Background: an optimization exercise with open tools, aiming at small area and a short achievable clock period. Do not read the settings as production practice. The RTL was checked by simulation tests, not by an equivalence proof against the original design. The series may have gaps, and a smaller design here may also do less where the tests do not look. Power figures rest on the tool's default switching activity, not on a simulated workload.

### flow/config.mk
export PLATFORM = sky130hd
export DESIGN_NAME = data_path
export DESIGN_NICKNAME = data_path
export VERILOG_FILES = /design/flow/design.v
export SDC_FILE = /design/flow/constraint.sdc
export NUM_CORES = 4
export LEC_CHECK = 0
export CAP_MARGIN = 20
export CORE_MARGIN = 2
export CORE_UTILIZATION = 25
export PLACE_DENSITY = 0.45
export SLEW_MARGIN = 20
### flow/text.dat
20090003
200a0007
200b0001
01294820
01495020
01495820
ad73d1f7
360fb556
adb3263b
35bd6cdb
ac76ee88
2114a962
8d94d42a
8dba68b3
21c1a371
13477611
03b74025
ad30acad
8faaa9e3
00865824
adf629b2
024fe826
137a2446
8e718003
10df6410
ad6eb58f
34583cb2
00686800
01ff5020
00c13000
36808fda
21636b9b
11ac5f50
ae91e0d4
35b9d63b
110d9f90
ad8be920
3407017f
03426800
ac7b0574
12b07340
10db4436
00359826
02fdd800
8d423d0d
8f6b1bd7
37617639
22883752
acd1519a
00076000
135c7e9e
1251e65b
34f99036
8dcf742c
afb36344
ac706b43
8f4891da
3505ed56
1232c761
364bbac5
230433e5
ae8c822e
220c55e4
03d12020
### flow/run.sh
#!/bin/bash
# synth_recipe.tcl (not shown) runs the flow's synth.tcl, then flattens the netlist and writes it again
# the make line also repeats each setting of config.mk as NAME=value (left out here)
make -C /OpenROAD-flow-scripts/flow DESIGN_CONFIG=/design/flow/config.mk WORK_HOME=/design/flow/orfs CLKGATE_MAP_FILE= SYNTH_SCRIPT=/design/flow/synth_recipe.tcl finish
### flow/design.v
module ALU 
#(
        parameter WIDTH = 32
)
(
input          [2:0]    select,
input          [WIDTH-1:0]  a,
input          [WIDTH-1:0]  b,
output 							zero,
output reg		[WIDTH-1:0]  y
);          
reg z;
always @ (*)
begin
    case (select)
        3'b000:   y = a + b;
        3'b001:	y = a & b;
        3'b010:	y = a | b;
        3'b011:	y = a ^ b;
        3'b100:	y = ~a;
        3'b101:	y = a << 1;
        3'b110:	y = a >> 1;         
        3'b111:	y = 32'h0;           
        default:        y = 32'h0;
    endcase
	 	z = (y == 32'h0) ? 1:0;  
end
assign zero = z;
endmodule
module MUX4to1 #(
parameter WIDTH = 32
)(
	input [WIDTH-1:0] a,
	input [WIDTH-1:0] b,
	input [WIDTH-1:0] c,
	input [WIDTH-1:0] d,
	input [1:0] selec,
   output reg [WIDTH-1:0] SrcB
);
always @(*)
begin
case (selec) 
	0: begin
		SrcB = a;
	end
	1: begin
		SrcB = b;
	end
	2: begin
		SrcB = c;
	end
	3: begin
		SrcB = d;
	end
endcase	
end
endmodule
module register #(
parameter WHIDT = 32
)
(
		input		[WHIDT-1 : 0] d, 
		input 	clk, 
		input		reset, 
		output 	[WHIDT-1 : 0] q
);
		reg 		[WHIDT-1 : 0] q6;
   always @(posedge clk or negedge reset) begin
      if (!reset)
         q6 <= 0;
      else 
         q6 <= d;
   end
  assign q = q6;
endmodule
module registro_pc #(
parameter WHIDT = 32
)
(
		input		[WHIDT-1 : 0] d, 
		input 	clk, 
		input		reset, 
		input		enable,
		output 	[WHIDT-1 : 0] q
);
		reg 		[WHIDT-1 : 0] q6;
   always @(posedge clk or negedge reset) begin
      if (!reset)
         q6 <= 32'h400_000;
      else if(enable)
         q6 <= d;
   end
  assign q = q6;
endmodule
module sign_extend (
	input [15:0] sign_ext_i,
	output wire [31:0] sign_ext_o
);
assign sign_ext_o = {{16{sign_ext_i[15]}},sign_ext_i};
endmodule
module mux2to1 #(
  parameter DATA_WIDTH = 32
)(
   input [(DATA_WIDTH-1):0] x,
   input [(DATA_WIDTH-1):0] y,
	input Sel,
	output [(DATA_WIDTH-1):0] Data_out
);
assign Data_out = Sel ? x : y ; 
endmodule 
module single_port_ram #(
	parameter DATA_WIDTH=32,
	parameter MEMORY_DEPTH = 64
)
(
	input write_enable,		 
	input clk,
	input [DATA_WIDTH-1:0] WriteData, 
	input [DATA_WIDTH-1:0]  address,  
	output [DATA_WIDTH-1:0]  ReadData 
);
	reg [DATA_WIDTH-1:0] ram[MEMORY_DEPTH-1:0];
	localparam [DATA_WIDTH-1:0] ReadDataAux = 32'h1001_0000;
	wire [DATA_WIDTH-1:0] offset = address - ReadDataAux;
	always @ (posedge clk)
	begin
		if (write_enable)
			ram[offset[7:2]] <= WriteData;
	end
	assign ReadData = ram[offset[7:2]];
endmodule
module single_port_rom #(
	parameter DATA_WIDTH = 32,
	parameter ADDR_WIDTH = 64
)
(
	input [(DATA_WIDTH-1):0] addr,
	output [(DATA_WIDTH-1):0] q
);
	reg [DATA_WIDTH-1:0] rom [ADDR_WIDTH-1:0];
	localparam [(DATA_WIDTH-1):0] x = 32'h400_000;
	wire [(DATA_WIDTH-1):0] offset = addr - x;
	initial 
	begin 
		$readmemh("text.dat",rom);
	end
	assign q = rom[offset[7:2]];
endmodule
module memory_system
#(
	parameter MEMORY_DEPTH = 32,
	parameter DATA_WIDTH = 32
	)
	(
	input while_enable_i,
	input [(DATA_WIDTH-1):0] write_data, 
	input [(DATA_WIDTH-1):0] address_i,	 
	input clk,
	output [(DATA_WIDTH-1):0] instruction_o
	);
	wire [(DATA_WIDTH-1):0] rom_o;	 
	wire [(DATA_WIDTH-1):0] ram_o;	 
	wire addrs;
	localparam [(DATA_WIDTH-1):0] x = 32'h1000_0000;
	assign addrs = (address_i < x) ? 1 : 0;
	single_port_rom romx (	.addr(address_i),.q(rom_o));
	single_port_ram ramx(.write_enable(while_enable_i),.clk(clk),.WriteData(write_data),
	.address(address_i),.ReadData(ram_o));
	mux2to1 mux(.x(rom_o), .y(ram_o), .Sel(addrs), .Data_out(instruction_o));
endmodule
module memory_system_wrapper
#(
	parameter MEMORY_DEPTH = 32,
	parameter DATA_WIDTH = 32
	)
	(
	input while_enable_i,
	input [(DATA_WIDTH-1):0] write_data, 
	input [(DATA_WIDTH-1):0] address_i,	 
	input clk,
	output [(DATA_WIDTH-1):0] ReadData
	);
	memory_system conexion( 
	.while_enable_i(while_enable_i),
	.write_data(write_data), 
	.address_i(address_i), 
	.clk(clk),
	.instruction_o(ReadData)
	);
	endmodule
module ff #(
parameter WHIDT = 32
)
(
		input		[WHIDT-1 : 0] d, 
		input 	clk, 
		input		reset, 
		input		enable,
		output 	[WHIDT-1 : 0] q
);
		reg 		[WHIDT-1 : 0] q6;
   always @(posedge clk or negedge reset) begin
      if (!reset)
         q6 <= 0;
      else if(enable)
         q6 <= d;
   end
  assign q = q6;
endmodule
module cp5x32 
#( 
parameter WIDTH = 32, 
parameter SIZE = 5
)(
input [SIZE-1:0] entrada,  
output reg [WIDTH-1:0] salida
);
always @(*) begin 
case(entrada)
			default:	salida = 32'b00000000_00000000_00000000_00000000;
		5'b00001	:	salida = 32'b00000000_00000000_00000000_00000010;
		5'b00010	:	salida = 32'b00000000_00000000_00000000_00000100;
		5'b00011	:	salida = 32'b00000000_00000000_00000000_00001000;
		5'b00100	:	salida = 32'b00000000_00000000_00000000_00010000;
		5'b00101	:	salida = 32'b00000000_00000000_00000000_00100000;
		5'b00110	:	salida = 32'b00000000_00000000_00000000_01000000;
		5'b00111	:	salida = 32'b00000000_00000000_00000000_10000000;
		5'b01000	:	salida = 32'b00000000_00000000_00000001_00000000;
		5'b01001	:	salida = 32'b00000000_00000000_00000010_00000000;
		5'b01010	:	salida = 32'b00000000_00000000_00000100_00000000;
		5'b01011	:	salida = 32'b00000000_00000000_00001000_00000000;
		5'b01100	:	salida = 32'b00000000_00000000_00010000_00000000;
		5'b01101	:	salida = 32'b00000000_00000000_00100000_00000000;
		5'b01110	:	salida = 32'b00000000_00000000_01000000_00000000;
		5'b01111	:	salida = 32'b00000000_00000000_10000000_00000000;
		5'b10000	:	salida = 32'b00000000_00000001_00000000_00000000;
		5'b10001	:	salida = 32'b00000000_00000010_00000000_00000000;
		5'b10010	:	salida = 32'b00000000_00000100_00000000_00000000;
		5'b10011	:	salida = 32'b00000000_00001000_00000000_00000000;
		5'b10100	:	salida = 32'b00000000_00010000_00000000_00000000;
		5'b10101	:	salida = 32'b00000000_00100000_00000000_00000000;
		5'b10110	:	salida = 32'b00000000_01000000_00000000_00000000;
		5'b10111	:	salida = 32'b00000000_10000000_00000000_00000000;
		5'b11000	:	salida = 32'b00000001_00000000_00000000_00000000;
		5'b11001	:	salida = 32'b00000010_00000000_00000000_00000000;
		5'b11010	:	salida = 32'b00000100_00000000_00000000_00000000;
		5'b11011	:	salida = 32'b00001000_00000000_00000000_00000000;
		5'b11100	:	salida = 32'b00010000_00000000_00000000_00000000;
		5'b11101	:	salida = 32'b00100000_00000000_00000000_00000000;
		5'b11110	:	salida = 32'b01000000_00000000_00000000_00000000;
		5'b11111	:	salida = 32'b10000000_00000000_00000000_00000000;
	endcase
	end
endmodule
module MUX32_1
#(
	parameter WIDTH = 32,
	parameter SIZE = 5
	)
   (
	input [WIDTH-1:0] data_0, data_1, data_2, data_3, data_4, data_5,
	input [WIDTH-1:0] data_6, data_7, data_8, data_9, data_10, data_11,
	input [WIDTH-1:0] data_12, data_13, data_14, data_15, data_16, data_17,
	input [WIDTH-1:0] data_18, data_19, data_20, data_21, data_22, data_23,
	input [WIDTH-1:0] data_24, data_25, data_26, data_27, data_28, data_29,
	input [WIDTH-1:0] data_30, data_31,
   input [SIZE-1:0]selec,
   output reg [WIDTH-1:0] data_out
	);
always @(*)
begin
case (selec) 
	1: begin
		data_out = data_1;
	end
	2: begin
		data_out = data_2;
	end
	3: begin
		data_out = data_3;
	end
	4: begin
		data_out = data_4;
	end
	5: begin
		data_out = data_5;
	end
	6: begin
		data_out = data_6;
	end
	7: begin
		data_out = data_7;
	end
	8: begin
		data_out = data_8;
	end
	9: begin
		data_out = data_9;
	end
	10: begin
		data_out = data_10;
	end
	11: begin
		data_out = data_11;
	end
	12: begin
		data_out = data_12;
	end
	13: begin
		data_out = data_13;
	end
	14: begin
		data_out = data_14;
	end
	15: begin
		data_out = data_15;
	end
	16: begin
		data_out = data_16;
	end
	17: begin
		data_out = data_17;
	end
	18: begin
		data_out = data_18;
	end
	19: begin
		data_out = data_19;
	end
	20: begin
		data_out = data_20;
	end
	21: begin
		data_out = data_21;
	end
	22: begin
		data_out = data_22;
	end
	23: begin
		data_out = data_23;
	end	
	24: begin
		data_out = data_24;
	end	
	25: begin
		data_out = data_25;
	end	
	26: begin
		data_out = data_26;
	end	
	27: begin
		data_out = data_27;
	end	
	28: begin
		data_out = data_28;
	end	
	29: begin
		data_out = data_29;
	end	
	30: begin
		data_out = data_30;
	end	
	31: begin
		data_out = data_31;
	end
	default: 
	begin 
		data_out = data_0;
	end
endcase	
end
endmodule
module Registers_32
#(
	parameter WIDTH = 32
)
(
	input [WIDTH-1:0] Rd,
	input clk, reset,
	input reg_write_i,
	input [WIDTH-1:0] CP_o,
	output [WIDTH-1:0] Q, Q1, Q2, Q3, Q4, Q5, Q6, Q7, Q8, Q9, Q10, Q11, Q12, Q13, Q14, Q15,
	output [WIDTH-1:0] Q16, Q17, Q18, Q19, Q20, Q21, Q22, Q23, Q24, Q25, Q26, Q27, Q28, Q29, Q30, Q31
	);
	wire [WIDTH-1 : 0] Enable_dec;
generate
	genvar i;
		for (i = 0; i < WIDTH; i = i+1)
		begin: Reg
			and dec (Enable_dec[i], reg_write_i, CP_o[i]);
	end
endgenerate 
	ff Reg0 (.d(Rd), .clk(clk), .reset(reset), .enable(Enable_dec[0]), .q(Q));
	ff Reg1 (.d(Rd), .clk(clk), .reset(reset), .enable(Enable_dec[1]), .q(Q1));
	ff Reg2 (.d(Rd), .clk(clk), .reset(reset), .enable(Enable_dec[2]), .q(Q2));
	ff Reg3 (.d(Rd), .clk(clk), .reset(reset), .enable(Enable_dec[3]), .q(Q3));
	ff Reg4 (.d(Rd), .clk(clk), .reset(reset), .enable(Enable_dec[4]), .q(Q4));
	ff Reg5 (.d(Rd), .clk(clk), .reset(reset), .enable(Enable_dec[5]), .q(Q5));
	ff Reg6 (.d(Rd), .clk(clk), .reset(reset), .enable(Enable_dec[6]), .q(Q6));
	ff Reg7 (.d(Rd), .clk(clk), .reset(reset), .enable(Enable_dec[7]), .q(Q7));
	ff Reg8 (.d(Rd), .clk(clk), .reset(reset), .enable(Enable_dec[8]), .q(Q8));
	ff Reg9 (.d(Rd), .clk(clk), .reset(reset), .enable(Enable_dec[9]), .q(Q9));
	ff Reg10 (.d(Rd), .clk(clk), .reset(reset), .enable(Enable_dec[10]), .q(Q10));
	ff Reg11 (.d(Rd), .clk(clk), .reset(reset), .enable(Enable_dec[11]), .q(Q11));
	ff Reg12 (.d(Rd), .clk(clk), .reset(reset), .enable(Enable_dec[12]), .q(Q12));
	ff Reg13 (.d(Rd), .clk(clk), .reset(reset), .enable(Enable_dec[13]), .q(Q13));
	ff Reg14 (.d(Rd), .clk(clk), .reset(reset), .enable(Enable_dec[14]), .q(Q14));
	ff Reg15 (.d(Rd), .clk(clk), .reset(reset), .enable(Enable_dec[15]), .q(Q15));
	ff Reg16 (.d(Rd), .clk(clk), .reset(reset), .enable(Enable_dec[16]), .q(Q16));
	ff Reg17 (.d(Rd), .clk(clk), .reset(reset), .enable(Enable_dec[17]), .q(Q17));
	ff Reg18 (.d(Rd), .clk(clk), .reset(reset), .enable(Enable_dec[18]), .q(Q18));
	ff Reg19 (.d(Rd), .clk(clk), .reset(reset), .enable(Enable_dec[19]), .q(Q19));
	ff Reg20 (.d(Rd), .clk(clk), .reset(reset), .enable(Enable_dec[20]), .q(Q20));
	ff Reg21 (.d(Rd), .clk(clk), .reset(reset), .enable(Enable_dec[21]), .q(Q21));
	ff Reg22 (.d(Rd), .clk(clk), .reset(reset), .enable(Enable_dec[22]), .q(Q22));
	ff Reg23 (.d(Rd), .clk(clk), .reset(reset), .enable(Enable_dec[23]), .q(Q23));
	ff Reg24 (.d(Rd), .clk(clk), .reset(reset), .enable(Enable_dec[24]), .q(Q24));
	ff Reg25 (.d(Rd), .clk(clk), .reset(reset), .enable(Enable_dec[25]), .q(Q25));
	ff Reg26 (.d(Rd), .clk(clk), .reset(reset), .enable(Enable_dec[26]), .q(Q26));
	ff Reg27 (.d(Rd), .clk(clk), .reset(reset), .enable(Enable_dec[27]), .q(Q27));
	ff Reg28 (.d(Rd), .clk(clk), .reset(reset), .enable(Enable_dec[28]), .q(Q28));
	ff Reg29 (.d(Rd), .clk(clk), .reset(reset), .enable(Enable_dec[29]), .q(Q29));
	ff Reg30 (.d(Rd), .clk(clk), .reset(reset), .enable(Enable_dec[30]), .q(Q30));
	ff Reg31 (.d(Rd), .clk(clk), .reset(reset), .enable(Enable_dec[31]), .q(Q31));
endmodule 
module reg_file #(
parameter WIDTH = 32,
parameter SIZE = 5
)(
input clk,
input reset,
input	reg_write_i, 		 
input [SIZE-1:0] read_register_1_i,  
input [SIZE-1:0] read_register_2_i,  
input [SIZE-1:0] write_register_i,   
input [WIDTH-1:0] write_data_i,		 
output [WIDTH-1:0] read_data_1_o, 
output [WIDTH-1:0] read_data_2_o  
);
wire [WIDTH-1:0] Q [0:32];
wire [WIDTH-1:0] cp_o;
cp5x32 rd (.entrada(write_register_i), .salida(cp_o));
Registers_32 R32(
.Rd(write_data_i),
.clk(clk), 
.reset(reset),
.reg_write_i(reg_write_i),
.CP_o(cp_o),
.Q(Q[0]), .Q1(Q[1]), .Q2(Q[2]), .Q3(Q[3]), .Q4(Q[4]), .Q5(Q[5]), .Q6(Q[6]), .Q7(Q[7]), .Q8(Q[8]),
.Q9(Q[9]), .Q10(Q[10]), .Q11(Q[11]), .Q12(Q[12]), .Q13(Q[13]), .Q14(Q[14]), .Q15(Q[15]),
.Q16(Q[16]), .Q17(Q[17]), .Q18(Q[18]), .Q19(Q[19]), .Q20(Q[20]), .Q21(Q[21]), .Q22(Q[22]), .Q23(Q[23]),
.Q24(Q[24]), .Q25(Q[25]), .Q26(Q[26]), .Q27(Q[27]), .Q28(Q[28]), .Q29(Q[29]), .Q30(Q[30]), .Q31(Q[31])
	);
MUX32_1 MUX1 (
	.data_0(Q[0]), .data_1(Q[1]), .data_2(Q[2]), .data_3(Q[3]), .data_4(Q[4]), .data_5(Q[5]),
	.data_6(Q[6]), .data_7(Q[7]), .data_8(Q[8]), .data_9(Q[9]), .data_10(Q[10]), .data_11(Q[11]),
	.data_12(Q[12]), .data_13(Q[13]), .data_14(Q[14]), .data_15(Q[15]), .data_16(Q[16]), .data_17(Q[17]),
	.data_18(Q[18]), .data_19(Q[19]), .data_20(Q[20]), .data_21(Q[21]), .data_22(Q[22]), .data_23(Q[23]),
	.data_24(Q[24]), .data_25(Q[25]), .data_26(Q[26]), .data_27(Q[27]), .data_28(Q[28]), .data_29(Q[29]),
	.data_30(Q[30]), .data_31(Q[31]), .selec(read_register_1_i), .data_out(read_data_1_o)
	);
MUX32_1 MUX2 (
	.data_0(Q[0]), .data_1(Q[1]), .data_2(Q[2]), .data_3(Q[3]), .data_4(Q[4]), .data_5(Q[5]),
	.data_6(Q[6]), .data_7(Q[7]), .data_8(Q[8]), .data_9(Q[9]), .data_10(Q[10]), .data_11(Q[11]),
	.data_12(Q[12]), .data_13(Q[13]), .data_14(Q[14]), .data_15(Q[15]), .data_16(Q[16]), .data_17(Q[17]),
	.data_18(Q[18]), .data_19(Q[19]), .data_20(Q[20]), .data_21(Q[21]), .data_22(Q[22]), .data_23(Q[23]),
	.data_24(Q[24]), .data_25(Q[25]), .data_26(Q[26]), .data_27(Q[27]), .data_28(Q[28]), .data_29(Q[29]),
	.data_30(Q[30]), .data_31(Q[31]), .selec(read_register_2_i), .data_out(read_data_2_o)
	);
endmodule
module wrapper_register_file #(
	parameter WIDTH = 32,
	parameter SIZE = 5
)(
	input clk,
	input reset,
	input	reg_write_WE3_i, 						 
	input [SIZE-1:0] read_register_A1_i,  
	input [SIZE-1:0] read_register_A2_i,  
	input [SIZE-1:0] write_register_A3_i,   
	input [WIDTH-1:0] write_data_WD3_i,		 
	output [WIDTH-1:0] read_data_RD1_o, 
	output [WIDTH-1:0] read_data_RD2_o  
);
reg_file registerfile (
	.clk(clk), 
	.reset(reset), 
	.reg_write_i(reg_write_WE3_i),
	.read_register_1_i(read_register_A1_i), 
	.read_register_2_i(read_register_A2_i),
	.write_register_i(write_register_A3_i), 
	.write_data_i(write_data_WD3_i),	
	.read_data_1_o(read_data_RD1_o),
	.read_data_2_o(read_data_RD2_o) 
);
endmodule 
module data_path #(
	parameter WIDTH = 32
)(
	input clk, 
	input reset,
	input ALUSrcA,		
	input	[2:0]ALUControl,
	input [1:0]ALUSrcB,
	input PC_enable,  
	input IorD,			
	input MemWrite,	
	input IRWrite,		
	input RegDst,		
	input MemtoReg,	
	input RegWrite,	
	input PCSrc,		
	output zero,
	output [5:0] op,   
	output [5:0]Funct,	 
	output [7:0]GPIO,
	output [WIDTH-1:0] ffwd_disp,
	output [WIDTH-1:0] ffrd_disp,
	output [WIDTH-1:0] RD1_disp,
	output [WIDTH-1:0] RD2_disp,
	output [WIDTH-1:0] SrcB_disp
);
	wire [WIDTH-1:0] in_PC;
	wire [WIDTH-1:0] ffpc_o;
	wire [WIDTH-1:0] ffrd_o;
	wire [WIDTH-1:0] ffwd_o;
	wire [WIDTH-1:0] MUX2X1_1_o;
	wire [WIDTH-1:0] WD3_i;
	wire [WIDTH-1:0] ReadData_o;
	wire [4:0] A3_o;					 
	wire zero_1;
	wire [WIDTH-1:0] ALUResult;
	wire [WIDTH-1:0] ALU_o;
	wire [WIDTH-1:0] RD1_i;
	wire [WIDTH-1:0] RD2_i;
	wire [WIDTH-1:0] RD1_o;
	wire [WIDTH-1:0] RD2_o;
	wire  [4:0] rs_A1;
	wire  [4:0] rt_A2;
	wire  [4:0] rd_A3;
	wire	[WIDTH-1:0] SrcA;
	wire	[WIDTH-1:0] SrcB;
	wire [15:0] sign_extend_i;
	wire	[WIDTH-1:0] sign_extend_o;
	assign rs_A1 = ffrd_o [25:21];
	assign rt_A2 = ffrd_o [20:16];
	assign rd_A3 = ffrd_o [15:11];
	assign op [5:0] = ffrd_o [31:26];
	assign Funct [5:0] = ffrd_o [5:0];
	assign sign_extend_i = ffrd_o [15:0];
	assign zero = zero_1;
	assign GPIO [7:0] = ALUResult [7:0];
	assign ffrd_disp [WIDTH-1:0] = ffrd_o [WIDTH-1:0];
	assign ffwd_disp [WIDTH-1:0] = ffwd_o [WIDTH-1:0];
	assign RD1_disp [WIDTH-1:0] = RD1_o [WIDTH-1:0];
	assign RD2_disp [WIDTH-1:0] = RD2_o [WIDTH-1:0];
	assign SrcB_disp [WIDTH-1:0] = SrcB [WIDTH-1:0];
	registro_pc PC (
	.d(in_PC), 					 
	.clk(clk),
	.reset(reset),
	.enable(PC_enable),
	.q(ffpc_o)					 
	);
	mux2to1 first( 
	.x(ffpc_o), 
	.y(ALU_o), 
	.Sel(IorD),
	.Data_out(MUX2X1_1_o)
	);
	memory_system_wrapper data_memory(
	.while_enable_i(MemWrite),		 
	.write_data(RD2_o), 				 
	.address_i(MUX2X1_1_o),			 
	.clk(clk),							 
	.ReadData(ReadData_o)			 
	);
	ff RD (								 
	.d(ReadData_o), 					 
	.clk(clk),
	.reset(reset),
	.enable(IRWrite),
	.q(ffrd_o)							 
	);
	register RD_WD3 (					 
	.d(ReadData_o), 					 
	.clk(clk),
	.reset(reset),
	.q(ffwd_o)							 
	);
	mux2to1 RD_WD3_1( 
	.x(ALU_o), 
	.y(ffwd_o), 
	.Sel(MemtoReg),
	.Data_out(WD3_i)
	);
	mux2to1
	#(.DATA_WIDTH(5)) A3( 
	.x(rt_A2), 
	.y(rd_A3), 
	.Sel(RegDst),
	.Data_out(A3_o)
	);
	wrapper_register_file reg_file(
	.clk(clk),
	.reset(reset),
	.reg_write_WE3_i(RegWrite), 		 
	.read_register_A1_i(rs_A1), 	 
	.read_register_A2_i(rt_A2), 	 
	.write_register_A3_i(A3_o),	 
	.write_data_WD3_i(WD3_i),		 
   .read_data_RD1_o(RD1_i),		 
	.read_data_RD2_o(RD2_i) 		 
);
	register RD1_A (
	.d(RD1_i), 					 
	.clk(clk),
	.reset(reset),
	.q(RD1_o)					 
	);
	mux2to1 RD1_A_1( 
	.x(ffpc_o), 
	.y(RD1_o), 
	.Sel(ALUSrcA),
	.Data_out(SrcA)					 
	);
	register RD2_B (
	.d(RD2_i), 					 
	.clk(clk),
	.reset(reset),
	.q(RD2_o)					 
	);
	sign_extend Signlmm(
	.sign_ext_i(sign_extend_i),
	.sign_ext_o(sign_extend_o)
	);
	MUX4to1 Src(
	.a(RD2_o),   
	.b(32'h4),						
	.c(sign_extend_o),
	.d(sign_extend_o << 2),
	.selec(ALUSrcB),
   .SrcB(SrcB)					 
	);
	 ALU ALUC(
	.select(ALUControl),
	.a(SrcA),
	.b(SrcB),
	.zero(zero_1),
	.y(ALUResult)
	);
	register ALUR (
	.d(ALUResult), 			 
	.clk(clk),
	.reset(reset),
	.q(ALU_o)					 
	);
	mux2to1 ALU_result( 
	.x(ALUResult), 
	.y(ALU_o), 
	.Sel(PCSrc),
	.Data_out(in_PC)					 
	);
endmodule
### flow/constraint.sdc
create_clock -name core_clock -period 11.5 [get_ports {clk}]
set_input_delay 2.3000 -clock core_clock [delete_from_list [all_inputs] [get_ports {clk}]]
set_output_delay 2.3000 -clock core_clock [all_outputs]
set_load 0.01 [all_outputs]
==> flow_summary_export.csv, run 1 <==
group,metric,value,unit
yosys,synth_edf_count,2048,
grt,antenna_found_initial,69,
critical_path,cp.arrival,8.39,ns
grt,grt_pass1_vias,105000,
clock_network,htree_levels,5,
placed_design,dp_slack,0.983,ns
routing,wl_met3,65900,um
clock_network,ctsHoldBuffers,0,
cells_and_area,regArea,91200,um2
yosys,yosysTopAreaCell,"edfxtp_1",
worst_hold_path,hold_path_depth,2,
routing,post-route-drc-count,0,
critical_path,end_kind,"output pin",
routing,drt-vias-per-instance,5.53,
critical_path,crit_required,9.20,ns
grt,grt_pass1_wl,920000,um
yosys,ys_types,87,
critical_path,cp_max_fo,15,
cells_and_area,layout.nets,12700,
critical_path,r2r_end,"RD.q6[10]",
timing,timing.final.crit_share,93.0,%
worst_hold_path,min_to,"PC.q6[22]",
power_and_ir_drop,p_per_area,276,nW/um2
floorplanning,rows,275,
timing,max_slew_margin,9.58,%
grt,grt_overflow,0,
yosys,syn_area,141000,um2
cells_and_area,multi_input_area,46700,um2
clock_network,clock_path_buffers,4,
grt,grt_max_degree,146,
routing,ant_nets,0,
yosys,async_flop_share,36.6,%
critical_path,critPathLaunchType,"input port",
routing,wl_met1,281000,um
yosys,syn_inst,12800,
job,drv_cap,0,
routing,top_layer,"met5",
cells_and_area,largest_reg_flops,2048,
clock_network,post_cts_buffers,0,
yosys,synthTopCellsByCount,"nand2_1, edfxtp_1, nand3_1",
yosys,yosysSeqAreaShare,64.7,%
timing,whs,0.482,ns
yosys,synth_flop_cell,"edfxtp_1",
timing,hold_violations,0,
critical_path,timing.critical_path.from,"ALUSrcB[0]",
clock_network,cts_resized,0,
clock_network,numCtsBuffers,358,
critical_path,r2r_setup_slack,6.06,ns
critical_path,critPathCapture,"zero",
yosys,avgSynthCellArea,11.1,um2
critical_path,critPathKind,"in2out",
worst_hold_path,hold_path.class,"reg2reg",
routing,drt-pass1-iter-count,10,
clock_network,cts_root_buf,"clkbuf_16",
routing,met2_length,292000,um
cells_and_area,area_growth,16.9,%
floorplanning,coreArea,561000,um2
yosys,synth.most_common_cell,"nand2_1",
timing,fin_crit,10.69,ns
routing,drt_iter0_markers,16800,
power_and_ir_drop,vdd_ir_drop_max,147,uV
run_status,status,"no timing/DRC/antenna violations",
critical_path,r2r_start,"PC.q6[3]",
clock_network,cts_tree,"built",
yosys,ys_seq_elements,3232,
worst_hold_path,holdCritStartpoint,"PC.q6[22]",
placed_design,place_inst,19800,
yosys,ys_top_cells_by_area,"edfxtp_1, dfrtp_1, nand2_1, nand3_1, a21oi_1",
power_and_ir_drop,power.leakage,60.2,nW
power_and_ir_drop,finalPower,45.5,mW
clock_network,clk_pin_slew,0.06,ns
timing,setup-tns-final,0,ns
timing,rsz0062_at_grt,"false",
placed_design,gp_congestion,0.910,
timing,clock.fmax,0.0935,GHz
timing,finalClockSkew,0.0951,ns
placed_design,dp_hpwl,395000,um
cells_and_area,fillerInstances,57800,
clock_network,clk_latency,1.04,ns
floorplanning,ios,197,
timing,drv_slew,0,
clock_network,cts_sinks,3232,
floorplanning,floorplan.initialDensity,25.1,%
yosys,yosys_warnings,10,
placed_design,placed_cell_area,153000,um2
cells_and_area,drive_gt1_share,9.73,%
timing,tightest_slew,1.35,ns
critical_path,ff2ff_path_depth,12,
timing,finalSetupViolCount,0,
cells_and_area,finalInstanceArea,165000,um2
yosys,synth_top_area_share,43.6,%
timing,layout_setup_ws,0.807,ns
==> run 1: power breakdown <==
group          leakage, nW  internal (mW)  switching, mW
clock                 5.53           6.45           5.05
sequential            33.5           15.3           2.79
combinational         21.2           4.33           11.5
==> run 1: cell type report <==
class | instances | area share [%]
flip-flops and latches | 3232 | 55.4
diodes | 33 | 0.0501
well taps | 7479 | 5.68
clock inverters | 150 | 0.876
repair buffers | 622 | 3.40
clock buffers | 499 | 6.03
multi-input cells | 8340 | 28.4
inverters | 95 | 0.230
==> run 1: cells by family after synthesis <==
group                    synth area share (%)
AO/OA/AOI/OAI                            14.3
XOR/XNOR                               0.0994
adder cells (fa/ha/maj)                 0.751
buffers and inverters                    3.33
flip-flops                               64.7
multiplexers                             1.27
AND/OR/NAND/NOR                          15.5
==> run 1: worst max-delay path: stages <==
cell and delay, ns:
clkdlybuf4s50_1 0.63, buf_4 0.30, mux2_2 0.36, a22o_1 0.23, ha_1 0.43, o211ai_1 0.16, nor3_1 0.64, nor2_1 0.13
o21ai_0 0.32, mux2i_1 0.16, a2111oi_0 0.72, buf_4 0.23, nand4_1 0.10, nor4_1 0.50, nand4_1 0.24, nor4_2 0.26
clkdlybuf4s50_1 0.67
==> run 1: routing by layer <==
metal  vias up  GRT usage, %
li1      47000             -
met1     57800          31.1
met2      6557          34.0
met3      1652          5.45
met4        14          11.6
met5         -             0
==> run 1: cells in the final DEF (no fill, tap or decap), types with 20 or more instances in the layout <==
cell type	n
a211oi_1	24
a21o_1	33
a21oi_1	954
a221oi_1	173
a222oi_1	67
a22o_1	175
a22oi_1	609
a311o_1	72
a311oi_1	275
a31oi_1	52
and3_1	144
buf_12	32
buf_4	390
clkbuf_1	101
clkbuf_16	362
clkbuf_8	36
clkdlybuf4s50_1	187
clkinv_1	54
clkinv_2	43
dfrtp_1	1151
dfrtp_4	24
diode_2	33
edfxtp_1	2048
ha_1	83
inv_1	91
mux2_2	61
mux2i_1	69
mux2i_4	20
nand2_1	2392
nand2b_1	21
nand3_1	1187
nand4_1	115
nor2_1	929
nor2_4	149
nor3_1	31
o211ai_1	22
o21ai_0	316
o22ai_1	27
or3_1	31
or4_1	44
==> run_1/blocks.png <==
Scale bar: 200 um. Other sequential cells in the stronger gray, the rest of the logic in the fainter gray.
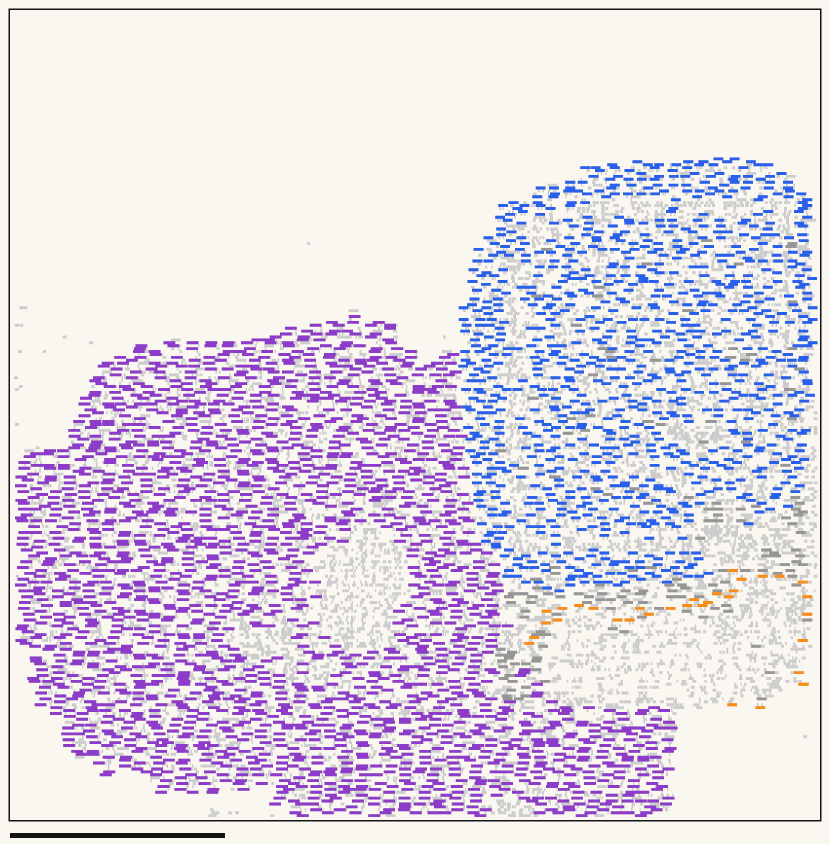
legend:
  orange:
    scope: `PC`
    sequential_cells: 32
    where: lower right
  blue:
    scope: `reg_file`
    sequential_cells: 992
  purple:
    scope: `data_memory`
    sequential_cells: 2048
not colored: 160
Core Util, Final: 29.4%
fin cells: 20.5k
die area: 570000 um2

==> run_1/pinout.png <==
Scale bar: 200 um. Pins as bars across the die edge, other pins in gray.
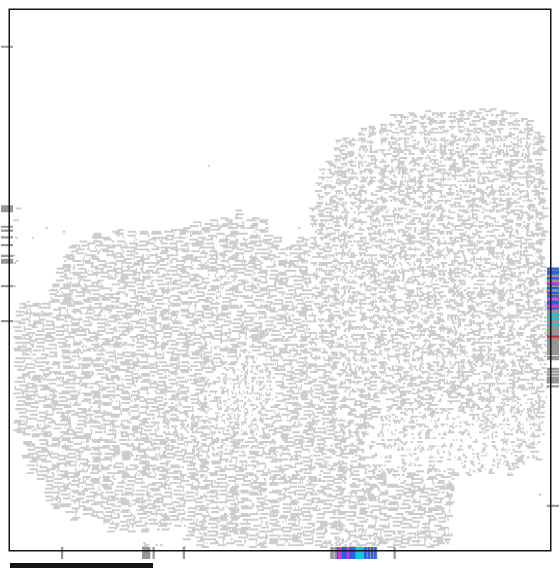
legend:
  red:
    port: `zero`
    pins: 1
    direction: output
    edge: right
  magenta:
    port: `op`
    pins: 6
    direction: output
    edge: 3 right, 3 bottom
  cyan:
    port: `GPIO`
    pins: 8
    direction: output
    edge: 5 bottom, 3 right
  green:
    port: `ALUSrcB`
    pins: 2
    direction: input
    edge: bottom
  blue:
    port: `ffrd_disp`
    pins: 32
    direction: output
    edge: 19 bottom, 13 right
PortBufs: 196
Die X: 755 um
Die Ht: 755 um

==> run_1/layers.png <==
Scale bar: 200 um.
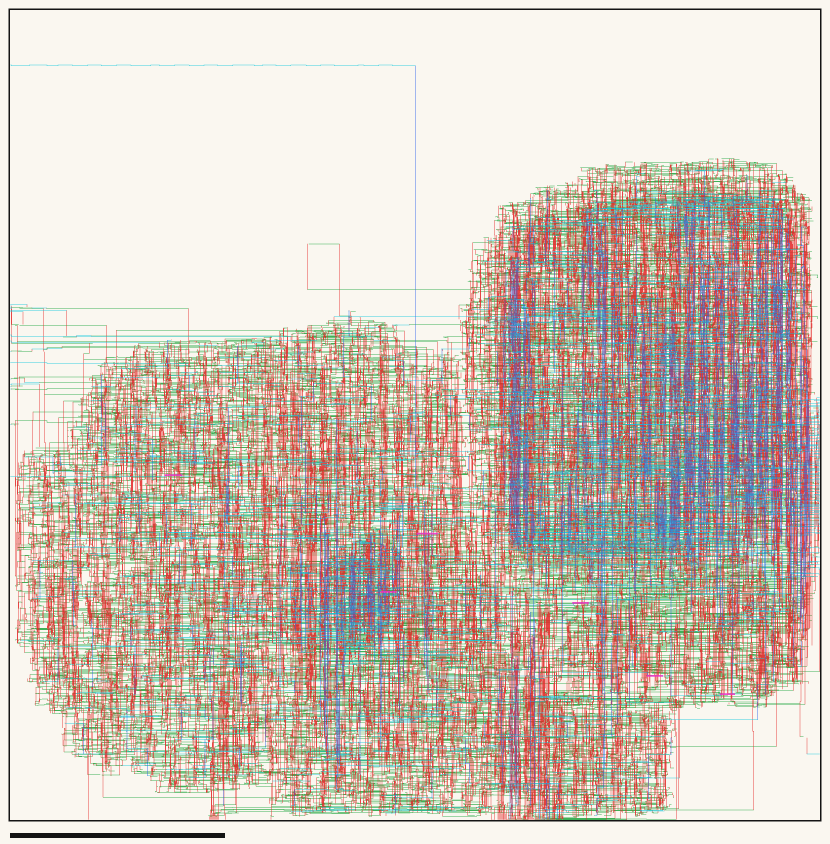
legend:
  red:
    layer: M2
    wire_length: 292 mm
  cyan:
    layer: M3
    wire_length: 65.9 mm
  blue:
    layer: M4
    wire_length: 39.3 mm
  green:
    layer: M1
    wire_length: 281 mm
  magenta:
    layer: M5
    wire_length: 98.7 um
Post-Route WL: 679000 um
wire per inst: 33.2 um
gr usage total: 22.9%
via count: 113k

==> run_1/class_map.png <==
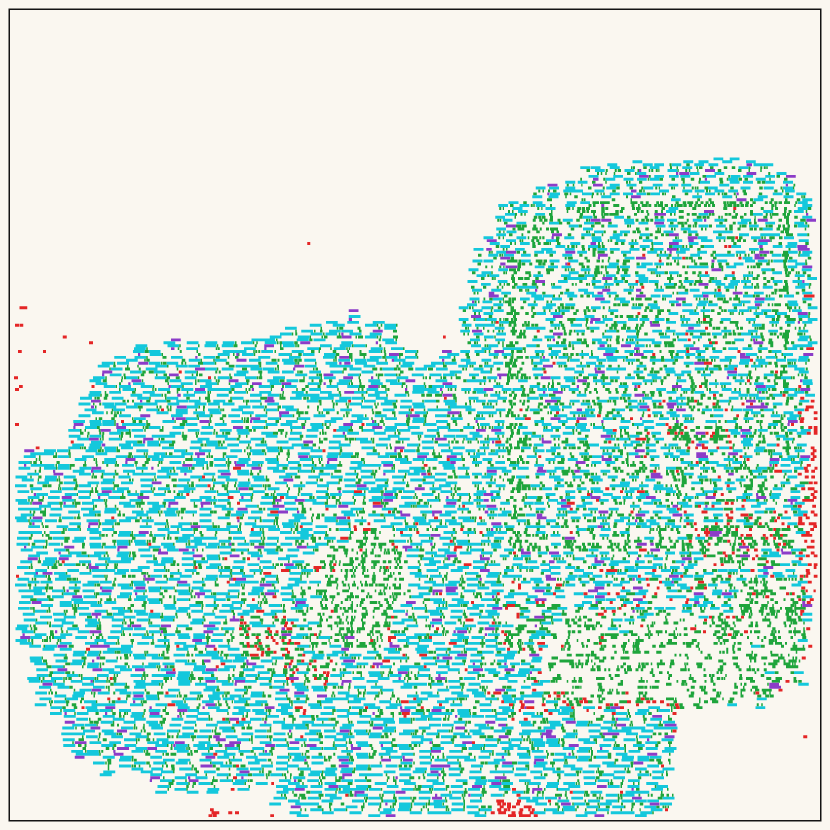

==> run 2: a larger rewrite; changed files in full <==
==> flow/design.v <==
module data_path #(
	parameter WIDTH = 32
)(
	input clk,
	input reset,
	input ALUSrcA,
	input [2:0] ALUControl,
	input [1:0] ALUSrcB,
	input PC_enable,
	input IorD,
	input MemWrite,
	input IRWrite,
	input RegDst,
	input MemtoReg,
	input RegWrite,
	input PCSrc,
	output zero,
	output [5:0] op,
	output [5:0] Funct,
	output [7:0] GPIO,
	output [WIDTH-1:0] ffwd_disp,
	output [WIDTH-1:0] ffrd_disp,
	output [WIDTH-1:0] RD1_disp,
	output [WIDTH-1:0] RD2_disp,
	output [WIDTH-1:0] SrcB_disp
);
	integer k;
	genvar g;
	reg [31:0] pc, ir, mdr, ra, rb, alu_out;
	wire [31:0] imm  = {{16{ir[15]}}, ir[15:0]};
	wire [31:0] imm4 = {imm[29:0], 2'b00};
	wire [4:0] rs = ir[25:21];
	wire [4:0] rt = ir[20:16];
	wire [4:0] rd = ir[15:11];
	wire [31:0] srca = ALUSrcA ? pc : ra;
	reg  [31:0] srcb;
	always @(*) begin
		case (ALUSrcB)
			2'd0: srcb = rb;
			2'd1: srcb = 32'd4;
			2'd2: srcb = imm;
			default: srcb = imm4;
		endcase
	end
	wire [31:0] s_ab = ra + rb;
	wire [31:0] s_a4 = ra + 32'd4;
	wire [31:0] s_ai = ra + imm;
	wire [31:0] s_aj = ra + imm4;
	wire [31:0] s_pb = pc + rb;
	wire [31:0] s_p4 = pc + 32'd4;
	wire [31:0] s_pi = pc + imm;
	wire [31:0] s_pj = pc + imm4;
	reg [31:0] sum;
	always @(*) begin
		case ({ALUSrcA, ALUSrcB})
			3'd0: sum = s_ab;
			3'd1: sum = s_a4;
			3'd2: sum = s_ai;
			3'd3: sum = s_aj;
			3'd4: sum = s_pb;
			3'd5: sum = s_p4;
			3'd6: sum = s_pi;
			default: sum = s_pj;
		endcase
	end
	reg [31:0] y;
	always @(*) begin
		case (ALUControl)
			3'd0: y = sum;
			3'd1: y = srca & srcb;
			3'd2: y = srca | srcb;
			3'd3: y = srca ^ srcb;
			3'd4: y = ~srca;
			3'd5: y = {srca[30:0], 1'b0};
			3'd6: y = {1'b0, srca[31:1]};
			default: y = 32'd0;
		endcase
	end
	wire za = ~|ra;
	wire zp = ~|pc;
	wire zb = ~|rb;
	wire zi = ~|ir[15:0];        
	reg [7:0] z_add, z_and, z_or, z_xor;
	always @(*) begin
		z_add[0] = ~|s_ab; z_add[1] = ~|s_a4; z_add[2] = ~|s_ai; z_add[3] = ~|s_aj;
		z_add[4] = ~|s_pb; z_add[5] = ~|s_p4; z_add[6] = ~|s_pi; z_add[7] = ~|s_pj;
		z_and[0] = ~|(ra & rb); z_and[1] = ~ra[2]; z_and[2] = ~|(ra & imm); z_and[3] = ~|(ra & imm4);
		z_and[4] = ~|(pc & rb); z_and[5] = ~pc[2]; z_and[6] = ~|(pc & imm); z_and[7] = ~|(pc & imm4);
		z_or[0] = za & zb; z_or[1] = 1'b0; z_or[2] = za & zi; z_or[3] = za & zi;
		z_or[4] = zp & zb; z_or[5] = 1'b0; z_or[6] = zp & zi; z_or[7] = zp & zi;
		z_xor[0] = (ra == rb); z_xor[1] = (ra == 32'd4); z_xor[2] = (ra == imm); z_xor[3] = (ra == imm4);
		z_xor[4] = (pc == rb); z_xor[5] = (pc == 32'd4); z_xor[6] = (pc == imm); z_xor[7] = (pc == imm4);
	end
	wire [1:0] z_not = {&pc, &ra};
	wire [1:0] z_shl = {~|pc[30:0], ~|ra[30:0]};
	wire [1:0] z_shr = {~|pc[31:1], ~|ra[31:1]};
	reg zf;
	always @(*) begin
		case (ALUControl)
			3'd0: zf = z_add[{ALUSrcA, ALUSrcB}];
			3'd1: zf = z_and[{ALUSrcA, ALUSrcB}];
			3'd2: zf = z_or[{ALUSrcA, ALUSrcB}];
			3'd3: zf = z_xor[{ALUSrcA, ALUSrcB}];
			3'd4: zf = z_not[ALUSrcA];
			3'd5: zf = z_shl[ALUSrcA];
			3'd6: zf = z_shr[ALUSrcA];
			default: zf = 1'b1;
		endcase
	end
	wire [31:0] adr = IorD ? pc : alu_out;
	wire [5:0] idx = adr[7:2];
	wire isrom = ~|adr[31:28];
	reg [63:0] msel;
	always @(*) begin
		for (k = 0; k < 64; k = k + 1)
			msel[k] = (idx == k);
	end
	reg [31:0] rom [0:63];
	initial begin
		$readmemh("text.dat", rom);
	end
	wire [31:0] romq = rom[idx];
	wire [31:0] ramw [0:63];
	generate
		for (g = 0; g < 64; g = g + 1) begin : ram
			reg [31:0] q;
			always @(posedge clk)
				if (MemWrite && msel[g])
					q <= rb;
			assign ramw[g] = q;
		end
	endgenerate
	reg [31:0] ramq;
	always @(*) begin
		ramq = 32'd0;
		for (k = 0; k < 64; k = k + 1)
			ramq = ramq | (ramw[k] & {32{msel[k]}});
	end
	wire [31:0] memq = isrom ? romq : ramq;
	wire [31:0] wd = MemtoReg ? alu_out : mdr;
	reg [31:0] rwe, sel1, sel2;
	reg [31:1] rv;
	always @(*) begin
		for (k = 0; k < 32; k = k + 1) begin
			rwe[k] = RegWrite && (k != 0) && ((RegDst ? rt : rd) == k);
			sel1[k] = (k != 0) && (rs == k);
			sel2[k] = (k != 0) && (rt == k);
		end
	end
	wire [31:0] rfw [1:31];
	generate
		for (g = 1; g < 32; g = g + 1) begin : rf
			reg [31:0] q;
			always @(posedge clk)
				if (rwe[g])
					q <= wd;
			assign rfw[g] = q;
		end
	endgenerate
	always @(posedge clk or negedge reset) begin
		if (!reset)
			rv <= 31'd0;
		else
			rv <= rv | rwe[31:1];
	end
	reg [31:0] rd1, rd2;
	always @(*) begin
		rd1 = 32'd0;
		rd2 = 32'd0;
		for (k = 1; k < 32; k = k + 1) begin
			rd1 = rd1 | (rfw[k] & {32{sel1[k] & rv[k]}});
			rd2 = rd2 | (rfw[k] & {32{sel2[k] & rv[k]}});
		end
	end
	always @(posedge clk or negedge reset) begin
		if (!reset) begin
			pc <= 32'h0040_0000;
			ir <= 32'd0;
			mdr <= 32'd0;
			ra <= 32'd0;
			rb <= 32'd0;
			alu_out <= 32'd0;
		end else begin
			if (PC_enable)
				pc <= PCSrc ? y : alu_out;
			if (IRWrite)
				ir <= memq;
			mdr <= memq;
			ra <= rd1;
			rb <= rd2;
			alu_out <= y;
		end
	end
	assign zero = zf;
	assign op = ir[31:26];
	assign Funct = ir[5:0];
	assign GPIO = y[7:0];
	assign ffwd_disp = mdr;
	assign ffrd_disp = ir;
	assign RD1_disp = ra;
	assign RD2_disp = rb;
	assign SrcB_disp = srcb;
endmodule
==> run_2/class_map.png <==
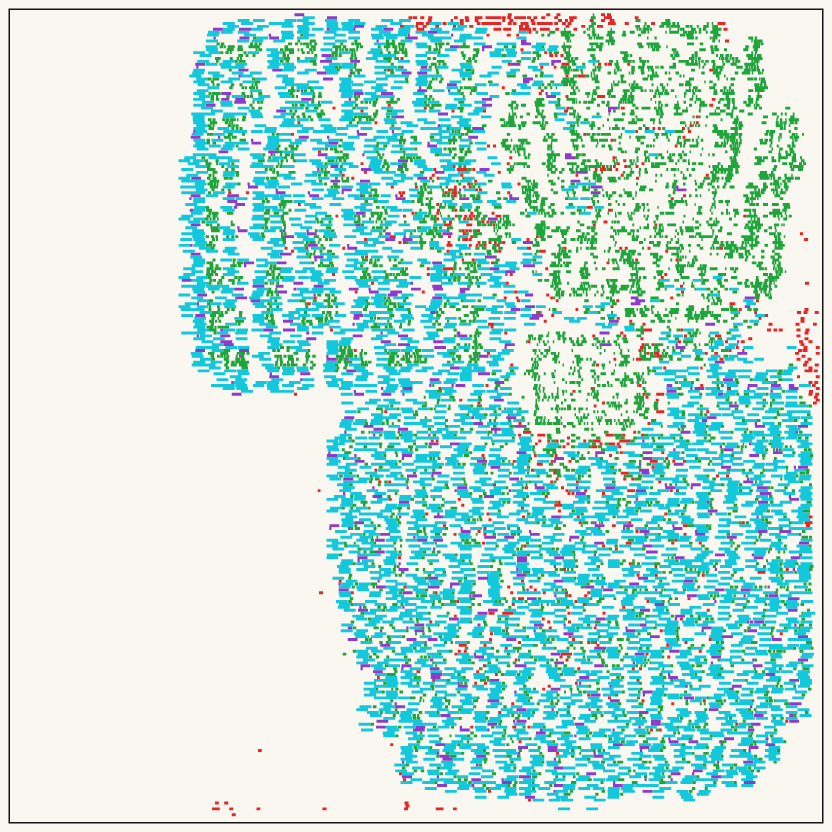
legend:
  cyan:
    class: sequential cells
    cells: 3263
  purple:
    class: clock drivers and dummy loads
    cells: 631
  green:
    class: remaining logic cells
    cells: 5982
  red:
    class: remaining buffers and delay cells
    cells: 691
fin area: 167000 um2
Seq/total area: 58.2%
Core Util, Final: 29.5%
Std-Cell Rows: 276
core area: 565000 um2

==> run_2/layers.png <==
Scale bar: 200 um.
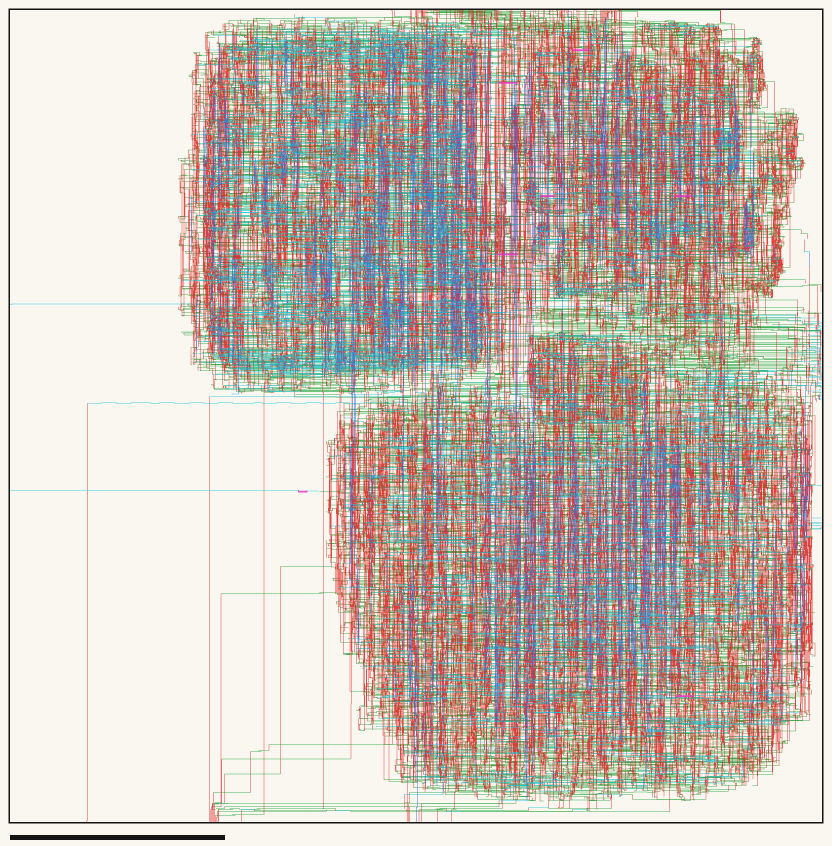
legend:
  cyan:
    layer: M3
    wire_length: 103 mm
  blue:
    layer: M4
    wire_length: 54.1 mm
  red:
    layer: M2
    wire_length: 353 mm
  green:
    layer: M1
    wire_length: 315 mm
  magenta:
    layer: M5
    wire_length: 102 um
wire per inst: 45.5 um
Post-Route WL: 824000 um
via count: 114k
gr usage total: 27.5%

==> run 2 against run 1 <==
  * Combinational power is 8% lower
  * Fmax is 2.5% higher
  * Via count is 0.95% higher
  * Design area is 1.1% higher
  * Routed wire length is 21% higher
  * Register-to-register slack worse by 0.94 ns
  * Sequential power is 12% lower
  * Total power is 8.1% lower
  * Synthesized cell count is 22% lower
==> flow_summary_export.csv, run 2 <==
group,metric,value,unit
run_status,status,"no timing/DRC/antenna violations",
timing,fin_crit,10.43,ns
critical_path,end_kind,"output pin",
clock_network,numCtsBuffers,345,
clock_network,clk_pin_slew,0.06,ns
cells_and_area,layout.nets,10500,
power_and_ir_drop,vdd_ir_drop_max,149,uV
critical_path,crit_chain,"clkdlybuf4s50_1 -> nor2_1 -> nor2_1 -> buf_4 -> or3_1 -> or4_1 -> or4_1 -> or4_1 -> nor4_1 -> and4b_1 -> nand4_1 -> a22oi_1 -> a31oi_1 -> o41ai_2 -> clkdlybuf4s50_1",
yosys,ys_seq_elements,3263,
yosys,syn_inst,9978,
clock_network,htree_levels,5,
clock_network,cts_tree,"built",
clock_network,clk_latency,1.07,ns
critical_path,critPathKind,"in2out",
grt,grt_pass1_vias,105000,
critical_path,crit_family,"simple AND/OR/NAND/NOR gates",
routing,drt_iter0_markers,23600,
placed_design,io_buffers,196,
power_and_ir_drop,finalPower,41.8,mW
cells_and_area,final_common_cell,"edfxtp_1",
routing,drt-pass1-iter-count,9,
power_and_ir_drop,p_per_area,251,nW/um2
timing,max_slew_margin,14.3,%
floorplanning,fp.dieH,756,um
worst_hold_path,hold_path.class,"reg2reg",
yosys,synth.most_common_cell,"edfxtp_1",
critical_path,crit_path_frequent_cell,"or4_1",
yosys,async_flop_share,6.83,%
critical_path,slowest_stage,"o41ai_2",
grt,grt_overflow,0,
grt,grt_max_degree,70,
yosys,synth_flop_cell,"edfxtp_1",
grt,grt_pass1_wl,1060000,um
critical_path,cp_max_fo,6,
clock_network,cts_sinks,3263,
cells_and_area,drive_gt1_share,13.7,%
timing,clock.fmax,0.0959,GHz
placed_design,dp_hpwl,493000,um
yosys,synth_top_area_share,64.5,%
timing,setup-tns-final,0,ns
yosys,yosysTopAreaCell,"edfxtp_1",
yosys,yosysSeqAreaShare,68.4,%
cells_and_area,final_cell_mix,"edfxtp_1, a22oi_1, buf_4",
floorplanning,dieArea,572000,um2
timing,drv_slew,0,
clock_network,cts_root_buf,"clkbuf_16",
clock_network,ctsHoldBuffers,0,
job,drv_cap,0,
routing,ant_nets,0,
yosys,avgSynthCellArea,14.2,um2
clock_network,cts_resized,0,
timing,hold_violations,0,
==> run 2: cell types whose count changed after synthesis, sizes merged, moves of 268 or more <==
cell	previous run	this run
dfrtp	1183	222
nand2	2396	350
nand3	1189	400
a21oi	955	354
a22oi	609	1066
edfxtp	2048	3040
nor2	1080	352
a311oi	275	7
==> run 2: report_power, final <==
group	internal (mW)	switching, mW	leakage, nW
Combinational	3.66	10.8	18.6
Clock	6.42	4.99	5.47
Sequential	14.9	1.06	30.5
==> run 2: worst register-to-register path, cell delays in order, from the launching register on <==
cell and delay (ns):
dfrtp_1 0.36, buf_4 0.22, mux2i_4 0.18, buf_4 0.42, inv_2 0.42, nor2_1 0.68
nand2_1 0.54, nor2_4 0.81, buf_4 0.78, a22oi_1 0.20, nand4_1 0.21, nor4_1 0.08
nand4_1 0.15, nor3_2 0.18, a31oi_1 0.70, mux2_2 0.30
==> run 2: worst paths after layout <==
check / cells past startpoint / from / endpoint / slack [ns]
hold reg to reg: 1 / rv[22] / rv[22] / 0.48
setup / recovery: 15 / ALUControl[1] / zero / 1.07
hold / removal: 1 / rv[22] / rv[22] / 0.48
min in group asynchronous: 1 / reset / pc[26] / 1.25
max in group asynchronous: 3 / reset / rb[5] / 7.71
setup reg to reg: 15 / pc[4] / ir[5] / 5.12
==> run 2: layout make-up <==
type	instances	area, um2
clock inverter	186	1880
multi-input combinational	5845	42400
antenna	38	95.1
timing repair buffer	691	5920
sequential	3263	97000
clock buffer	445	9330
inverter	137	514
tap	7506	9390
fill	56400	398000
==> run 2: layer usage <==
layer	GRT usage, %	part of all wire (%)
met2	41.1	43
met3	7.24	12
met4	15.1	6.6
met5	0	0.012
met1	36.3	38
==> run 2: logic make-up after synthesis <==
kind of cell | Yosys count | synth area share (%)
muxes | 158 | 1.29
and+or+nand+nor | 2050 | 7.55
adders and majority gates | 249 | 2.23
buffers and inverters | 870 | 2.37
DFF | 3263 | 68.4
xor gates and xnor gates | 221 | 1.37
AOI/OAI and AO/OA | 3167 | 16.7
==> run 2: through the flow <==
step	worst slack, ns	area [um2]	hold slack, ns
final	1.07	167000	0.477
after global routing	1.12	166000	0.490
after CTS	1.11	166000	0.475
after detailed placement	1.13	155000	0.462
after global placement	0.948	155000	0.460
after floorplan	3.88	142000	0.446
==> run_2/port_trees.png <==
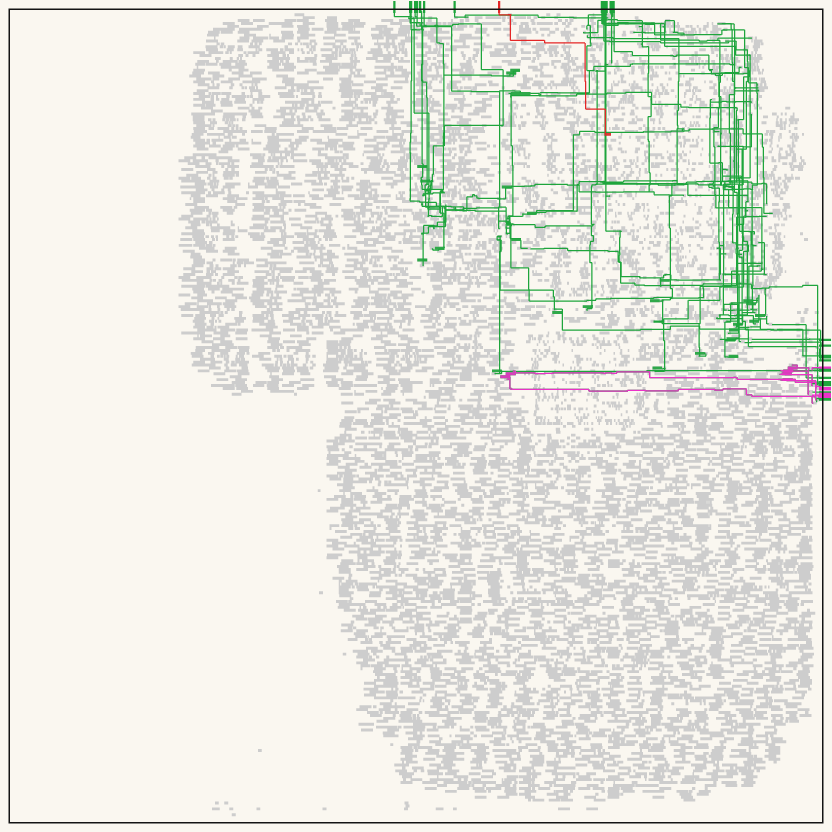

==> run 3: a larger rewrite; changed files in full <==
==> flow/design.v <==
module data_path #(
	parameter WIDTH = 32
)(
	input clk,
	input reset,
	input ALUSrcA,
	input [2:0] ALUControl,
	input [1:0] ALUSrcB,
	input PC_enable,
	input IorD,
	input MemWrite,
	input IRWrite,
	input RegDst,
	input MemtoReg,
	input RegWrite,
	input PCSrc,
	output zero,
	output [5:0] op,
	output [5:0] Funct,
	output [7:0] GPIO,
	output [WIDTH-1:0] ffwd_disp,
	output [WIDTH-1:0] ffrd_disp,
	output [WIDTH-1:0] RD1_disp,
	output [WIDTH-1:0] RD2_disp,
	output [WIDTH-1:0] SrcB_disp
);
	integer k;
	genvar g;
	reg [31:0] pc, ir, mdr, ra, rb, alu_out;
	wire [31:0] imm  = {{16{ir[15]}}, ir[15:0]};
	wire [31:0] imm4 = {imm[29:0], 2'b00};
	wire [4:0] rs = ir[25:21];
	wire [4:0] rt = ir[20:16];
	wire [4:0] rd = ir[15:11];
	wire [31:0] srca = ALUSrcA ? pc : ra;
	reg  [31:0] srcb;
	always @(*) begin
		case (ALUSrcB)
			2'd0: srcb = rb;
			2'd1: srcb = 32'd4;
			2'd2: srcb = imm;
			default: srcb = imm4;
		endcase
	end
	reg [7:0] co, cs;
	always @(*) begin
		for (k = 0; k < 8; k = k + 1) begin
			co[k] = (ALUControl == k);
			cs[k] = ({ALUSrcA, ALUSrcB} == k);
		end
	end
	wire [31:0] sum = srca + srcb;
	wire [8:0] la [0:1];
	assign la[0] = ra[8:0];
	assign la[1] = pc[8:0];
	wire [7:0] lb [0:3];
	assign lb[0] = rb[7:0];
	assign lb[1] = 8'd4;
	assign lb[2] = imm[7:0];
	assign lb[3] = imm4[7:0];
	reg [7:0] lsum, gpio;
	integer ka, kb;
	always @(*) begin
		lsum = 8'd0;
		for (ka = 0; ka < 2; ka = ka + 1)
			for (kb = 0; kb < 4; kb = kb + 1)
				lsum = lsum | ({8{cs[ka*4+kb]}} & (la[ka][7:0] + lb[kb]));
		gpio = ({8{co[0]}} & lsum)
			| ({8{co[1]}} & (srca[7:0] & srcb[7:0]))
			| ({8{co[2]}} & (srca[7:0] | srcb[7:0]))
			| ({8{co[3]}} & (srca[7:0] ^ srcb[7:0]))
			| ({8{co[4]}} & ~srca[7:0])
			| ({8{co[5]}} & {srca[6:0], 1'b0})
			| ({8{co[6]}} & srca[8:1]);
	end
	reg [31:0] y;
	always @(*) begin
		case (ALUControl)
			3'd0: y = sum;
			3'd1: y = srca & srcb;
			3'd2: y = srca | srcb;
			3'd3: y = srca ^ srcb;
			3'd4: y = ~srca;
			3'd5: y = {srca[30:0], 1'b0};
			3'd6: y = {1'b0, srca[31:1]};
			default: y = 32'd0;
		endcase
	end
	function [37:0] zflags;
		input [31:0] p, a, b, i;
		reg [31:0] m, m4;
		reg [7:0] zadd, zand, zor, zxor;
		reg za, zp, zb, zi;
		begin
			m  = {{16{i[15]}}, i[15:0]};
			m4 = {m[29:0], 2'b00};
			za = ~|a; zp = ~|p; zb = ~|b; zi = ~|i[15:0];
			zadd[0] = &((a ^ b) ~^ {a[30:0] | b[30:0], 1'b0});
			zadd[1] = (a == 32'hFFFF_FFFC);
			zadd[2] = &((a ^ m) ~^ {a[30:0] | m[30:0], 1'b0});
			zadd[3] = &((a ^ m4) ~^ {a[30:0] | m4[30:0], 1'b0});
			zadd[4] = &((p ^ b) ~^ {p[30:0] | b[30:0], 1'b0});
			zadd[5] = (p == 32'hFFFF_FFFC);
			zadd[6] = &((p ^ m) ~^ {p[30:0] | m[30:0], 1'b0});
			zadd[7] = &((p ^ m4) ~^ {p[30:0] | m4[30:0], 1'b0});
			zand[0] = ~|(a & b); zand[1] = ~a[2]; zand[2] = ~|(a & m); zand[3] = ~|(a & m4);
			zand[4] = ~|(p & b); zand[5] = ~p[2]; zand[6] = ~|(p & m); zand[7] = ~|(p & m4);
			zor[0] = za & zb; zor[1] = 1'b0; zor[2] = za & zi; zor[3] = za & zi;
			zor[4] = zp & zb; zor[5] = 1'b0; zor[6] = zp & zi; zor[7] = zp & zi;
			zxor[0] = (a == b); zxor[1] = (a == 32'd4); zxor[2] = (a == m); zxor[3] = (a == m4);
			zxor[4] = (p == b); zxor[5] = (p == 32'd4); zxor[6] = (p == m); zxor[7] = (p == m4);
			zflags = {~|p[31:1], ~|a[31:1], ~|p[30:0], ~|a[30:0], &p, &a, zxor, zor, zand, zadd};
		end
	endfunction
	reg [37:0] zr;
	wire [7:0] z_add = zr[7:0];
	wire [7:0] z_and = zr[15:8];
	wire [7:0] z_or  = zr[23:16];
	wire [7:0] z_xor = zr[31:24];
	wire [1:0] z_not = zr[33:32];
	wire [1:0] z_shl = zr[35:34];
	wire [1:0] z_shr = zr[37:36];
	wire zf = |(cs & ((z_add & {8{co[0]}}) | (z_and & {8{co[1]}})
	                 | (z_or & {8{co[2]}}) | (z_xor & {8{co[3]}})))
	        | (co[4] & z_not[ALUSrcA]) | (co[5] & z_shl[ALUSrcA])
	        | (co[6] & z_shr[ALUSrcA]) | co[7];
	wire [31:0] adr = IorD ? pc : alu_out;
	wire [5:0] idx = adr[7:2];
	wire isrom = ~|adr[31:28];
	reg [63:0] msel;
	always @(*) begin
		for (k = 0; k < 64; k = k + 1)
			msel[k] = (idx == k);
	end
	reg [31:0] rom [0:63];
	initial begin
		$readmemh("text.dat", rom);
	end
	wire [31:0] romq = rom[idx];
	wire [31:0] ramw [0:63];
	generate
		for (g = 0; g < 64; g = g + 1) begin : ram
			reg [31:0] q;
			always @(posedge clk)
				if (MemWrite && msel[g])
					q <= rb;
			assign ramw[g] = q;
		end
	endgenerate
	reg [31:0] ramq;
	always @(*) begin
		ramq = 32'd0;
		for (k = 0; k < 64; k = k + 1)
			ramq = ramq | (ramw[k] & {32{msel[k]}});
	end
	wire [31:0] memq = isrom ? romq : ramq;
	wire [31:0] wd = MemtoReg ? alu_out : mdr;
	reg [31:0] rwe, sel1, sel2;
	reg [31:1] rv;
	always @(*) begin
		for (k = 0; k < 32; k = k + 1) begin
			rwe[k] = RegWrite && (k != 0) && ((RegDst ? rt : rd) == k);
			sel1[k] = (k != 0) && (rs == k);
			sel2[k] = (k != 0) && (rt == k);
		end
	end
	wire [31:0] rfw [1:31];
	generate
		for (g = 1; g < 32; g = g + 1) begin : rf
			reg [31:0] q;
			always @(posedge clk)
				if (rwe[g])
					q <= wd;
			assign rfw[g] = q;
		end
	endgenerate
	always @(posedge clk or negedge reset) begin
		if (!reset)
			rv <= 31'd0;
		else
			rv <= rv | rwe[31:1];
	end
	reg [31:0] rd1, rd2;
	always @(*) begin
		rd1 = 32'd0;
		rd2 = 32'd0;
		for (k = 1; k < 32; k = k + 1) begin
			rd1 = rd1 | (rfw[k] & {32{sel1[k] & rv[k]}});
			rd2 = rd2 | (rfw[k] & {32{sel2[k] & rv[k]}});
		end
	end
	wire [31:0] pc_n = PC_enable ? (PCSrc ? y : alu_out) : pc;
	wire [31:0] ir_n = IRWrite ? memq : ir;
	always @(posedge clk or negedge reset) begin
		if (!reset) begin
			pc <= 32'h0040_0000;
			ir <= 32'd0;
			mdr <= 32'd0;
			ra <= 32'd0;
			rb <= 32'd0;
			alu_out <= 32'd0;
			zr <= zflags(32'h0040_0000, 32'd0, 32'd0, 32'd0);
		end else begin
			pc <= pc_n;
			ir <= ir_n;
			mdr <= memq;
			ra <= rd1;
			rb <= rd2;
			alu_out <= y;
			zr <= zflags(pc_n, rd1, rd2, ir_n);
		end
	end
	assign zero = zf;
	assign op = ir[31:26];
	assign Funct = ir[5:0];
	assign GPIO = gpio;
	assign ffwd_disp = mdr;
	assign ffrd_disp = ir;
	assign RD1_disp = ra;
	assign RD2_disp = rb;
	assign SrcB_disp = srcb;
endmodule
==> flow/config.mk <==
export PLATFORM = sky130hd
export DESIGN_NAME = data_path
export DESIGN_NICKNAME = data_path
export VERILOG_FILES = /design/flow/design.v
export SDC_FILE = /design/flow/constraint.sdc
export NUM_CORES = 4
export LEC_CHECK = 0
export CAP_MARGIN = 20
export CORE_MARGIN = 2
export CORE_UTILIZATION = 40
export CTS_BUF_LIST = sky130_fd_sc_hd__clkbuf_8
export CTS_CLUSTER_SIZE = 30
export PLACE_DENSITY = 0.55
export SETUP_SLACK_MARGIN = 5
export SLEW_MARGIN = 20
==> run_3/port_trees.png <==
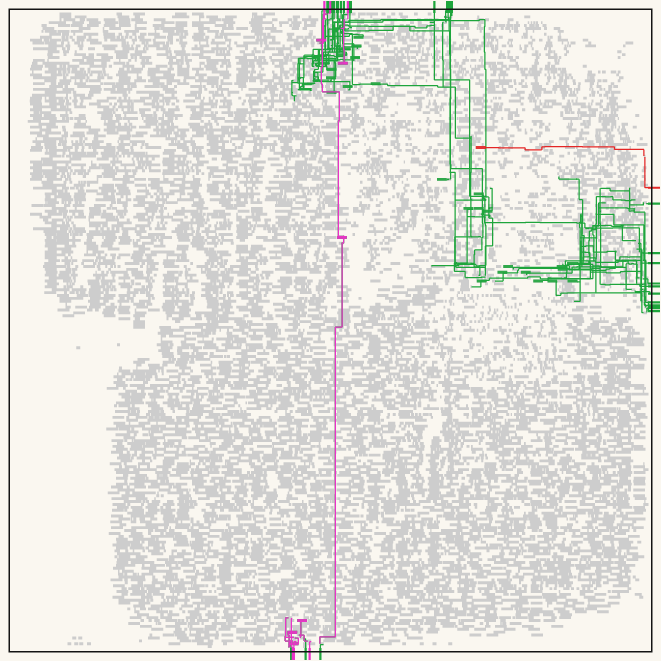
legend:
  green:
    port: `ffrd_disp`
    bits: 32
    direction: output
    edge: 17 top, 11 right, 4 bottom
    end_cells: 32
    buffers: 38
    wire: 7270 um
  red:
    port: `zero`
    bits: 1
    direction: output
    edge: right
    end_cells: 1
    buffers: 1
    wire: 196 um
  magenta:
    port: `op`
    bits: 6
    direction: output
    edge: 3 top, 3 bottom
    end_cells: 6
    buffers: 6
    wire: 900 um
I/O Pins: 197

==> run 3 against run 2 <==
  * Still clean
  * Synthesized cell count down 3.0%
  * Sequential share of layout area up 0.61 points
  * Register-to-register slack better by 0.16 ns
  * Fmax up 57%
  * Non-clock buffer count up 103
  * Die area down 37%
  * Critical path depth up 2
  * Count of clock-buffer cells in the layout up 135
  * First-iteration DRC count up 5.7%
  * Clock skew down 0.0045 ns
  * Routed wire length down 9.7%
  * Largest cell class unchanged
==> flow_summary_export.csv, run 3 <==
group,metric,value,unit
run_status,status,"no timing/DRC/antenna violations",
yosys,ys_types,107,
floorplanning,rows,219,
power_and_ir_drop,power.leakage,57.0,nW
critical_path,crit_chain,"buf_8 -> mux2i_4 -> buf_4 -> buf_4 -> ha_4 -> buf_12 -> and4b_1 -> nor2_2 -> buf_6 -> nor2_2 -> buf_4 -> a22oi_1 -> nand4_1 -> or4_1 -> nor4_1 -> a21oi_1 -> mux2_2",
power_and_ir_drop,p_int,25.2,mW
routing,via_count,113000,
critical_path,critPathKind,"in2reg",
timing,max_slew_margin,12.6,%
yosys,synth_top_area_share,64.1,%
timing,timing.final.crit_share,57.9,%
clock_network,clk_pin_slew,0.06,ns
cells_and_area,area_growth,16.7,%
timing,finalSetupViolCount,0,
power_and_ir_drop,clkPwrFrac,23.3,%
critical_path,end_kind,"flop",
yosys,avgSynthCellArea,14.7,um2
yosys,synth_edf_count,3040,
yosys,synthTopCellsByCount,"edfxtp_1, a22oi_1, clkbuf_1",
critical_path,ff2ff_path_depth,16,
critical_path,crit_path_frequent_cell,"buf_4",
worst_hold_path,holdCritStartpoint,"rv[16]",
power_and_ir_drop,comb_power,17.6,mW
floorplanning,fp.dieH,601,um
placed_design,dp_hpwl,443000,um
cells_and_area,largest_reg_flops,2048,
grt,use_met1,52.9,%
yosys,syn_area,142000,um2
critical_path,r2r_start,"pc[3]",
placed_design,place_inst,14400,
routing,wl_met1,268000,um
yosys,yosys_warnings,1,
timing,tightest_slew,1.30,ns
critical_path,r2r_setup_slack,5.28,ns
routing,wire_per_inst,47.8,um
grt,grt_pass1_wl,969000,um
critical_path,cp_max_fo,16,
routing,met2_length,308000,um
routing,ant_nets,0,
clock_network,clk_latency,1.27,ns
timing,hold_violations,0,
routing,wl_met3,117000,um
critical_path,crit_required,12.60,ns
yosys,ys_seq_elements,3297,
routing,drt-pass1-iter-count,10,
timing,clock.fmax,0.150,GHz
grt,grt_pass1_vias,105000,
critical_path,r2r_end,"ir[24]",
timing,layout_setup_ws,4.84,ns
yosys,async_flop_share,7.79,%
critical_path,crit_buf_inv,6,
critical_path,cp.arrival,7.76,ns
placed_design,gp_congestion,0.984,
power_and_ir_drop,p_per_area,263,nW/um2
routing,drt-vias-per-instance,7.26,
grt,grt.total_usage,39.6,%
yosys,ys_top_cells_by_area,"edfxtp_1, a22oi_1, dfrtp_1, ha_1, a22o_1",
cells_and_area,final_cells,15600,
clock_network,cts_tree,"built",
timing,rsz0062_at_grt,"true",
routing,top_layer,"met5",
power_and_ir_drop,powerClk,10.2,mW
critical_path,crit_family,"simple AND/OR/NAND/NOR gates",
power_and_ir_drop,comb_power_share,40.3,%
routing,post-route-drc-count,0,
critical_path,slowest_stage,"nor4_1",
floorplanning,floorplan.initialDensity,40.1,%
floorplanning,fp.dieW,601,um
cells_and_area,final_cell_mix,"edfxtp_1, a22oi_1, clkbuf_8",
cells_and_area,layout.nets,10800,
grt,grt_overflow,0,
timing,finalClockSkew,0.0926,ns
power_and_ir_drop,sw_frac_of_total,42.3,%
grt,use_met2,56.3,%
yosys,yosysTopAreaCell,"edfxtp_1",
power_and_ir_drop,p_seq_share,36.4,%
grt,antenna_found_initial,58,
cells_and_area,drive_gt1_share,19.0,%
yosys,synth.most_common_cell,"edfxtp_1",
power_and_ir_drop,vdd_ir_drop_max,178,uV
floorplanning,coreArea,355000,um2
job,drv_cap,0,
placed_design,dp_slack,1.60,ns
==> run_3/cts.png <==
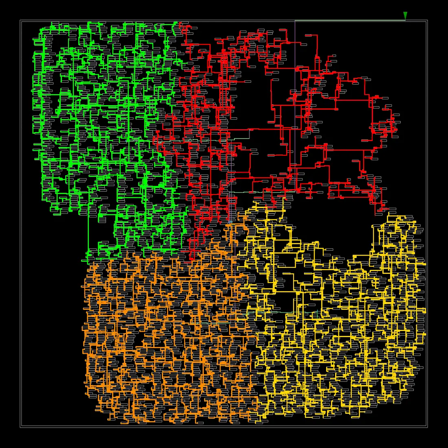
CTS sink count: 3297
htree depth: 6
cts bufs inserted: 559
FFs & Latches: 3297

[run 3: cell count changes in the layout (fill, tap and decap cells not counted), sizes merged, moves of 54 or more]
cell    previous run  this run
ha               243       449
a22oi           1066      1156
a22o             415       340
nand2            350       277
clkbuf           445       592
a221o             15        69
inv              149       420
nor2             352       277
a21oi            354       195
buf              506       600
a221oi           437       253
o21ai            261       159
[run 3: worst reg2reg max path: cells and delay by family, from the launching register on]
| family | cells | cell delay, ns |
|---|---|---|
| and+or+nand+nor | 6 | 2.47 |
| adders and majority gates | 1 | 0.20 |
| muxes | 2 | 0.69 |
| AOI/OAI and AO/OA | 2 | 0.83 |
| buffers and inverters | 5 | 1.13 |
| DFF | 1 | 0.78 |
[run 3: what timing repair did]
item | in CTS | in global routing
cloned | 12 | 7
resized for setup | 267 | 171
pin swaps | 50 | 63
endpoints found under the setup margin | 109 | 37
setup buffers | 87 | 52
hold endpoints to repair | 0 | 0
[run 3: logic make-up (layout without fill, tap and decap cells)]
group	after synthesis	count (layout)	synth area share [%]
and+or+nand+nor	1857	1859	7.03
buffers and inverters	913	2019	2.57
muxes	168	169	1.45
other	0	24	0
adders and majority gates	456	456	4.04
DFF	3297	3297	68.6
AOI/OAI and AO/OA	2782	2785	15.0
xor gates and xnor gates	203	203	1.25
[run 3: how the worst max path moves through the flow]
stage / cells after the start / slack, ns / from / endpoint
after floorplan: 26 / 4.22 / IorD / zr[2]
after global placement: 19 / 1.41 / IorD / zr[6]
after detailed placement: 21 / 1.60 / IorD / zr[2]
after CTS: 7 / 4.83 / ALUControl[2] / GPIO[7]
after global routing: 12 / 4.85 / ALUSrcB[0] / GPIO[7]
final: 17 / 4.84 / IorD / ir[24]
[run 3: through the flow]
stage	hold slack (ns)	utilization, %	power, mW	area (um2)
CTS	0.493	46.4	42.5	165000
finish	0.500	46.8	43.7	166000
global route	0.502	46.8	44.4	166000
floorplan	0.446	-	23.5	143000
global placement	0.465	42.9	32.1	152000
detailed placement	0.475	42.9	32.0	152000
[run 3: area by class of cell]
cell class,count,area [um2]
clock inverters,411,2400
repair inverters,1,7.51
clock buffers,580,7980
repair buffers,794,7230
diodes,24,60.1
multi-input cells,5472,43900
flip-flops and latches,3297,97800
inverters,233,907
well taps,4751,5940
fillers,31000,189000
==> run_3/layers.png <==
Scale bar: 200 um.
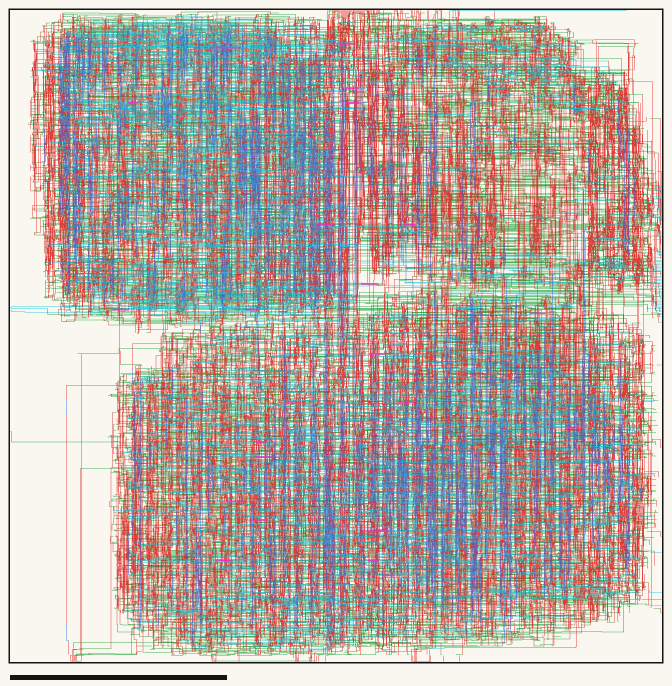

## Run 4: files that changed since run 3, shown whole
==> flow/design.v <==
module data_path #(
	parameter WIDTH = 32
)(
	input clk,
	input reset,
	input ALUSrcA,
	input [2:0] ALUControl,
	input [1:0] ALUSrcB,
	input PC_enable,
	input IorD,
	input MemWrite,
	input IRWrite,
	input RegDst,
	input MemtoReg,
	input RegWrite,
	input PCSrc,
	output zero,
	output [5:0] op,
	output [5:0] Funct,
	output [7:0] GPIO,
	output [WIDTH-1:0] ffwd_disp,
	output [WIDTH-1:0] ffrd_disp,
	output [WIDTH-1:0] RD1_disp,
	output [WIDTH-1:0] RD2_disp,
	output [WIDTH-1:0] SrcB_disp
);
	integer k;
	genvar g;
	reg [31:0] pc, ir, mdr, ra, rb, alu_out;
	wire [31:0] imm  = {{16{ir[15]}}, ir[15:0]};
	wire [31:0] imm4 = {imm[29:0], 2'b00};
	wire [4:0] rs = ir[25:21];
	wire [4:0] rt = ir[20:16];
	wire [4:0] rd = ir[15:11];
	wire [31:0] srca = ALUSrcA ? pc : ra;
	reg  [31:0] srcb;
	always @(*) begin
		case (ALUSrcB)
			2'd0: srcb = rb;
			2'd1: srcb = 32'd4;
			2'd2: srcb = imm;
			default: srcb = imm4;
		endcase
	end
	reg [7:0] co, cs;
	always @(*) begin
		for (k = 0; k < 8; k = k + 1) begin
			co[k] = (ALUControl == k);
			cs[k] = ({ALUSrcA, ALUSrcB} == k);
		end
	end
	wire [8:0] la [0:1];
	assign la[0] = ra[8:0];
	assign la[1] = pc[8:0];
	wire [7:0] lb [0:3];
	assign lb[0] = rb[7:0];
	assign lb[1] = 8'd4;
	assign lb[2] = imm[7:0];
	assign lb[3] = imm4[7:0];
	reg [8:0] lsum;
	integer ka, kb;
	always @(*) begin
		lsum = 9'd0;
		for (ka = 0; ka < 2; ka = ka + 1)
			for (kb = 0; kb < 4; kb = kb + 1)
				lsum = lsum | ({9{cs[ka*4+kb]}} & ({1'b0, la[ka][7:0]} + {1'b0, lb[kb]}));
	end
	wire [23:0] hsum = srca[31:8] + srcb[31:8] + {23'd0, lsum[8]};
	reg [7:0] ylo;
	reg [31:8] yhi;
	always @(*) begin
		ylo = ({8{co[0]}} & lsum[7:0])
			| ({8{co[1]}} & (srca[7:0] & srcb[7:0]))
			| ({8{co[2]}} & (srca[7:0] | srcb[7:0]))
			| ({8{co[3]}} & (srca[7:0] ^ srcb[7:0]))
			| ({8{co[4]}} & ~srca[7:0])
			| ({8{co[5]}} & {srca[6:0], 1'b0})
			| ({8{co[6]}} & srca[8:1]);
		case (ALUControl)
			3'd0: yhi = hsum;
			3'd1: yhi = srca[31:8] & srcb[31:8];
			3'd2: yhi = srca[31:8] | srcb[31:8];
			3'd3: yhi = srca[31:8] ^ srcb[31:8];
			3'd4: yhi = ~srca[31:8];
			3'd5: yhi = srca[30:7];
			3'd6: yhi = {1'b0, srca[31:9]};
			default: yhi = 24'd0;
		endcase
	end
	wire [31:0] y = {yhi, ylo};
	function [37:0] zflags;
		input [31:0] p, a, b, i;
		reg [31:0] m4;
		reg [15:0] h;
		reg s;
		reg [7:0] zadd, zand, zor, zxor;
		reg za, zp, zb, zi;
		reg a16z, a16o, a15z, a15o, a18z, a18o, a17z, a17o;
		reg p16z, p16o, p15z, p15o, p18z, p18o, p17z, p17o;
		begin
			h = i[15:0];
			s = i[15];
			m4 = {{14{s}}, h, 2'b00};
			za = ~|a; zp = ~|p; zb = ~|b; zi = ~|h;
			a16z = ~|a[31:16]; a16o = &a[31:16]; a15z = ~|a[31:15]; a15o = &a[31:15];
			a18z = ~|a[31:18]; a18o = &a[31:18]; a17z = ~|a[31:17]; a17o = &a[31:17];
			p16z = ~|p[31:16]; p16o = &p[31:16]; p15z = ~|p[31:15]; p15o = &p[31:15];
			p18z = ~|p[31:18]; p18o = &p[31:18]; p17z = ~|p[31:17]; p17o = &p[31:17];
			zadd[0] = &((a ^ b) ~^ {a[30:0] | b[30:0], 1'b0});
			zadd[1] = (a == 32'hFFFF_FFFC);
			zadd[2] = &((a[15:0] ^ h) ~^ {a[14:0] | h[14:0], 1'b0})
				& (s ? a16z : (a15z | a15o));
			zadd[3] = &((a[17:0] ^ m4[17:0]) ~^ {a[16:0] | m4[16:0], 1'b0})
				& (s ? a18z : (a17z | a17o));
			zadd[4] = &((p ^ b) ~^ {p[30:0] | b[30:0], 1'b0});
			zadd[5] = (p == 32'hFFFF_FFFC);
			zadd[6] = &((p[15:0] ^ h) ~^ {p[14:0] | h[14:0], 1'b0})
				& (s ? p16z : (p15z | p15o));
			zadd[7] = &((p[17:0] ^ m4[17:0]) ~^ {p[16:0] | m4[16:0], 1'b0})
				& (s ? p18z : (p17z | p17o));
			zand[0] = ~|(a & b);
			zand[1] = ~a[2];
			zand[2] = ~|(a[15:0] & h) & (~s | a16z);
			zand[3] = ~|(a[17:2] & h) & (~s | a18z);
			zand[4] = ~|(p & b);
			zand[5] = ~p[2];
			zand[6] = ~|(p[15:0] & h) & (~s | p16z);
			zand[7] = ~|(p[17:2] & h) & (~s | p18z);
			zor[0] = za & zb; zor[1] = 1'b0; zor[2] = za & zi; zor[3] = za & zi;
			zor[4] = zp & zb; zor[5] = 1'b0; zor[6] = zp & zi; zor[7] = zp & zi;
			zxor[0] = (a == b);
			zxor[1] = (a == 32'd4);
			zxor[2] = (a[15:0] == h) & (s ? a16o : a16z);
			zxor[3] = (a[1:0] == 2'b00) & (a[17:2] == h) & (s ? a18o : a18z);
			zxor[4] = (p == b);
			zxor[5] = (p == 32'd4);
			zxor[6] = (p[15:0] == h) & (s ? p16o : p16z);
			zxor[7] = (p[1:0] == 2'b00) & (p[17:2] == h) & (s ? p18o : p18z);
			zflags = {~|p[31:1], ~|a[31:1], ~|p[30:0], ~|a[30:0], &p, &a, zxor, zor, zand, zadd};
		end
	endfunction
	wire [37:0] zr = zflags(pc, ra, rb, ir);
	wire [7:0] z_add = zr[7:0];
	wire [7:0] z_and = zr[15:8];
	wire [7:0] z_or  = zr[23:16];
	wire [7:0] z_xor = zr[31:24];
	wire [1:0] z_not = zr[33:32];
	wire [1:0] z_shl = zr[35:34];
	wire [1:0] z_shr = zr[37:36];
	wire zf = |(cs & ((z_add & {8{co[0]}}) | (z_and & {8{co[1]}})
	                 | (z_or & {8{co[2]}}) | (z_xor & {8{co[3]}})))
	        | (co[4] & z_not[ALUSrcA]) | (co[5] & z_shl[ALUSrcA])
	        | (co[6] & z_shr[ALUSrcA]) | co[7];
	wire [31:0] adr = IorD ? pc : alu_out;
	wire [5:0] idx = adr[7:2];
	wire isrom = ~|adr[31:28];
	reg [63:0] msel;
	always @(*) begin
		for (k = 0; k < 64; k = k + 1)
			msel[k] = (idx == k);
	end
	reg [31:0] rom [0:63];
	initial begin
		$readmemh("text.dat", rom);
	end
	wire [31:0] romq = rom[idx];
	wire [31:0] ramw [0:63];
	generate
		for (g = 0; g < 64; g = g + 1) begin : ram
			reg [31:0] q;
			always @(posedge clk)
				if (MemWrite && msel[g])
					q <= rb;
			assign ramw[g] = q;
		end
	endgenerate
	reg [31:0] ramq;
	always @(*) begin
		ramq = 32'd0;
		for (k = 0; k < 64; k = k + 1)
			ramq = ramq | (ramw[k] & {32{msel[k]}});
	end
	wire [31:0] memq = isrom ? romq : ramq;
	wire [31:0] wd = MemtoReg ? alu_out : mdr;
	reg [31:0] rwe, sel1, sel2;
	reg [31:1] rv;
	always @(*) begin
		for (k = 0; k < 32; k = k + 1) begin
			rwe[k] = RegWrite && (k != 0) && ((RegDst ? rt : rd) == k);
			sel1[k] = (k != 0) && (rs == k);
			sel2[k] = (k != 0) && (rt == k);
		end
	end
	wire [31:0] rfw [1:31];
	generate
		for (g = 1; g < 32; g = g + 1) begin : rf
			reg [31:0] q;
			always @(posedge clk)
				if (rwe[g])
					q <= wd;
			assign rfw[g] = q;
		end
	endgenerate
	always @(posedge clk or negedge reset) begin
		if (!reset)
			rv <= 31'd0;
		else
			rv <= rv | rwe[31:1];
	end
	reg [31:0] rd1, rd2;
	always @(*) begin
		rd1 = 32'd0;
		rd2 = 32'd0;
		for (k = 1; k < 32; k = k + 1) begin
			rd1 = rd1 | (rfw[k] & {32{sel1[k] & rv[k]}});
			rd2 = rd2 | (rfw[k] & {32{sel2[k] & rv[k]}});
		end
	end
	wire [31:0] pc_n = PC_enable ? (PCSrc ? y : alu_out) : pc;
	wire [31:0] ir_n = IRWrite ? memq : ir;
	always @(posedge clk or negedge reset) begin
		if (!reset) begin
			pc <= 32'h0040_0000;
			ir <= 32'd0;
			mdr <= 32'd0;
			ra <= 32'd0;
			rb <= 32'd0;
			alu_out <= 32'd0;
		end else begin
			pc <= pc_n;
			ir <= ir_n;
			mdr <= memq;
			ra <= rd1;
			rb <= rd2;
			alu_out <= y;
		end
	end
	assign zero = zf;
	assign op = ir[31:26];
	assign Funct = ir[5:0];
	assign GPIO = ylo;
	assign ffwd_disp = mdr;
	assign ffrd_disp = ir;
	assign RD1_disp = ra;
	assign RD2_disp = rb;
	assign SrcB_disp = srcb;
endmodule
==> flow/config.mk <==
export PLATFORM = sky130hd
export DESIGN_NAME = data_path
export DESIGN_NICKNAME = data_path
export VERILOG_FILES = /design/flow/design.v
export SDC_FILE = /design/flow/constraint.sdc
export NUM_CORES = 4
export LEC_CHECK = 0
export CAP_MARGIN = 20
export CORE_MARGIN = 2
export CORE_UTILIZATION = 40
export CTS_CLUSTER_DIAMETER = 100
export CTS_CLUSTER_SIZE = 20
export PLACE_DENSITY = 0.55
export SETUP_SLACK_MARGIN = 5
export SLEW_MARGIN = 20
==> run_4/layers.png <==
Scale bar: 200 um.
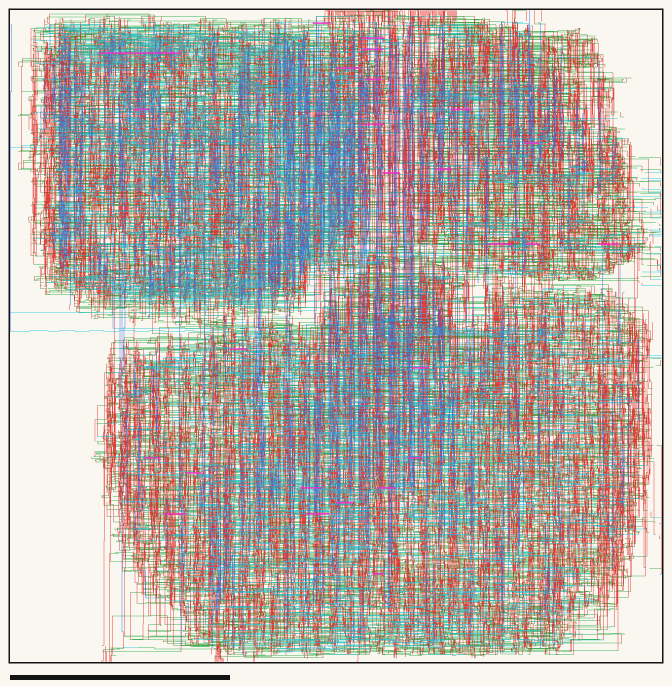
legend:
  magenta:
    layer: M5
    wire_length: 454 um
  red:
    layer: M2
    wire_length: 292 mm
  cyan:
    layer: M3
    wire_length: 119 mm
  green:
    layer: M1
    wire_length: 260 mm
  blue:
    layer: M4
    wire_length: 52.4 mm
gr usage total: 40.1%
wire per inst: 51.1 um
via count: 106k
Post-Route WL: 723000 um

==> run 4 against run 3 <==
  * Total power shrank 16%
  * Utilization shrank 1.6 points
  * Count of clock-buffer cells in the layout shrank 285
  * Largest cell class unchanged
  * First-iteration DRC count shrank 4.4%
  * Final cell count shrank 9.1%
==> flow_summary_export.csv, run 4 <==
group,metric,value,unit
cells_and_area,layout.nets,9753,
cells_and_area,final_common_cell,"edfxtp_1",
clock_network,clk_latency,0.99,ns
cells_and_area,multi_input_cells,5024,
critical_path,crit_path_frequent_cell,"o2111ai_1",
yosys,ys_top_cells_by_area,"edfxtp_1, a22oi_1, dfrtp_1, ha_1, a22o_1",
critical_path,slowest_stage,"dfrtp_1",
yosys,avgSynthCellArea,15.1,um2
critical_path,cp.arrival,4.64,ns
clock_network,cts_root_buf,"clkbuf_16",
yosys,synth.most_common_cell,"edfxtp_1",
cells_and_area,largest_class,"sequential cells",
placed_design,dp_hpwl,435000,um
cells_and_area,n_all_buffers,717,
power_and_ir_drop,comb_power_share,35.5,%
cells_and_area,fillerInstances,30100,
cells_and_area,regArea,97000,um2
grt,grt_max_degree,105,
critical_path,critPathLaunchType,"flop",
critical_path,r2r_start,"pc[4]",
timing,max_slew_margin,8.65,%
timing,fin_crit,6.94,ns
routing,drt-vias-per-instance,7.51,
timing,rsz0062_at_grt,"true",
cells_and_area,clock_buffer_count,295,
floorplanning,n_tap_cell,4557,
routing,ant_nets,0,
grt,grt_overflow,0,
power_and_ir_drop,power.switching,15.2,mW
placed_design,place_inst,13700,
critical_path,crit_buf_inv,3,
critical_path,end_kind,"output pin",
clock_network,cts_tree,"built",
yosys,ys_types,99,
routing,post-route-drc-count,0,
clock_network,cts_sinks,3263,
cells_and_area,clkCellAreaFrac,3.53,%
run_status,status,"no timing/DRC/antenna violations",
cells_and_area,nonClkBufAreaFrac,4.12,%
timing,hold_violations,0,
power_and_ir_drop,sw_frac_of_total,41.5,%
timing,drv_slew,0,
cells_and_area,n_antenna_cell,71,
timing,whs,0.495,ns
clock_network,clock_path_buffers,4,
cells_and_area,flops_and_latches,3263,
critical_path,critPathKind,"reg2out",
critical_path,crit_chain,"inv_1 -> ha_1 -> or4b_2 -> o2111ai_1 -> a32oi_1 -> o2111ai_1 -> nor4_2 -> buf_4 -> a21oi_4 -> buf_6",
timing,finalClockSkew,0.120,ns
cells_and_area,inv_count,201,
cells_and_area,final_cell_mix,"edfxtp_1, a22oi_1, buf_4",
yosys,synth_flop_cell,"edfxtp_1",
yosys,yosysTopAreaCell,"edfxtp_1",
yosys,ys_seq_elements,3263,
cells_and_area,multi_input_area_share,25.6,%
cells_and_area,multi_input_area,39700,um2
timing,setup-tns-final,0,ns
critical_path,max_stage_delay,0.75,ns
worst_hold_path,hold_path_depth,1,
power_and_ir_drop,clkPwrFrac,19.8,%
yosys,synth_top_area_share,66.1,%
floorplanning,ios,197,
grt,grt_pass1_vias,96000,
cells_and_area,final_cells,14100,
floorplanning,floorplan.initialDensity,40.2,%
critical_path,crit_required,9.20,ns
floorplanning,fp.dieW,592,um
timing,finalSetupViolCount,0,
power_and_ir_drop,p_seq_share,44.8,%
clock_network,clk_pin_slew,0.09,ns
worst_hold_path,holdCritStartpoint,"rv[24]",
cells_and_area,drive_gt1_share,13.8,%
timing,tightest_slew,1.37,ns
critical_path,r2r_setup_slack,5.15,ns
placed_design,gp_congestion,1.09,
worst_hold_path,hold_path.class,"reg2reg",
==> run_4/class_map.png <==
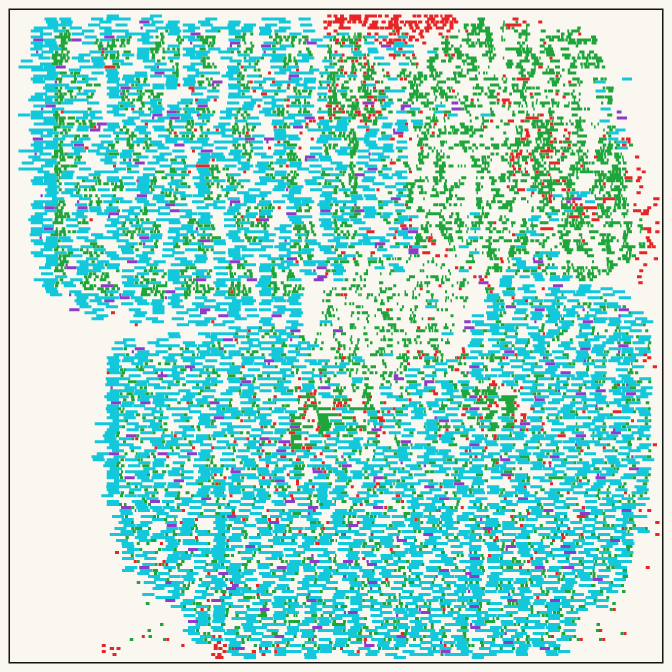
legend:
  red:
    class: remaining buffers and delay cells
    cells: 717
  purple:
    class: clock drivers and dummy loads
    cells: 314
  cyan:
    class: sequential cells
    cells: 3263
  green:
    class: remaining logic cells
    cells: 5225
fin area: 155000 um2
Core Util, Final: 45.2%
core area: 343000 um2
Std-Cell Rows: 215
Seq/total area: 62.5%

[run 4: cell count changes after synthesis, moves of 31 or more]
| cell | previous run | this run |
|---|---|---|
| buf_2 | 66 | 148 |
| a221oi_1 | 253 | 323 |
| inv_1 | 229 | 197 |
| nand3_1 | 349 | 253 |
| and3_1 | 105 | 74 |
| nor2_1 | 273 | 179 |
| clkbuf_1 | 514 | 399 |
| xnor2_1 | 147 | 53 |
| ha_1 | 449 | 333 |
| a22oi_1 | 1155 | 1206 |
| xor2_1 | 56 | 108 |
| nor4_1 | 185 | 135 |
| a221o_1 | 69 | 17 |
| nand4_1 | 196 | 256 |
[run 4: worst max path at each step]
stage	end	depth (start not counted)	slack, ns
floorplan	GPIO[6]	13	4.78
global placement	ir[14]	13	1.09
detailed placement	GPIO[7]	10	2.55
CTS	GPIO[7]	11	4.71
global route	GPIO[6]	12	4.71
finish	GPIO[7]	10	4.56
[run 4: what timing repair did]
| action | CTS | global route |
|---|---|---|
| pin swaps | 39 | 25 |
| setup endpoints to repair | 167 | 33 |
| cloned | 6 | 0 |
| buffers inserted | 73 | 10 |
| resized for setup | 293 | 49 |
[run 4: stage by stage]
step                      worst slack [ns]  area, um2  util [%]
after global routing                  4.71     155000      45.2
after CTS                             4.71     155000      45.1
after detailed placement              2.55     148000      43.0
after global placement                1.09     147000      43.0
final                                 4.56     155000      45.2
after floorplan                       4.78     138000         -
[run 4: power groups by stage]
stage,clock network [mW],registers (mW),logic [mW]
floorplan,0,16.0,4.92
global placement,0,16.6,11.7
detailed placement,0,16.6,11.7
CTS,7.19,16.3,12.1
global route,7.58,16.3,12.9
finish,7.24,16.4,13.0
[run 4: kinds of logic (layout without fill, tap and decap cells)]
group,Yosys count,in the layout,share of synthesized area (%)
AO/OA/AOI/OAI,2755,2755,15.5
multiplexers,125,125,1.02
XOR/XNOR,161,161,1.02
adder cells (fa/ha/maj),341,341,3.13
AND/OR/NAND/NOR,1642,1642,6.55
buffers and inverters,862,1232,2.63
other,0,71,0
flip-flops,3263,3263,70.1
[run 4: per-layer routing]
layer	global-route usage [%]	routed length, um	vias to the layer above
li1	-	-	38200
met1	52.9	260000	54300
met2	55.2	292000	11200
met3	16.8	119000	2482
met4	22.8	52400	52
met5	0	453	-
==> run_4/pinout.png <==
Scale bar: 200 um. Pins as bars across the die edge, other pins in gray.
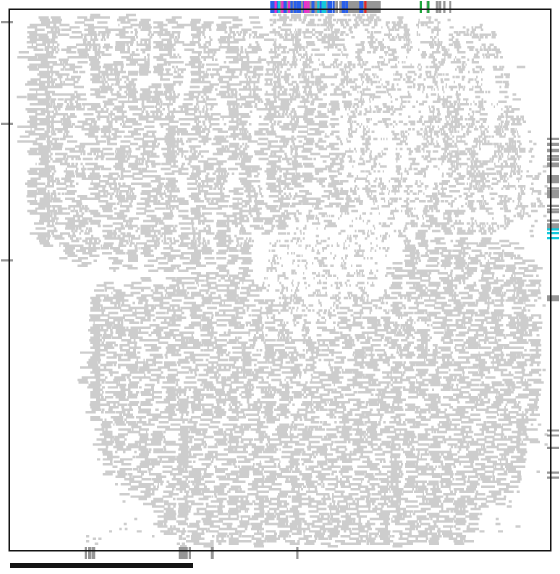

==> inputs of run 5 (changes only) <==
--- a/flow/design.v
+++ b/flow/design.v
@@ -1,3 +1,60 @@
+module alu_sel (
+	input ALUSrcA,
+	input [1:0] ALUSrcB,
+	input [2:0] ALUControl,
+	input [31:0] rb,
+	input [31:0] imm,
+	input [31:0] imm4,
+	input [8:0] ra_lo,
+	input [8:0] pc_lo,
+	input [71:0] lsums,
+	input [37:0] zr,
+	output [31:0] srcb,
+	output [7:0] gpio,
+	output lcarry,
+	output zero
+);
+	integer k;
+	reg [7:0] co, cs;
+	reg [3:0] cb;
+	always @(*) begin
+		for (k = 0; k < 8; k = k + 1) begin
+			co[k] = (ALUControl == k);
+			cs[k] = ({ALUSrcA, ALUSrcB} == k);
+		end
+		for (k = 0; k < 4; k = k + 1)
+			cb[k] = (ALUSrcB == k);
+	end
+	assign srcb = ({32{cb[0]}} & rb) | ({32{cb[1]}} & 32'd4)
+	            | ({32{cb[2]}} & imm) | ({32{cb[3]}} & imm4);
+	reg [8:0] lsum;
+	always @(*) begin
+		lsum = 9'd0;
+		for (k = 0; k < 8; k = k + 1)
+			lsum = lsum | ({9{cs[k]}} & lsums[9*k +: 9]);
+	end
+	assign lcarry = lsum[8];
+	wire [8:0] sa = ALUSrcA ? pc_lo : ra_lo;
+	wire [7:0] sb = srcb[7:0];
+	assign gpio = ({8{co[0]}} & lsum[7:0])
+	            | ({8{co[1]}} & (sa[7:0] & sb))
+	            | ({8{co[2]}} & (sa[7:0] | sb))
+	            | ({8{co[3]}} & (sa[7:0] ^ sb))
+	            | ({8{co[4]}} & ~sa[7:0])
+	            | ({8{co[5]}} & {sa[6:0], 1'b0})
+	            | ({8{co[6]}} & sa[8:1]);
+	wire [7:0] z_add = zr[7:0];
+	wire [7:0] z_and = zr[15:8];
+	wire [7:0] z_or  = zr[23:16];
+	wire [7:0] z_xor = zr[31:24];
+	wire [1:0] z_not = zr[33:32];
+	wire [1:0] z_shl = zr[35:34];
+	wire [1:0] z_shr = zr[37:36];
+	assign zero = |(cs & ((z_add & {8{co[0]}}) | (z_and & {8{co[1]}})
+	                   | (z_or & {8{co[2]}}) | (z_xor & {8{co[3]}})))
+	            | (co[4] & z_not[ALUSrcA]) | (co[5] & z_shl[ALUSrcA])
+	            | (co[6] & z_shr[ALUSrcA]) | co[7];
+endmodule
 module data_path #(
 	parameter WIDTH = 32
 )(
@@ -33,22 +90,9 @@
 	wire [4:0] rt = ir[20:16];
 	wire [4:0] rd = ir[15:11];
 	wire [31:0] srca = ALUSrcA ? pc : ra;
-	reg  [31:0] srcb;
-	always @(*) begin
-		case (ALUSrcB)
-			2'd0: srcb = rb;
-			2'd1: srcb = 32'd4;
-			2'd2: srcb = imm;
-			default: srcb = imm4;
-		endcase
-	end
-	reg [7:0] co, cs;
-	always @(*) begin
-		for (k = 0; k < 8; k = k + 1) begin
-			co[k] = (ALUControl == k);
-			cs[k] = ({ALUSrcA, ALUSrcB} == k);
-		end
-	end
+	wire [31:0] srcb;
+	wire [7:0] ylo;
+	wire lcarry, zf;
 	wire [8:0] la [0:1];
 	assign la[0] = ra[8:0];
 	assign la[1] = pc[8:0];
@@ -57,25 +101,23 @@
 	assign lb[1] = 8'd4;
 	assign lb[2] = imm[7:0];
 	assign lb[3] = imm4[7:0];
-	reg [8:0] lsum;
+	reg [71:0] lsums;
 	integer ka, kb;
 	always @(*) begin
-		lsum = 9'd0;
 		for (ka = 0; ka < 2; ka = ka + 1)
 			for (kb = 0; kb < 4; kb = kb + 1)
-				lsum = lsum | ({9{cs[ka*4+kb]}} & ({1'b0, la[ka][7:0]} + {1'b0, lb[kb]}));
-	end
-	wire [23:0] hsum = srca[31:8] + srcb[31:8] + {23'd0, lsum[8]};
-	reg [7:0] ylo;
+				lsums[9*(ka*4+kb) +: 9] = {1'b0, la[ka][7:0]} + {1'b0, lb[kb]};
+	end
+	wire [37:0] zr;
+	alu_sel sel (
+		.ALUSrcA(ALUSrcA), .ALUSrcB(ALUSrcB), .ALUControl(ALUControl),
+		.rb(rb), .imm(imm), .imm4(imm4), .ra_lo(ra[8:0]), .pc_lo(pc[8:0]),
+		.lsums(lsums), .zr(zr),
+		.srcb(srcb), .gpio(ylo), .lcarry(lcarry), .zero(zf)
+	);
+	wire [23:0] hsum = srca[31:8] + srcb[31:8] + {23'd0, lcarry};
 	reg [31:8] yhi;
 	always @(*) begin
-		ylo = ({8{co[0]}} & lsum[7:0])
-			| ({8{co[1]}} & (srca[7:0] & srcb[7:0]))
-			| ({8{co[2]}} & (srca[7:0] | srcb[7:0]))
-			| ({8{co[3]}} & (srca[7:0] ^ srcb[7:0]))
-			| ({8{co[4]}} & ~srca[7:0])
-			| ({8{co[5]}} & {srca[6:0], 1'b0})
-			| ({8{co[6]}} & srca[8:1]);
 		case (ALUControl)
 			3'd0: yhi = hsum;
 			3'd1: yhi = srca[31:8] & srcb[31:8];
@@ -139,18 +181,7 @@
 			zflags = {~|p[31:1], ~|a[31:1], ~|p[30:0], ~|a[30:0], &p, &a, zxor, zor, zand, zadd};
 		end
 	endfunction
-	wire [37:0] zr = zflags(pc, ra, rb, ir);
-	wire [7:0] z_add = zr[7:0];
-	wire [7:0] z_and = zr[15:8];
-	wire [7:0] z_or  = zr[23:16];
-	wire [7:0] z_xor = zr[31:24];
-	wire [1:0] z_not = zr[33:32];
-	wire [1:0] z_shl = zr[35:34];
-	wire [1:0] z_shr = zr[37:36];
-	wire zf = |(cs & ((z_add & {8{co[0]}}) | (z_and & {8{co[1]}})
-	                 | (z_or & {8{co[2]}}) | (z_xor & {8{co[3]}})))
-	        | (co[4] & z_not[ALUSrcA]) | (co[5] & z_shl[ALUSrcA])
-	        | (co[6] & z_shr[ALUSrcA]) | co[7];
+	assign zr = zflags(pc, ra, rb, ir);
 	wire [31:0] adr = IorD ? pc : alu_out;
 	wire [5:0] idx = adr[7:2];
 	wire isrom = ~|adr[31:28];
==> flow/flow/run.sh (new file) <==
#!/bin/bash
set -euo pipefail
bash standard.sh finish SETUP_SLACK_MARGIN=5.6 > run_make.log 2>&1
==> flow/standard.sh (new file) <==
#!/bin/bash
# synth_recipe.tcl (not shown) runs the flow's synth.tcl, then flattens the netlist and writes it again
# the make line also repeats each setting of config.mk as NAME=value (left out here)
make -C /OpenROAD-flow-scripts/flow DESIGN_CONFIG=/design/flow/config.mk WORK_HOME=/design/flow/orfs CLKGATE_MAP_FILE= SYNTH_SCRIPT=/design/flow/synth_recipe.tcl "${@:-finish}"
==> flow/config.mk (replaced) <==
export PLATFORM = sky130hd
export DESIGN_NAME = data_path
export DESIGN_NICKNAME = data_path
export VERILOG_FILES = /design/flow/design.v
export SDC_FILE = /design/flow/constraint.sdc
export NUM_CORES = 4
export LEC_CHECK = 0
export CAP_MARGIN = 20
export CORE_MARGIN = 2
export CORE_UTILIZATION = 30
export PLACE_DENSITY = 0.5
export SLEW_MARGIN = 20
export SYNTH_HIERARCHICAL = 1
export SYNTH_MINIMUM_KEEP_SIZE = 0
removed: flow/run.sh
==> run_5/pinout.png <==
Scale bar: 200 um. Pins as bars across the die edge, other pins in gray.
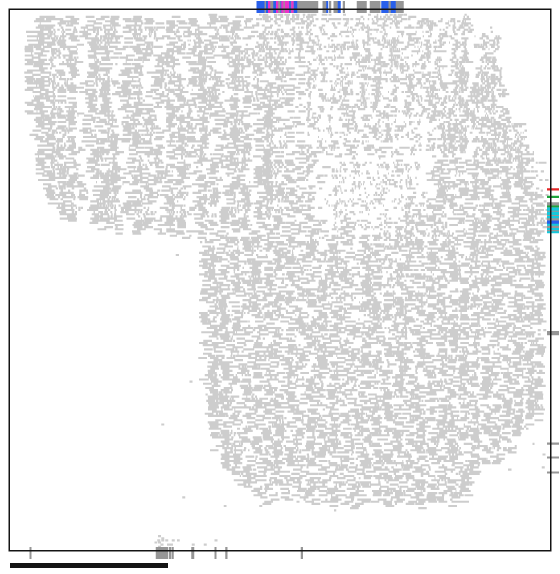
Die X: 685 um
Die Ht: 685 um

==> run_5/layers.png <==
Scale bar: 200 um.
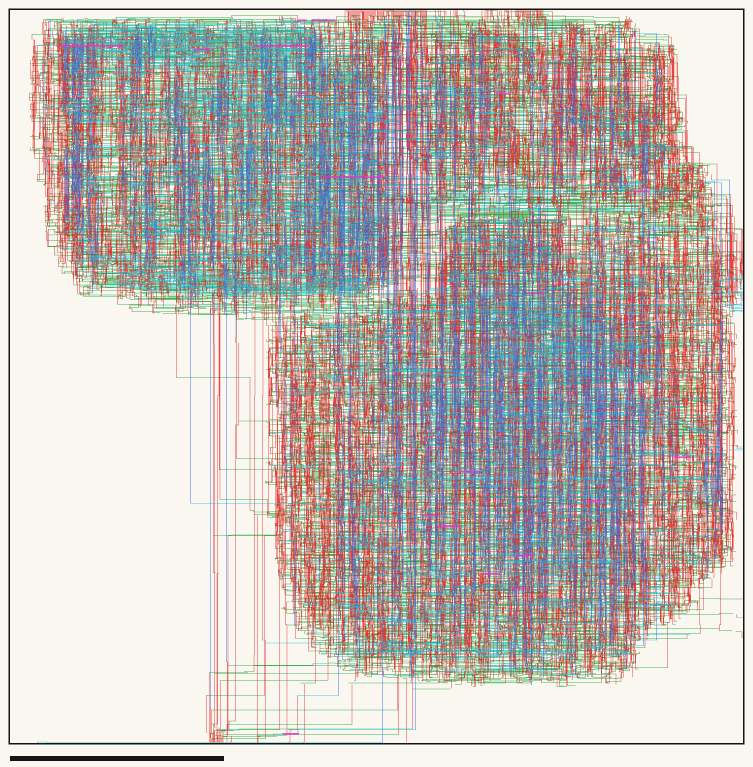
legend:
  blue:
    layer: M4
    wire_length: 66.8 mm
  magenta:
    layer: M5
    wire_length: 386 um
  red:
    layer: M2
    wire_length: 323 mm
  cyan:
    layer: M3
    wire_length: 124 mm
  green:
    layer: M1
    wire_length: 281 mm
Post-Route WL: 795000 um
via count: 111k
wire per inst: 48.5 um
gr usage total: 32.4%

==> run 5 against run 4 <==
  * Critical endpoint is now zero
  * Critical path type unchanged
  * Setup slack better by 0.34 ns
  * Via count is 4.4% higher
  * Still clean
  * Largest cell class unchanged
  * Global-route usage is 7.7 points lower
  * Critical path depth is 3 higher
  * Hold slack worse by 0.014 ns
==> flow_summary_export.csv, run 5 <==
group,metric,value,unit
yosys,ys_seq_elements,3263,
cells_and_area,largest_reg_flops,2048,
yosys,synth_top_family_by_area,"compound AO/OA/AOI/OAI gates",
yosys,async_flop_share,6.83,%
critical_path,crit_required,9.20,ns
timing,drv_slew,0,
timing,max_slew_margin,6.20,%
critical_path,crit_chain,"buf_12 -> buf_4 -> buf_4 -> ha_1 -> nor4_2 -> nand4_1 -> a21oi_1 -> mux4_2 -> mux2i_2 -> nor4_2 -> nor3_2 -> nand3_4 -> buf_6",
power_and_ir_drop,vdd_ir_drop_max,159,uV
cells_and_area,final_cell_mix,"edfxtp_1, a22oi_1, buf_4",
critical_path,crit_family,"simple AND/OR/NAND/NOR gates",
timing,tightest_slew,1.40,ns
yosys,ys_types,104,
power_and_ir_drop,power.leakage,55.4,nW
clock_network,cts_root_buf,"clkbuf_16",
yosys,yosysSeqAreaShare,69.7,%
yosys,yosys_warnings,8,
grt,grt_max_degree,107,
floorplanning,ios,197,
yosys,synth_edf_count,3040,
clock_network,clock_path_buffers,4,
routing,top_layer,"met5",
critical_path,r2r_start,"rb[1]",
clock_network,htree_levels,5,
cells_and_area,fin_util,36.3,%
yosys,ys_top_cells_by_area,"edfxtp_1, a22oi_1, dfrtp_1, ha_1, a221oi_1",
floorplanning,floorplan.initialDensity,30.2,%
critical_path,cp_max_fo,9,
yosys,synth_xor_area_share,1.05,%
yosys,avgSynthCellArea,14.9,um2
yosys,synth_mux_area_share,1.78,%
worst_hold_path,holdCritStartpoint,"rv[12]",
yosys,syn_inst,9304,
grt,grt_pass1_vias,102000,
yosys,syn_area,139000,um2
critical_path,slowest_stage,"dfrtp_2",
floorplanning,rows,249,
cells_and_area,fillerInstances,43500,
grt,grt_overflow,0,
critical_path,max_stage_delay,0.51,ns
worst_hold_path,hold_path.class,"reg2reg",
yosys,synth_fa_ha_area_share,3.11,%
cells_and_area,layout.nets,10200,
power_and_ir_drop,p_per_area,250,nW/um2
yosys,synth_flop_cell,"edfxtp_1",
floorplanning,coreArea,461000,um2
clock_network,cts_sinks,3263,
critical_path,crit_buf_inv,4,
job,drv_cap,0,
floorplanning,dieArea,469000,um2
yosys,synth_top_area_share,65.7,%
clock_network,clk_pin_slew,0.06,ns
yosys,synth.most_common_cell,"edfxtp_1",
cells_and_area,reg.largest.list,"ram.q x2048, rf.q x992",
routing,met2_length,323000,um
routing,wl_met3,124000,um
timing,layout_setup_ws,4.90,ns
routing,ant_nets,0,
critical_path,end_kind,"output pin",
critical_path,timing.critical_path.from,"ir[5]",
run_status,status,"no timing/DRC/antenna violations",
cells_and_area,final_common_cell,"edfxtp_1",
grt,antenna_found_initial,77,
critical_path,cp.arrival,4.30,ns
yosys,yosysTopAreaCell,"edfxtp_1",
power_and_ir_drop,finalPower,41.9,mW
timing,fin_crit,6.60,ns
routing,post-route-drc-count,0,
timing,finalClockSkew,0.154,ns
yosys,synth-simple-area-share,6.16,%
timing,finalSetupViolCount,0,
timing,setup-tns-final,0,ns
timing,whs,0.482,ns
clock_network,clk_latency,1.03,ns
placed_design,dp_hpwl,454000,um
timing,hold_violations,0,
routing,drt_iter0_markers,24400,
placed_design,dp_slack,3.07,ns
yosys,synthTopCellsByCount,"edfxtp_1, a22oi_1, clkbuf_1",
critical_path,critPathLaunchType,"flop",
cells_and_area,area_growth,20.3,%
critical_path,critPathKind,"reg2out",
grt,grt_pass1_wl,1020000,um
clock_network,cts_tree,"built",
timing,clock.fmax,0.151,GHz
yosys,synth-compound-area-share,15.5,%
routing,drt-vias-per-instance,6.76,
timing,rsz0062_at_grt,"true",
routing,wl_met1,281000,um
routing,drt-pass1-iter-count,13,
placed_design,gp_congestion,0.961,
clock_network,numCtsBuffers,348,
cells_and_area,drive_gt1_share,19.6,%
placed_design,io_buffers,196,
timing,timing.final.crit_share,57.4,%
[run 5: cell count changes after synthesis, sizes merged, moves of 44 or more]
cell	previous run	this run
mux2i	47	106
a21oi	189	259
xnor2	53	151
nand3	254	313
nor2	179	233
nand4	256	155
a221oi	349	286
xor2	108	16
nand2	275	231
a22o	324	272
a22oi	1206	1268
[run 5: layer usage]
layer,vias to the layer above,track usage (%)
met5,-,0.0918
met4,38,21.7
met3,2674,12.9
met2,11800,45.6
met1,56800,41.0
li1,39600,-
[run 5: cell families after synthesis]
logic type,after synthesis
AO/OA/AOI/OAI,2844
XOR/XNOR,167
adder cells (fa/ha/maj),341
buffers and inverters,893
flip-flops,3263
multiplexers,211
other,1
AND/OR/NAND/NOR,1584
[run 5: final timing paths]
check,endpoint,slack [ns],cells past startpoint
min reg2reg,rv[12],0.48,1
min,rv[12],0.48,1
min in group asynchronous,alu_out[16],1.32,1
max reg2reg,pc[18],5.76,25
max in group asynchronous,rb[3],8.58,2
max,zero,4.90,13
[run 5: what timing repair did]
item,in CTS,in global routing
hold buffers,0,0
pin swaps,71,66
resized for setup,519,152
setup buffers,169,77
endpoints found under the setup margin,1332,103
cloned,15,6
[run 5: per-stage QoR]
stage          std cells  area (um2)
3_3_place_gp       15400      151000
3_5_place_dp       15400      151000
2_1_floorplan       9307      139000
4_1_cts            16200      166000
6_report           16400      167000
5_1_grt            16300      167000
[run 5: power breakdown]
group,internal [mW],switching (mW)
Sequential,14.9,1.21
Combinational,4.09,10.3
Clock,6.39,5.04
[run 5: Yosys stat by module, one instance, submodules excluded]
module	flops+latches	area, um2	copies in the design	cells
data_path	3263	136000	1	8984
alu_sel	0	2500	1	320
[run 5: cell type report]
class                   count  area [um2]  area share (%)
flip-flops and latches   3263       97000            58.0
multi-input cells        5152       41400            24.7
clock buffers             467        9510            5.69
repair buffers            897        8640            5.17
well taps                6149        7690            4.60
clock inverters           172        1830            1.09
inverters                 230         970           0.580
diodes                     74         185           0.111
==> run_5/class_map.png <==
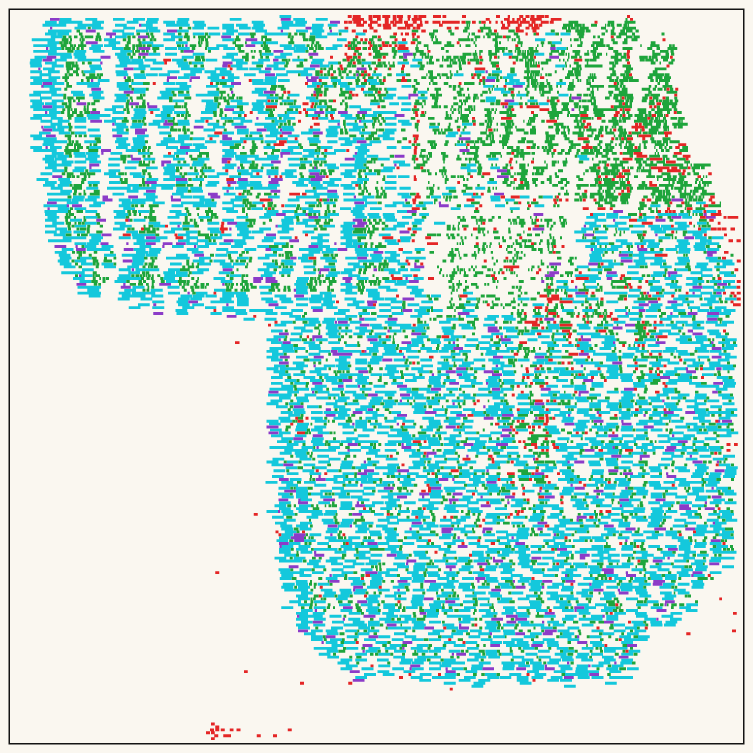

==> inputs of run 6 (changes only) <==
--- a/flow/config.mk
+++ b/flow/config.mk
@@ -8,6 +8,8 @@
 export CAP_MARGIN = 20
 export CORE_MARGIN = 2
 export CORE_UTILIZATION = 30
+export CTS_CLUSTER_DIAMETER = 100
+export CTS_CLUSTER_SIZE = 20
 export PLACE_DENSITY = 0.5
 export SLEW_MARGIN = 20
 export SYNTH_HIERARCHICAL = 1
==> run_6/class_map.png <==
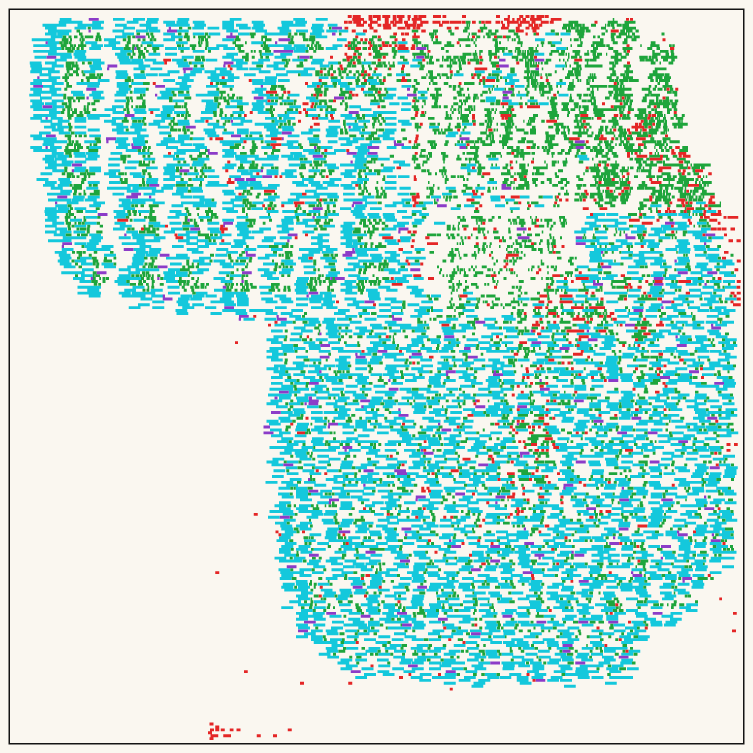
Core Util, Final: 35.0%
fin area: 161000 um2

==> run 6 against run 5 <==
  * Largest cell class unchanged
  * Global-route usage shrank 0.21 points
  * Non-clock buffer count shrank 16
  * Critical path type unchanged
  * Clock skew up 0.019 ns
  * Still clean
  * Clock power shrank 35%
  * Critical endpoint unchanged
  * Register-to-register slack got worse by 0.09 ns
  * Hold slack gained 0.0051 ns
  * Count of clock-buffer cells in the layout down 178
  * Sequential cell count is the same
  * Design area decreased by 3.5%
  * Synthesized cell count unchanged
==> flow_summary_export.csv, run 6 <==
group,metric,value,unit
grt,grt_pass1_wl,1010000,um
routing,via_count,109000,
clock_network,cts_tree,"built",
grt,grt_max_degree,107,
yosys,synth_flop_cell,"edfxtp_1",
cells_and_area,layout.nets,10100,
worst_hold_path,hold_path_depth,1,
placed_design,gp_congestion,0.961,
run_status,status,"no timing/DRC/antenna violations",
clock_network,numCtsBuffers,191,
cells_and_area,final_common_cell,"edfxtp_1",
floorplanning,ios,197,
clock_network,htree_levels,4,
floorplanning,dieArea,469000,um2
yosys,syn_area,139000,um2
yosys,ys_seq_elements,3263,
routing,routed_wl,792000,um
yosys,yosys_warnings,8,
timing,finalSetupViolCount,0,
floorplanning,fp.dieW,685,um
timing,setup-tns-final,0,ns
routing,post-route-drc-count,0,
routing,ant_nets,0,
timing,tightest_slew,1.31,ns
critical_path,cp_max_fo,4,
cells_and_area,final_cells,16100,
routing,drt-vias-per-instance,6.81,
placed_design,dp_hpwl,454000,um
routing,wire_per_inst,49.3,um
power_and_ir_drop,power.leakage,52.5,nW
yosys,synth_edf_count,3040,
floorplanning,coreArea,461000,um2
critical_path,r2r_end,"pc[18]",
timing,hold_violations,0,
routing,drt-pass1-iter-count,10,
grt,grt_pass1_vias,100000,
timing,max_slew_margin,12.7,%
clock_network,ctsHoldBuffers,0,
critical_path,cp.arrival,4.21,ns
worst_hold_path,hold_path.class,"reg2reg",
yosys,synthTopCellsByCount,"edfxtp_1, a22oi_1, clkbuf_1",
cells_and_area,area_growth,16.1,%
yosys,ys_types,104,
critical_path,timing.critical_path.from,"rb[7]",
floorplanning,floorplan.initialDensity,30.2,%
timing,clock.fmax,0.154,GHz
clock_network,clk_latency,1.02,ns
power_and_ir_drop,p_per_area,234,nW/um2
timing,fin_crit,6.51,ns
cells_and_area,fillerInstances,44000,
worst_hold_path,min_to,"rv[12]",
critical_path,r2r_start,"ir[2]",
critical_path,ff2ff_path_depth,23,
worst_hold_path,holdCritStartpoint,"rv[12]",
critical_path,critPathCapture,"zero",
cells_and_area,reg.largest.list,"ram.q x2048, rf.q x992",
cells_and_area,final_cell_mix,"edfxtp_1, a22oi_1, buf_4",
critical_path,r2r_setup_slack,5.67,ns
timing,rsz0062_at_grt,"true",
cells_and_area,drive_gt1_share,16.9,%
job,drv_cap,0,
clock_network,clock_path_buffers,4,
placed_design,io_buffers,196,
yosys,yosysTopAreaCell,"edfxtp_1",
clock_network,cts_sinks,3263,
critical_path,critPathLaunchType,"flop",
grt,grt_overflow,0,
yosys,synth_top_area_share,65.7,%
critical_path,critPathKind,"reg2out",
placed_design,place_inst,15400,
routing,drt_iter0_markers,22800,
==> run_6/pinout.png <==
Scale bar: 200 um. Pins as bars across the die edge, other pins in gray.
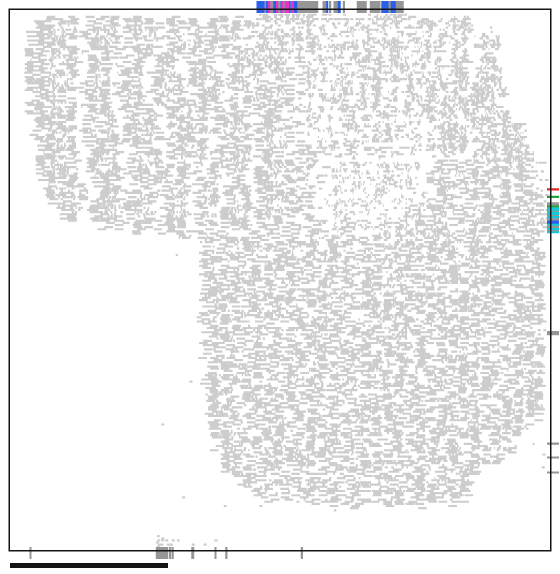

run 6: metal layers:
metal / wire [um] / GRT usage, %
met5: 572 / 0.0816
met4: 62300 / 20.6
met3: 119000 / 12.2
met2: 326000 / 45.8
met1: 284000 / 41.1
run 6: kinds of logic (layout without fill, tap and decap cells):
group / count (synthesis) / after routing / synth area share, %
adder cells (fa/ha/maj): 341 / 341 / 3.11
other: 1 / 81 / 0.00270
AO/OA/AOI/OAI: 2844 / 2844 / 15.5
multiplexers: 211 / 211 / 1.78
buffers and inverters: 893 / 1424 / 2.71
XOR/XNOR: 167 / 167 / 1.05
flip-flops: 3263 / 3263 / 69.7
AND/OR/NAND/NOR: 1584 / 1585 / 6.16
run 6: power by group:
group	switching [mW]	internal (mW)	leakage, nW	total (mW)
Sequential	1.24	14.9	30.5	16.1
Clock	4.24	3.20	2.66	7.43
Combinational	10.2	4.09	19.4	14.3
run 6: Yosys stat by module (local to each module, per instance):
module	flops+latches	times used	area [um2]
data_path	3263	1	136000
alu_sel	0	1	2500
run 6: critical path, cell delays in order (launching register included):
cell and delay [ns]:
dfrtp_4 0.68, inv_1 0.20, ha_1 0.42, xnor2_1 0.33, nor4_1 0.10, nand4_1 0.10, nor2_1 0.08, mux4_2 0.48
mux2i_2 0.25, nor4_2 0.07, nor3_2 0.24, nand3_4 0.17, buf_6 0.17
run 6: layout make-up:
class	count	area, um2	share of cell area [%]
Clock buffer	289	5190	3.21
Multi-Input combinational cell	5152	41300	25.6
Inverter	230	970	0.601
Sequential cell	3263	97000	60.1
Antenna cell	77	193	0.119
Tap cell	6149	7690	4.77
Timing Repair Buffer	881	8630	5.35
Clock inverter	24	385	0.239
run 6: through the flow:
stage               utilization (%)  power [mW]  cell area (um2)  hold slack (ns)  setup WS, ns
floorplan                         -        21.1           139000            0.446          5.30
global placement               32.7        28.4           151000            0.461          2.64
detailed placement             32.7        28.4           151000            0.461          3.07
CTS                            34.7        36.6           160000            0.483          5.00
global route                   35.0        38.1           161000            0.512          4.97
finish                         35.0        37.9           161000            0.487          4.99
run 6: timing repair:
action | CTS | global route
pin swaps | 66 | 72
cloned | 16 | 7
buffers inserted | 158 | 72
resized for setup | 516 | 121
setup endpoints to repair | 1314 | 92

==> screenshots <==
Port wiring.
picture 1
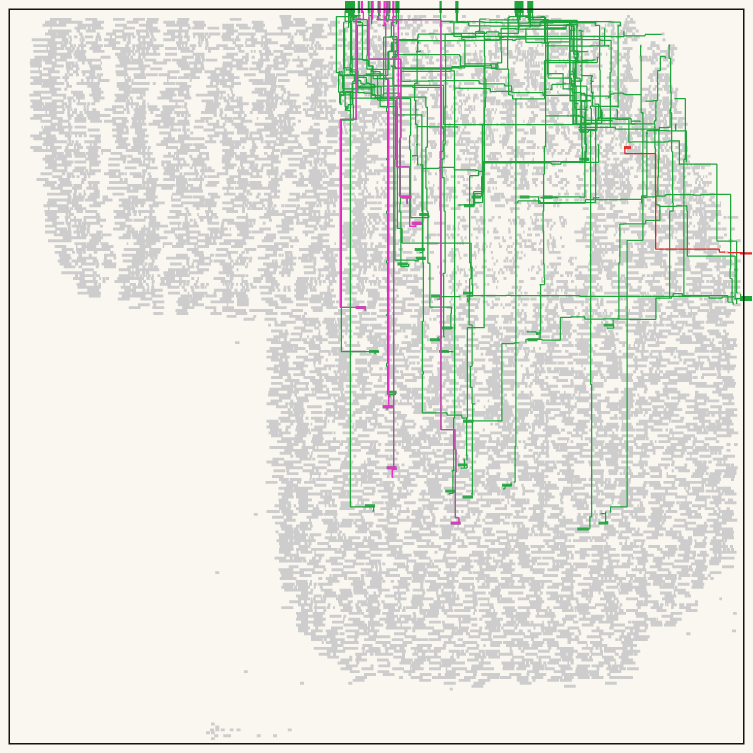
picture 2
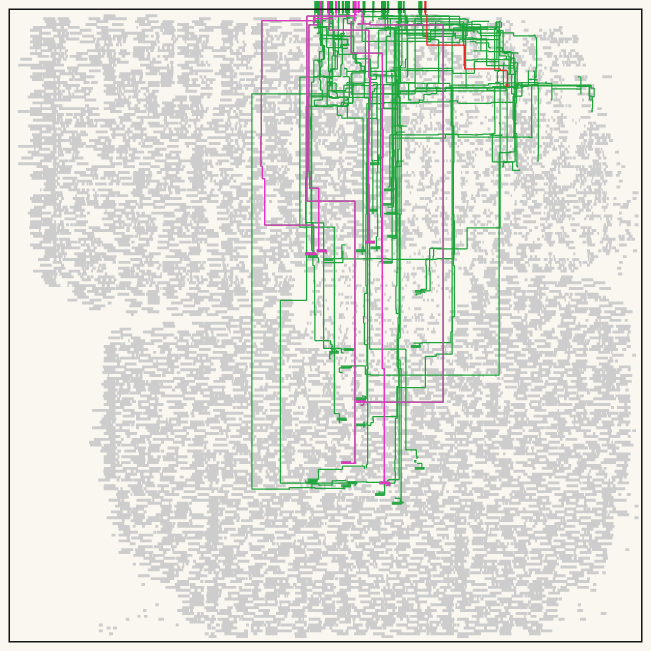
- most cells: picture 1
| picture | from |
|---|---|
| picture 2 | run 4 |
| picture 1 | run 5 |

Key to picture 1:
legend:
  red:
    port: `zero`
    bits: 1
    direction: output
    edge: right
    end_cells: 1
    buffers: 1
    wire: 205 um
  green:
    port: `ffrd_disp`
    bits: 32
    direction: output
    edge: 29 top, 3 right
    end_cells: 32
    buffers: 57
    wire: 18100 um
  magenta:
    port: `op`
    bits: 6
    direction: output
    edge: top
    end_cells: 6
    buffers: 6
    wire: 2180 um


==> notes/layouts.md <==
Pictures saved along the way, in no particular order.

Clock tree branches.
image #1
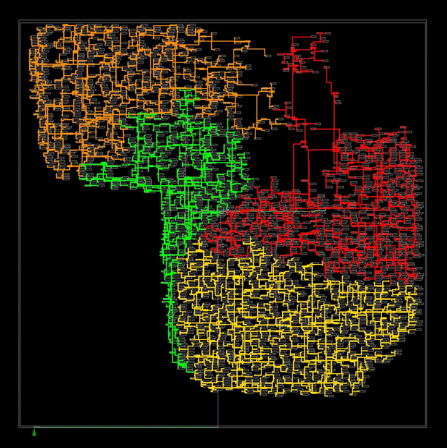
image #2
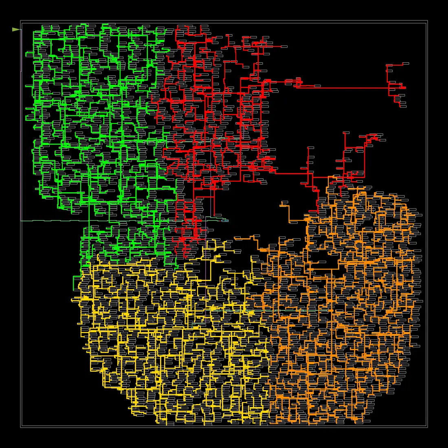
image #3
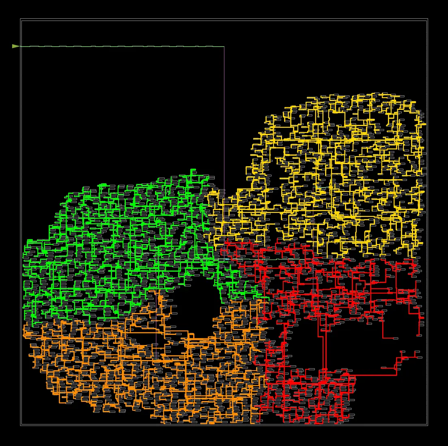
image #4
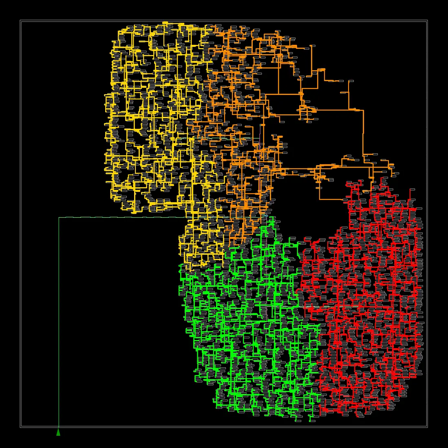
run 1: image #3
run 4: image #2
run 2: image #4
run 6: image #1

[static timing again, ports no longer ideal]
How much do the figures lean on ideal ports? The routed layouts below were timed once more, with nothing changed but the port constraints. Step 1: set_driving_cell puts a clkbuf_16 on clk and a buf_2 on each other input, an assumption about the parent block. Step 2 moves the port delays by t, midway between the first and last clock arrival at a register: inputs arrive t later, outputs are due t later. That takes back most of the time a late clock gives input paths. Three values: no drivers, after step 1, after step 2; two values: the first two.
run | shift t [ns] | setup slack, ns | clock arrival spread, ns
run 1 | 1.111 | 0.807 / 0.703 / 0.703 | 0.104 / 0.103
run 2 | 1.117 | 1.070 / 1.031 / 1.031 | 0.097 / 0.097
run 3 | 1.329 | 4.844 / 4.770 / 3.573 | 0.094 / 0.093
run 4 | 1.022 | 4.558 / 4.465 / 3.876 | 0.122 / 0.122
run 5 | 1.069 | 4.896 / 4.779 / 4.309 | 0.157 / 0.157
run 6 | 1.058 | 4.987 / 4.864 / 4.219 | 0.179 / 0.179
After both steps every run listed still meets setup and hold. The setup slack of run 3, which loses most, moves by -0.074 ns with the drivers and by -1.271 ns with both steps.
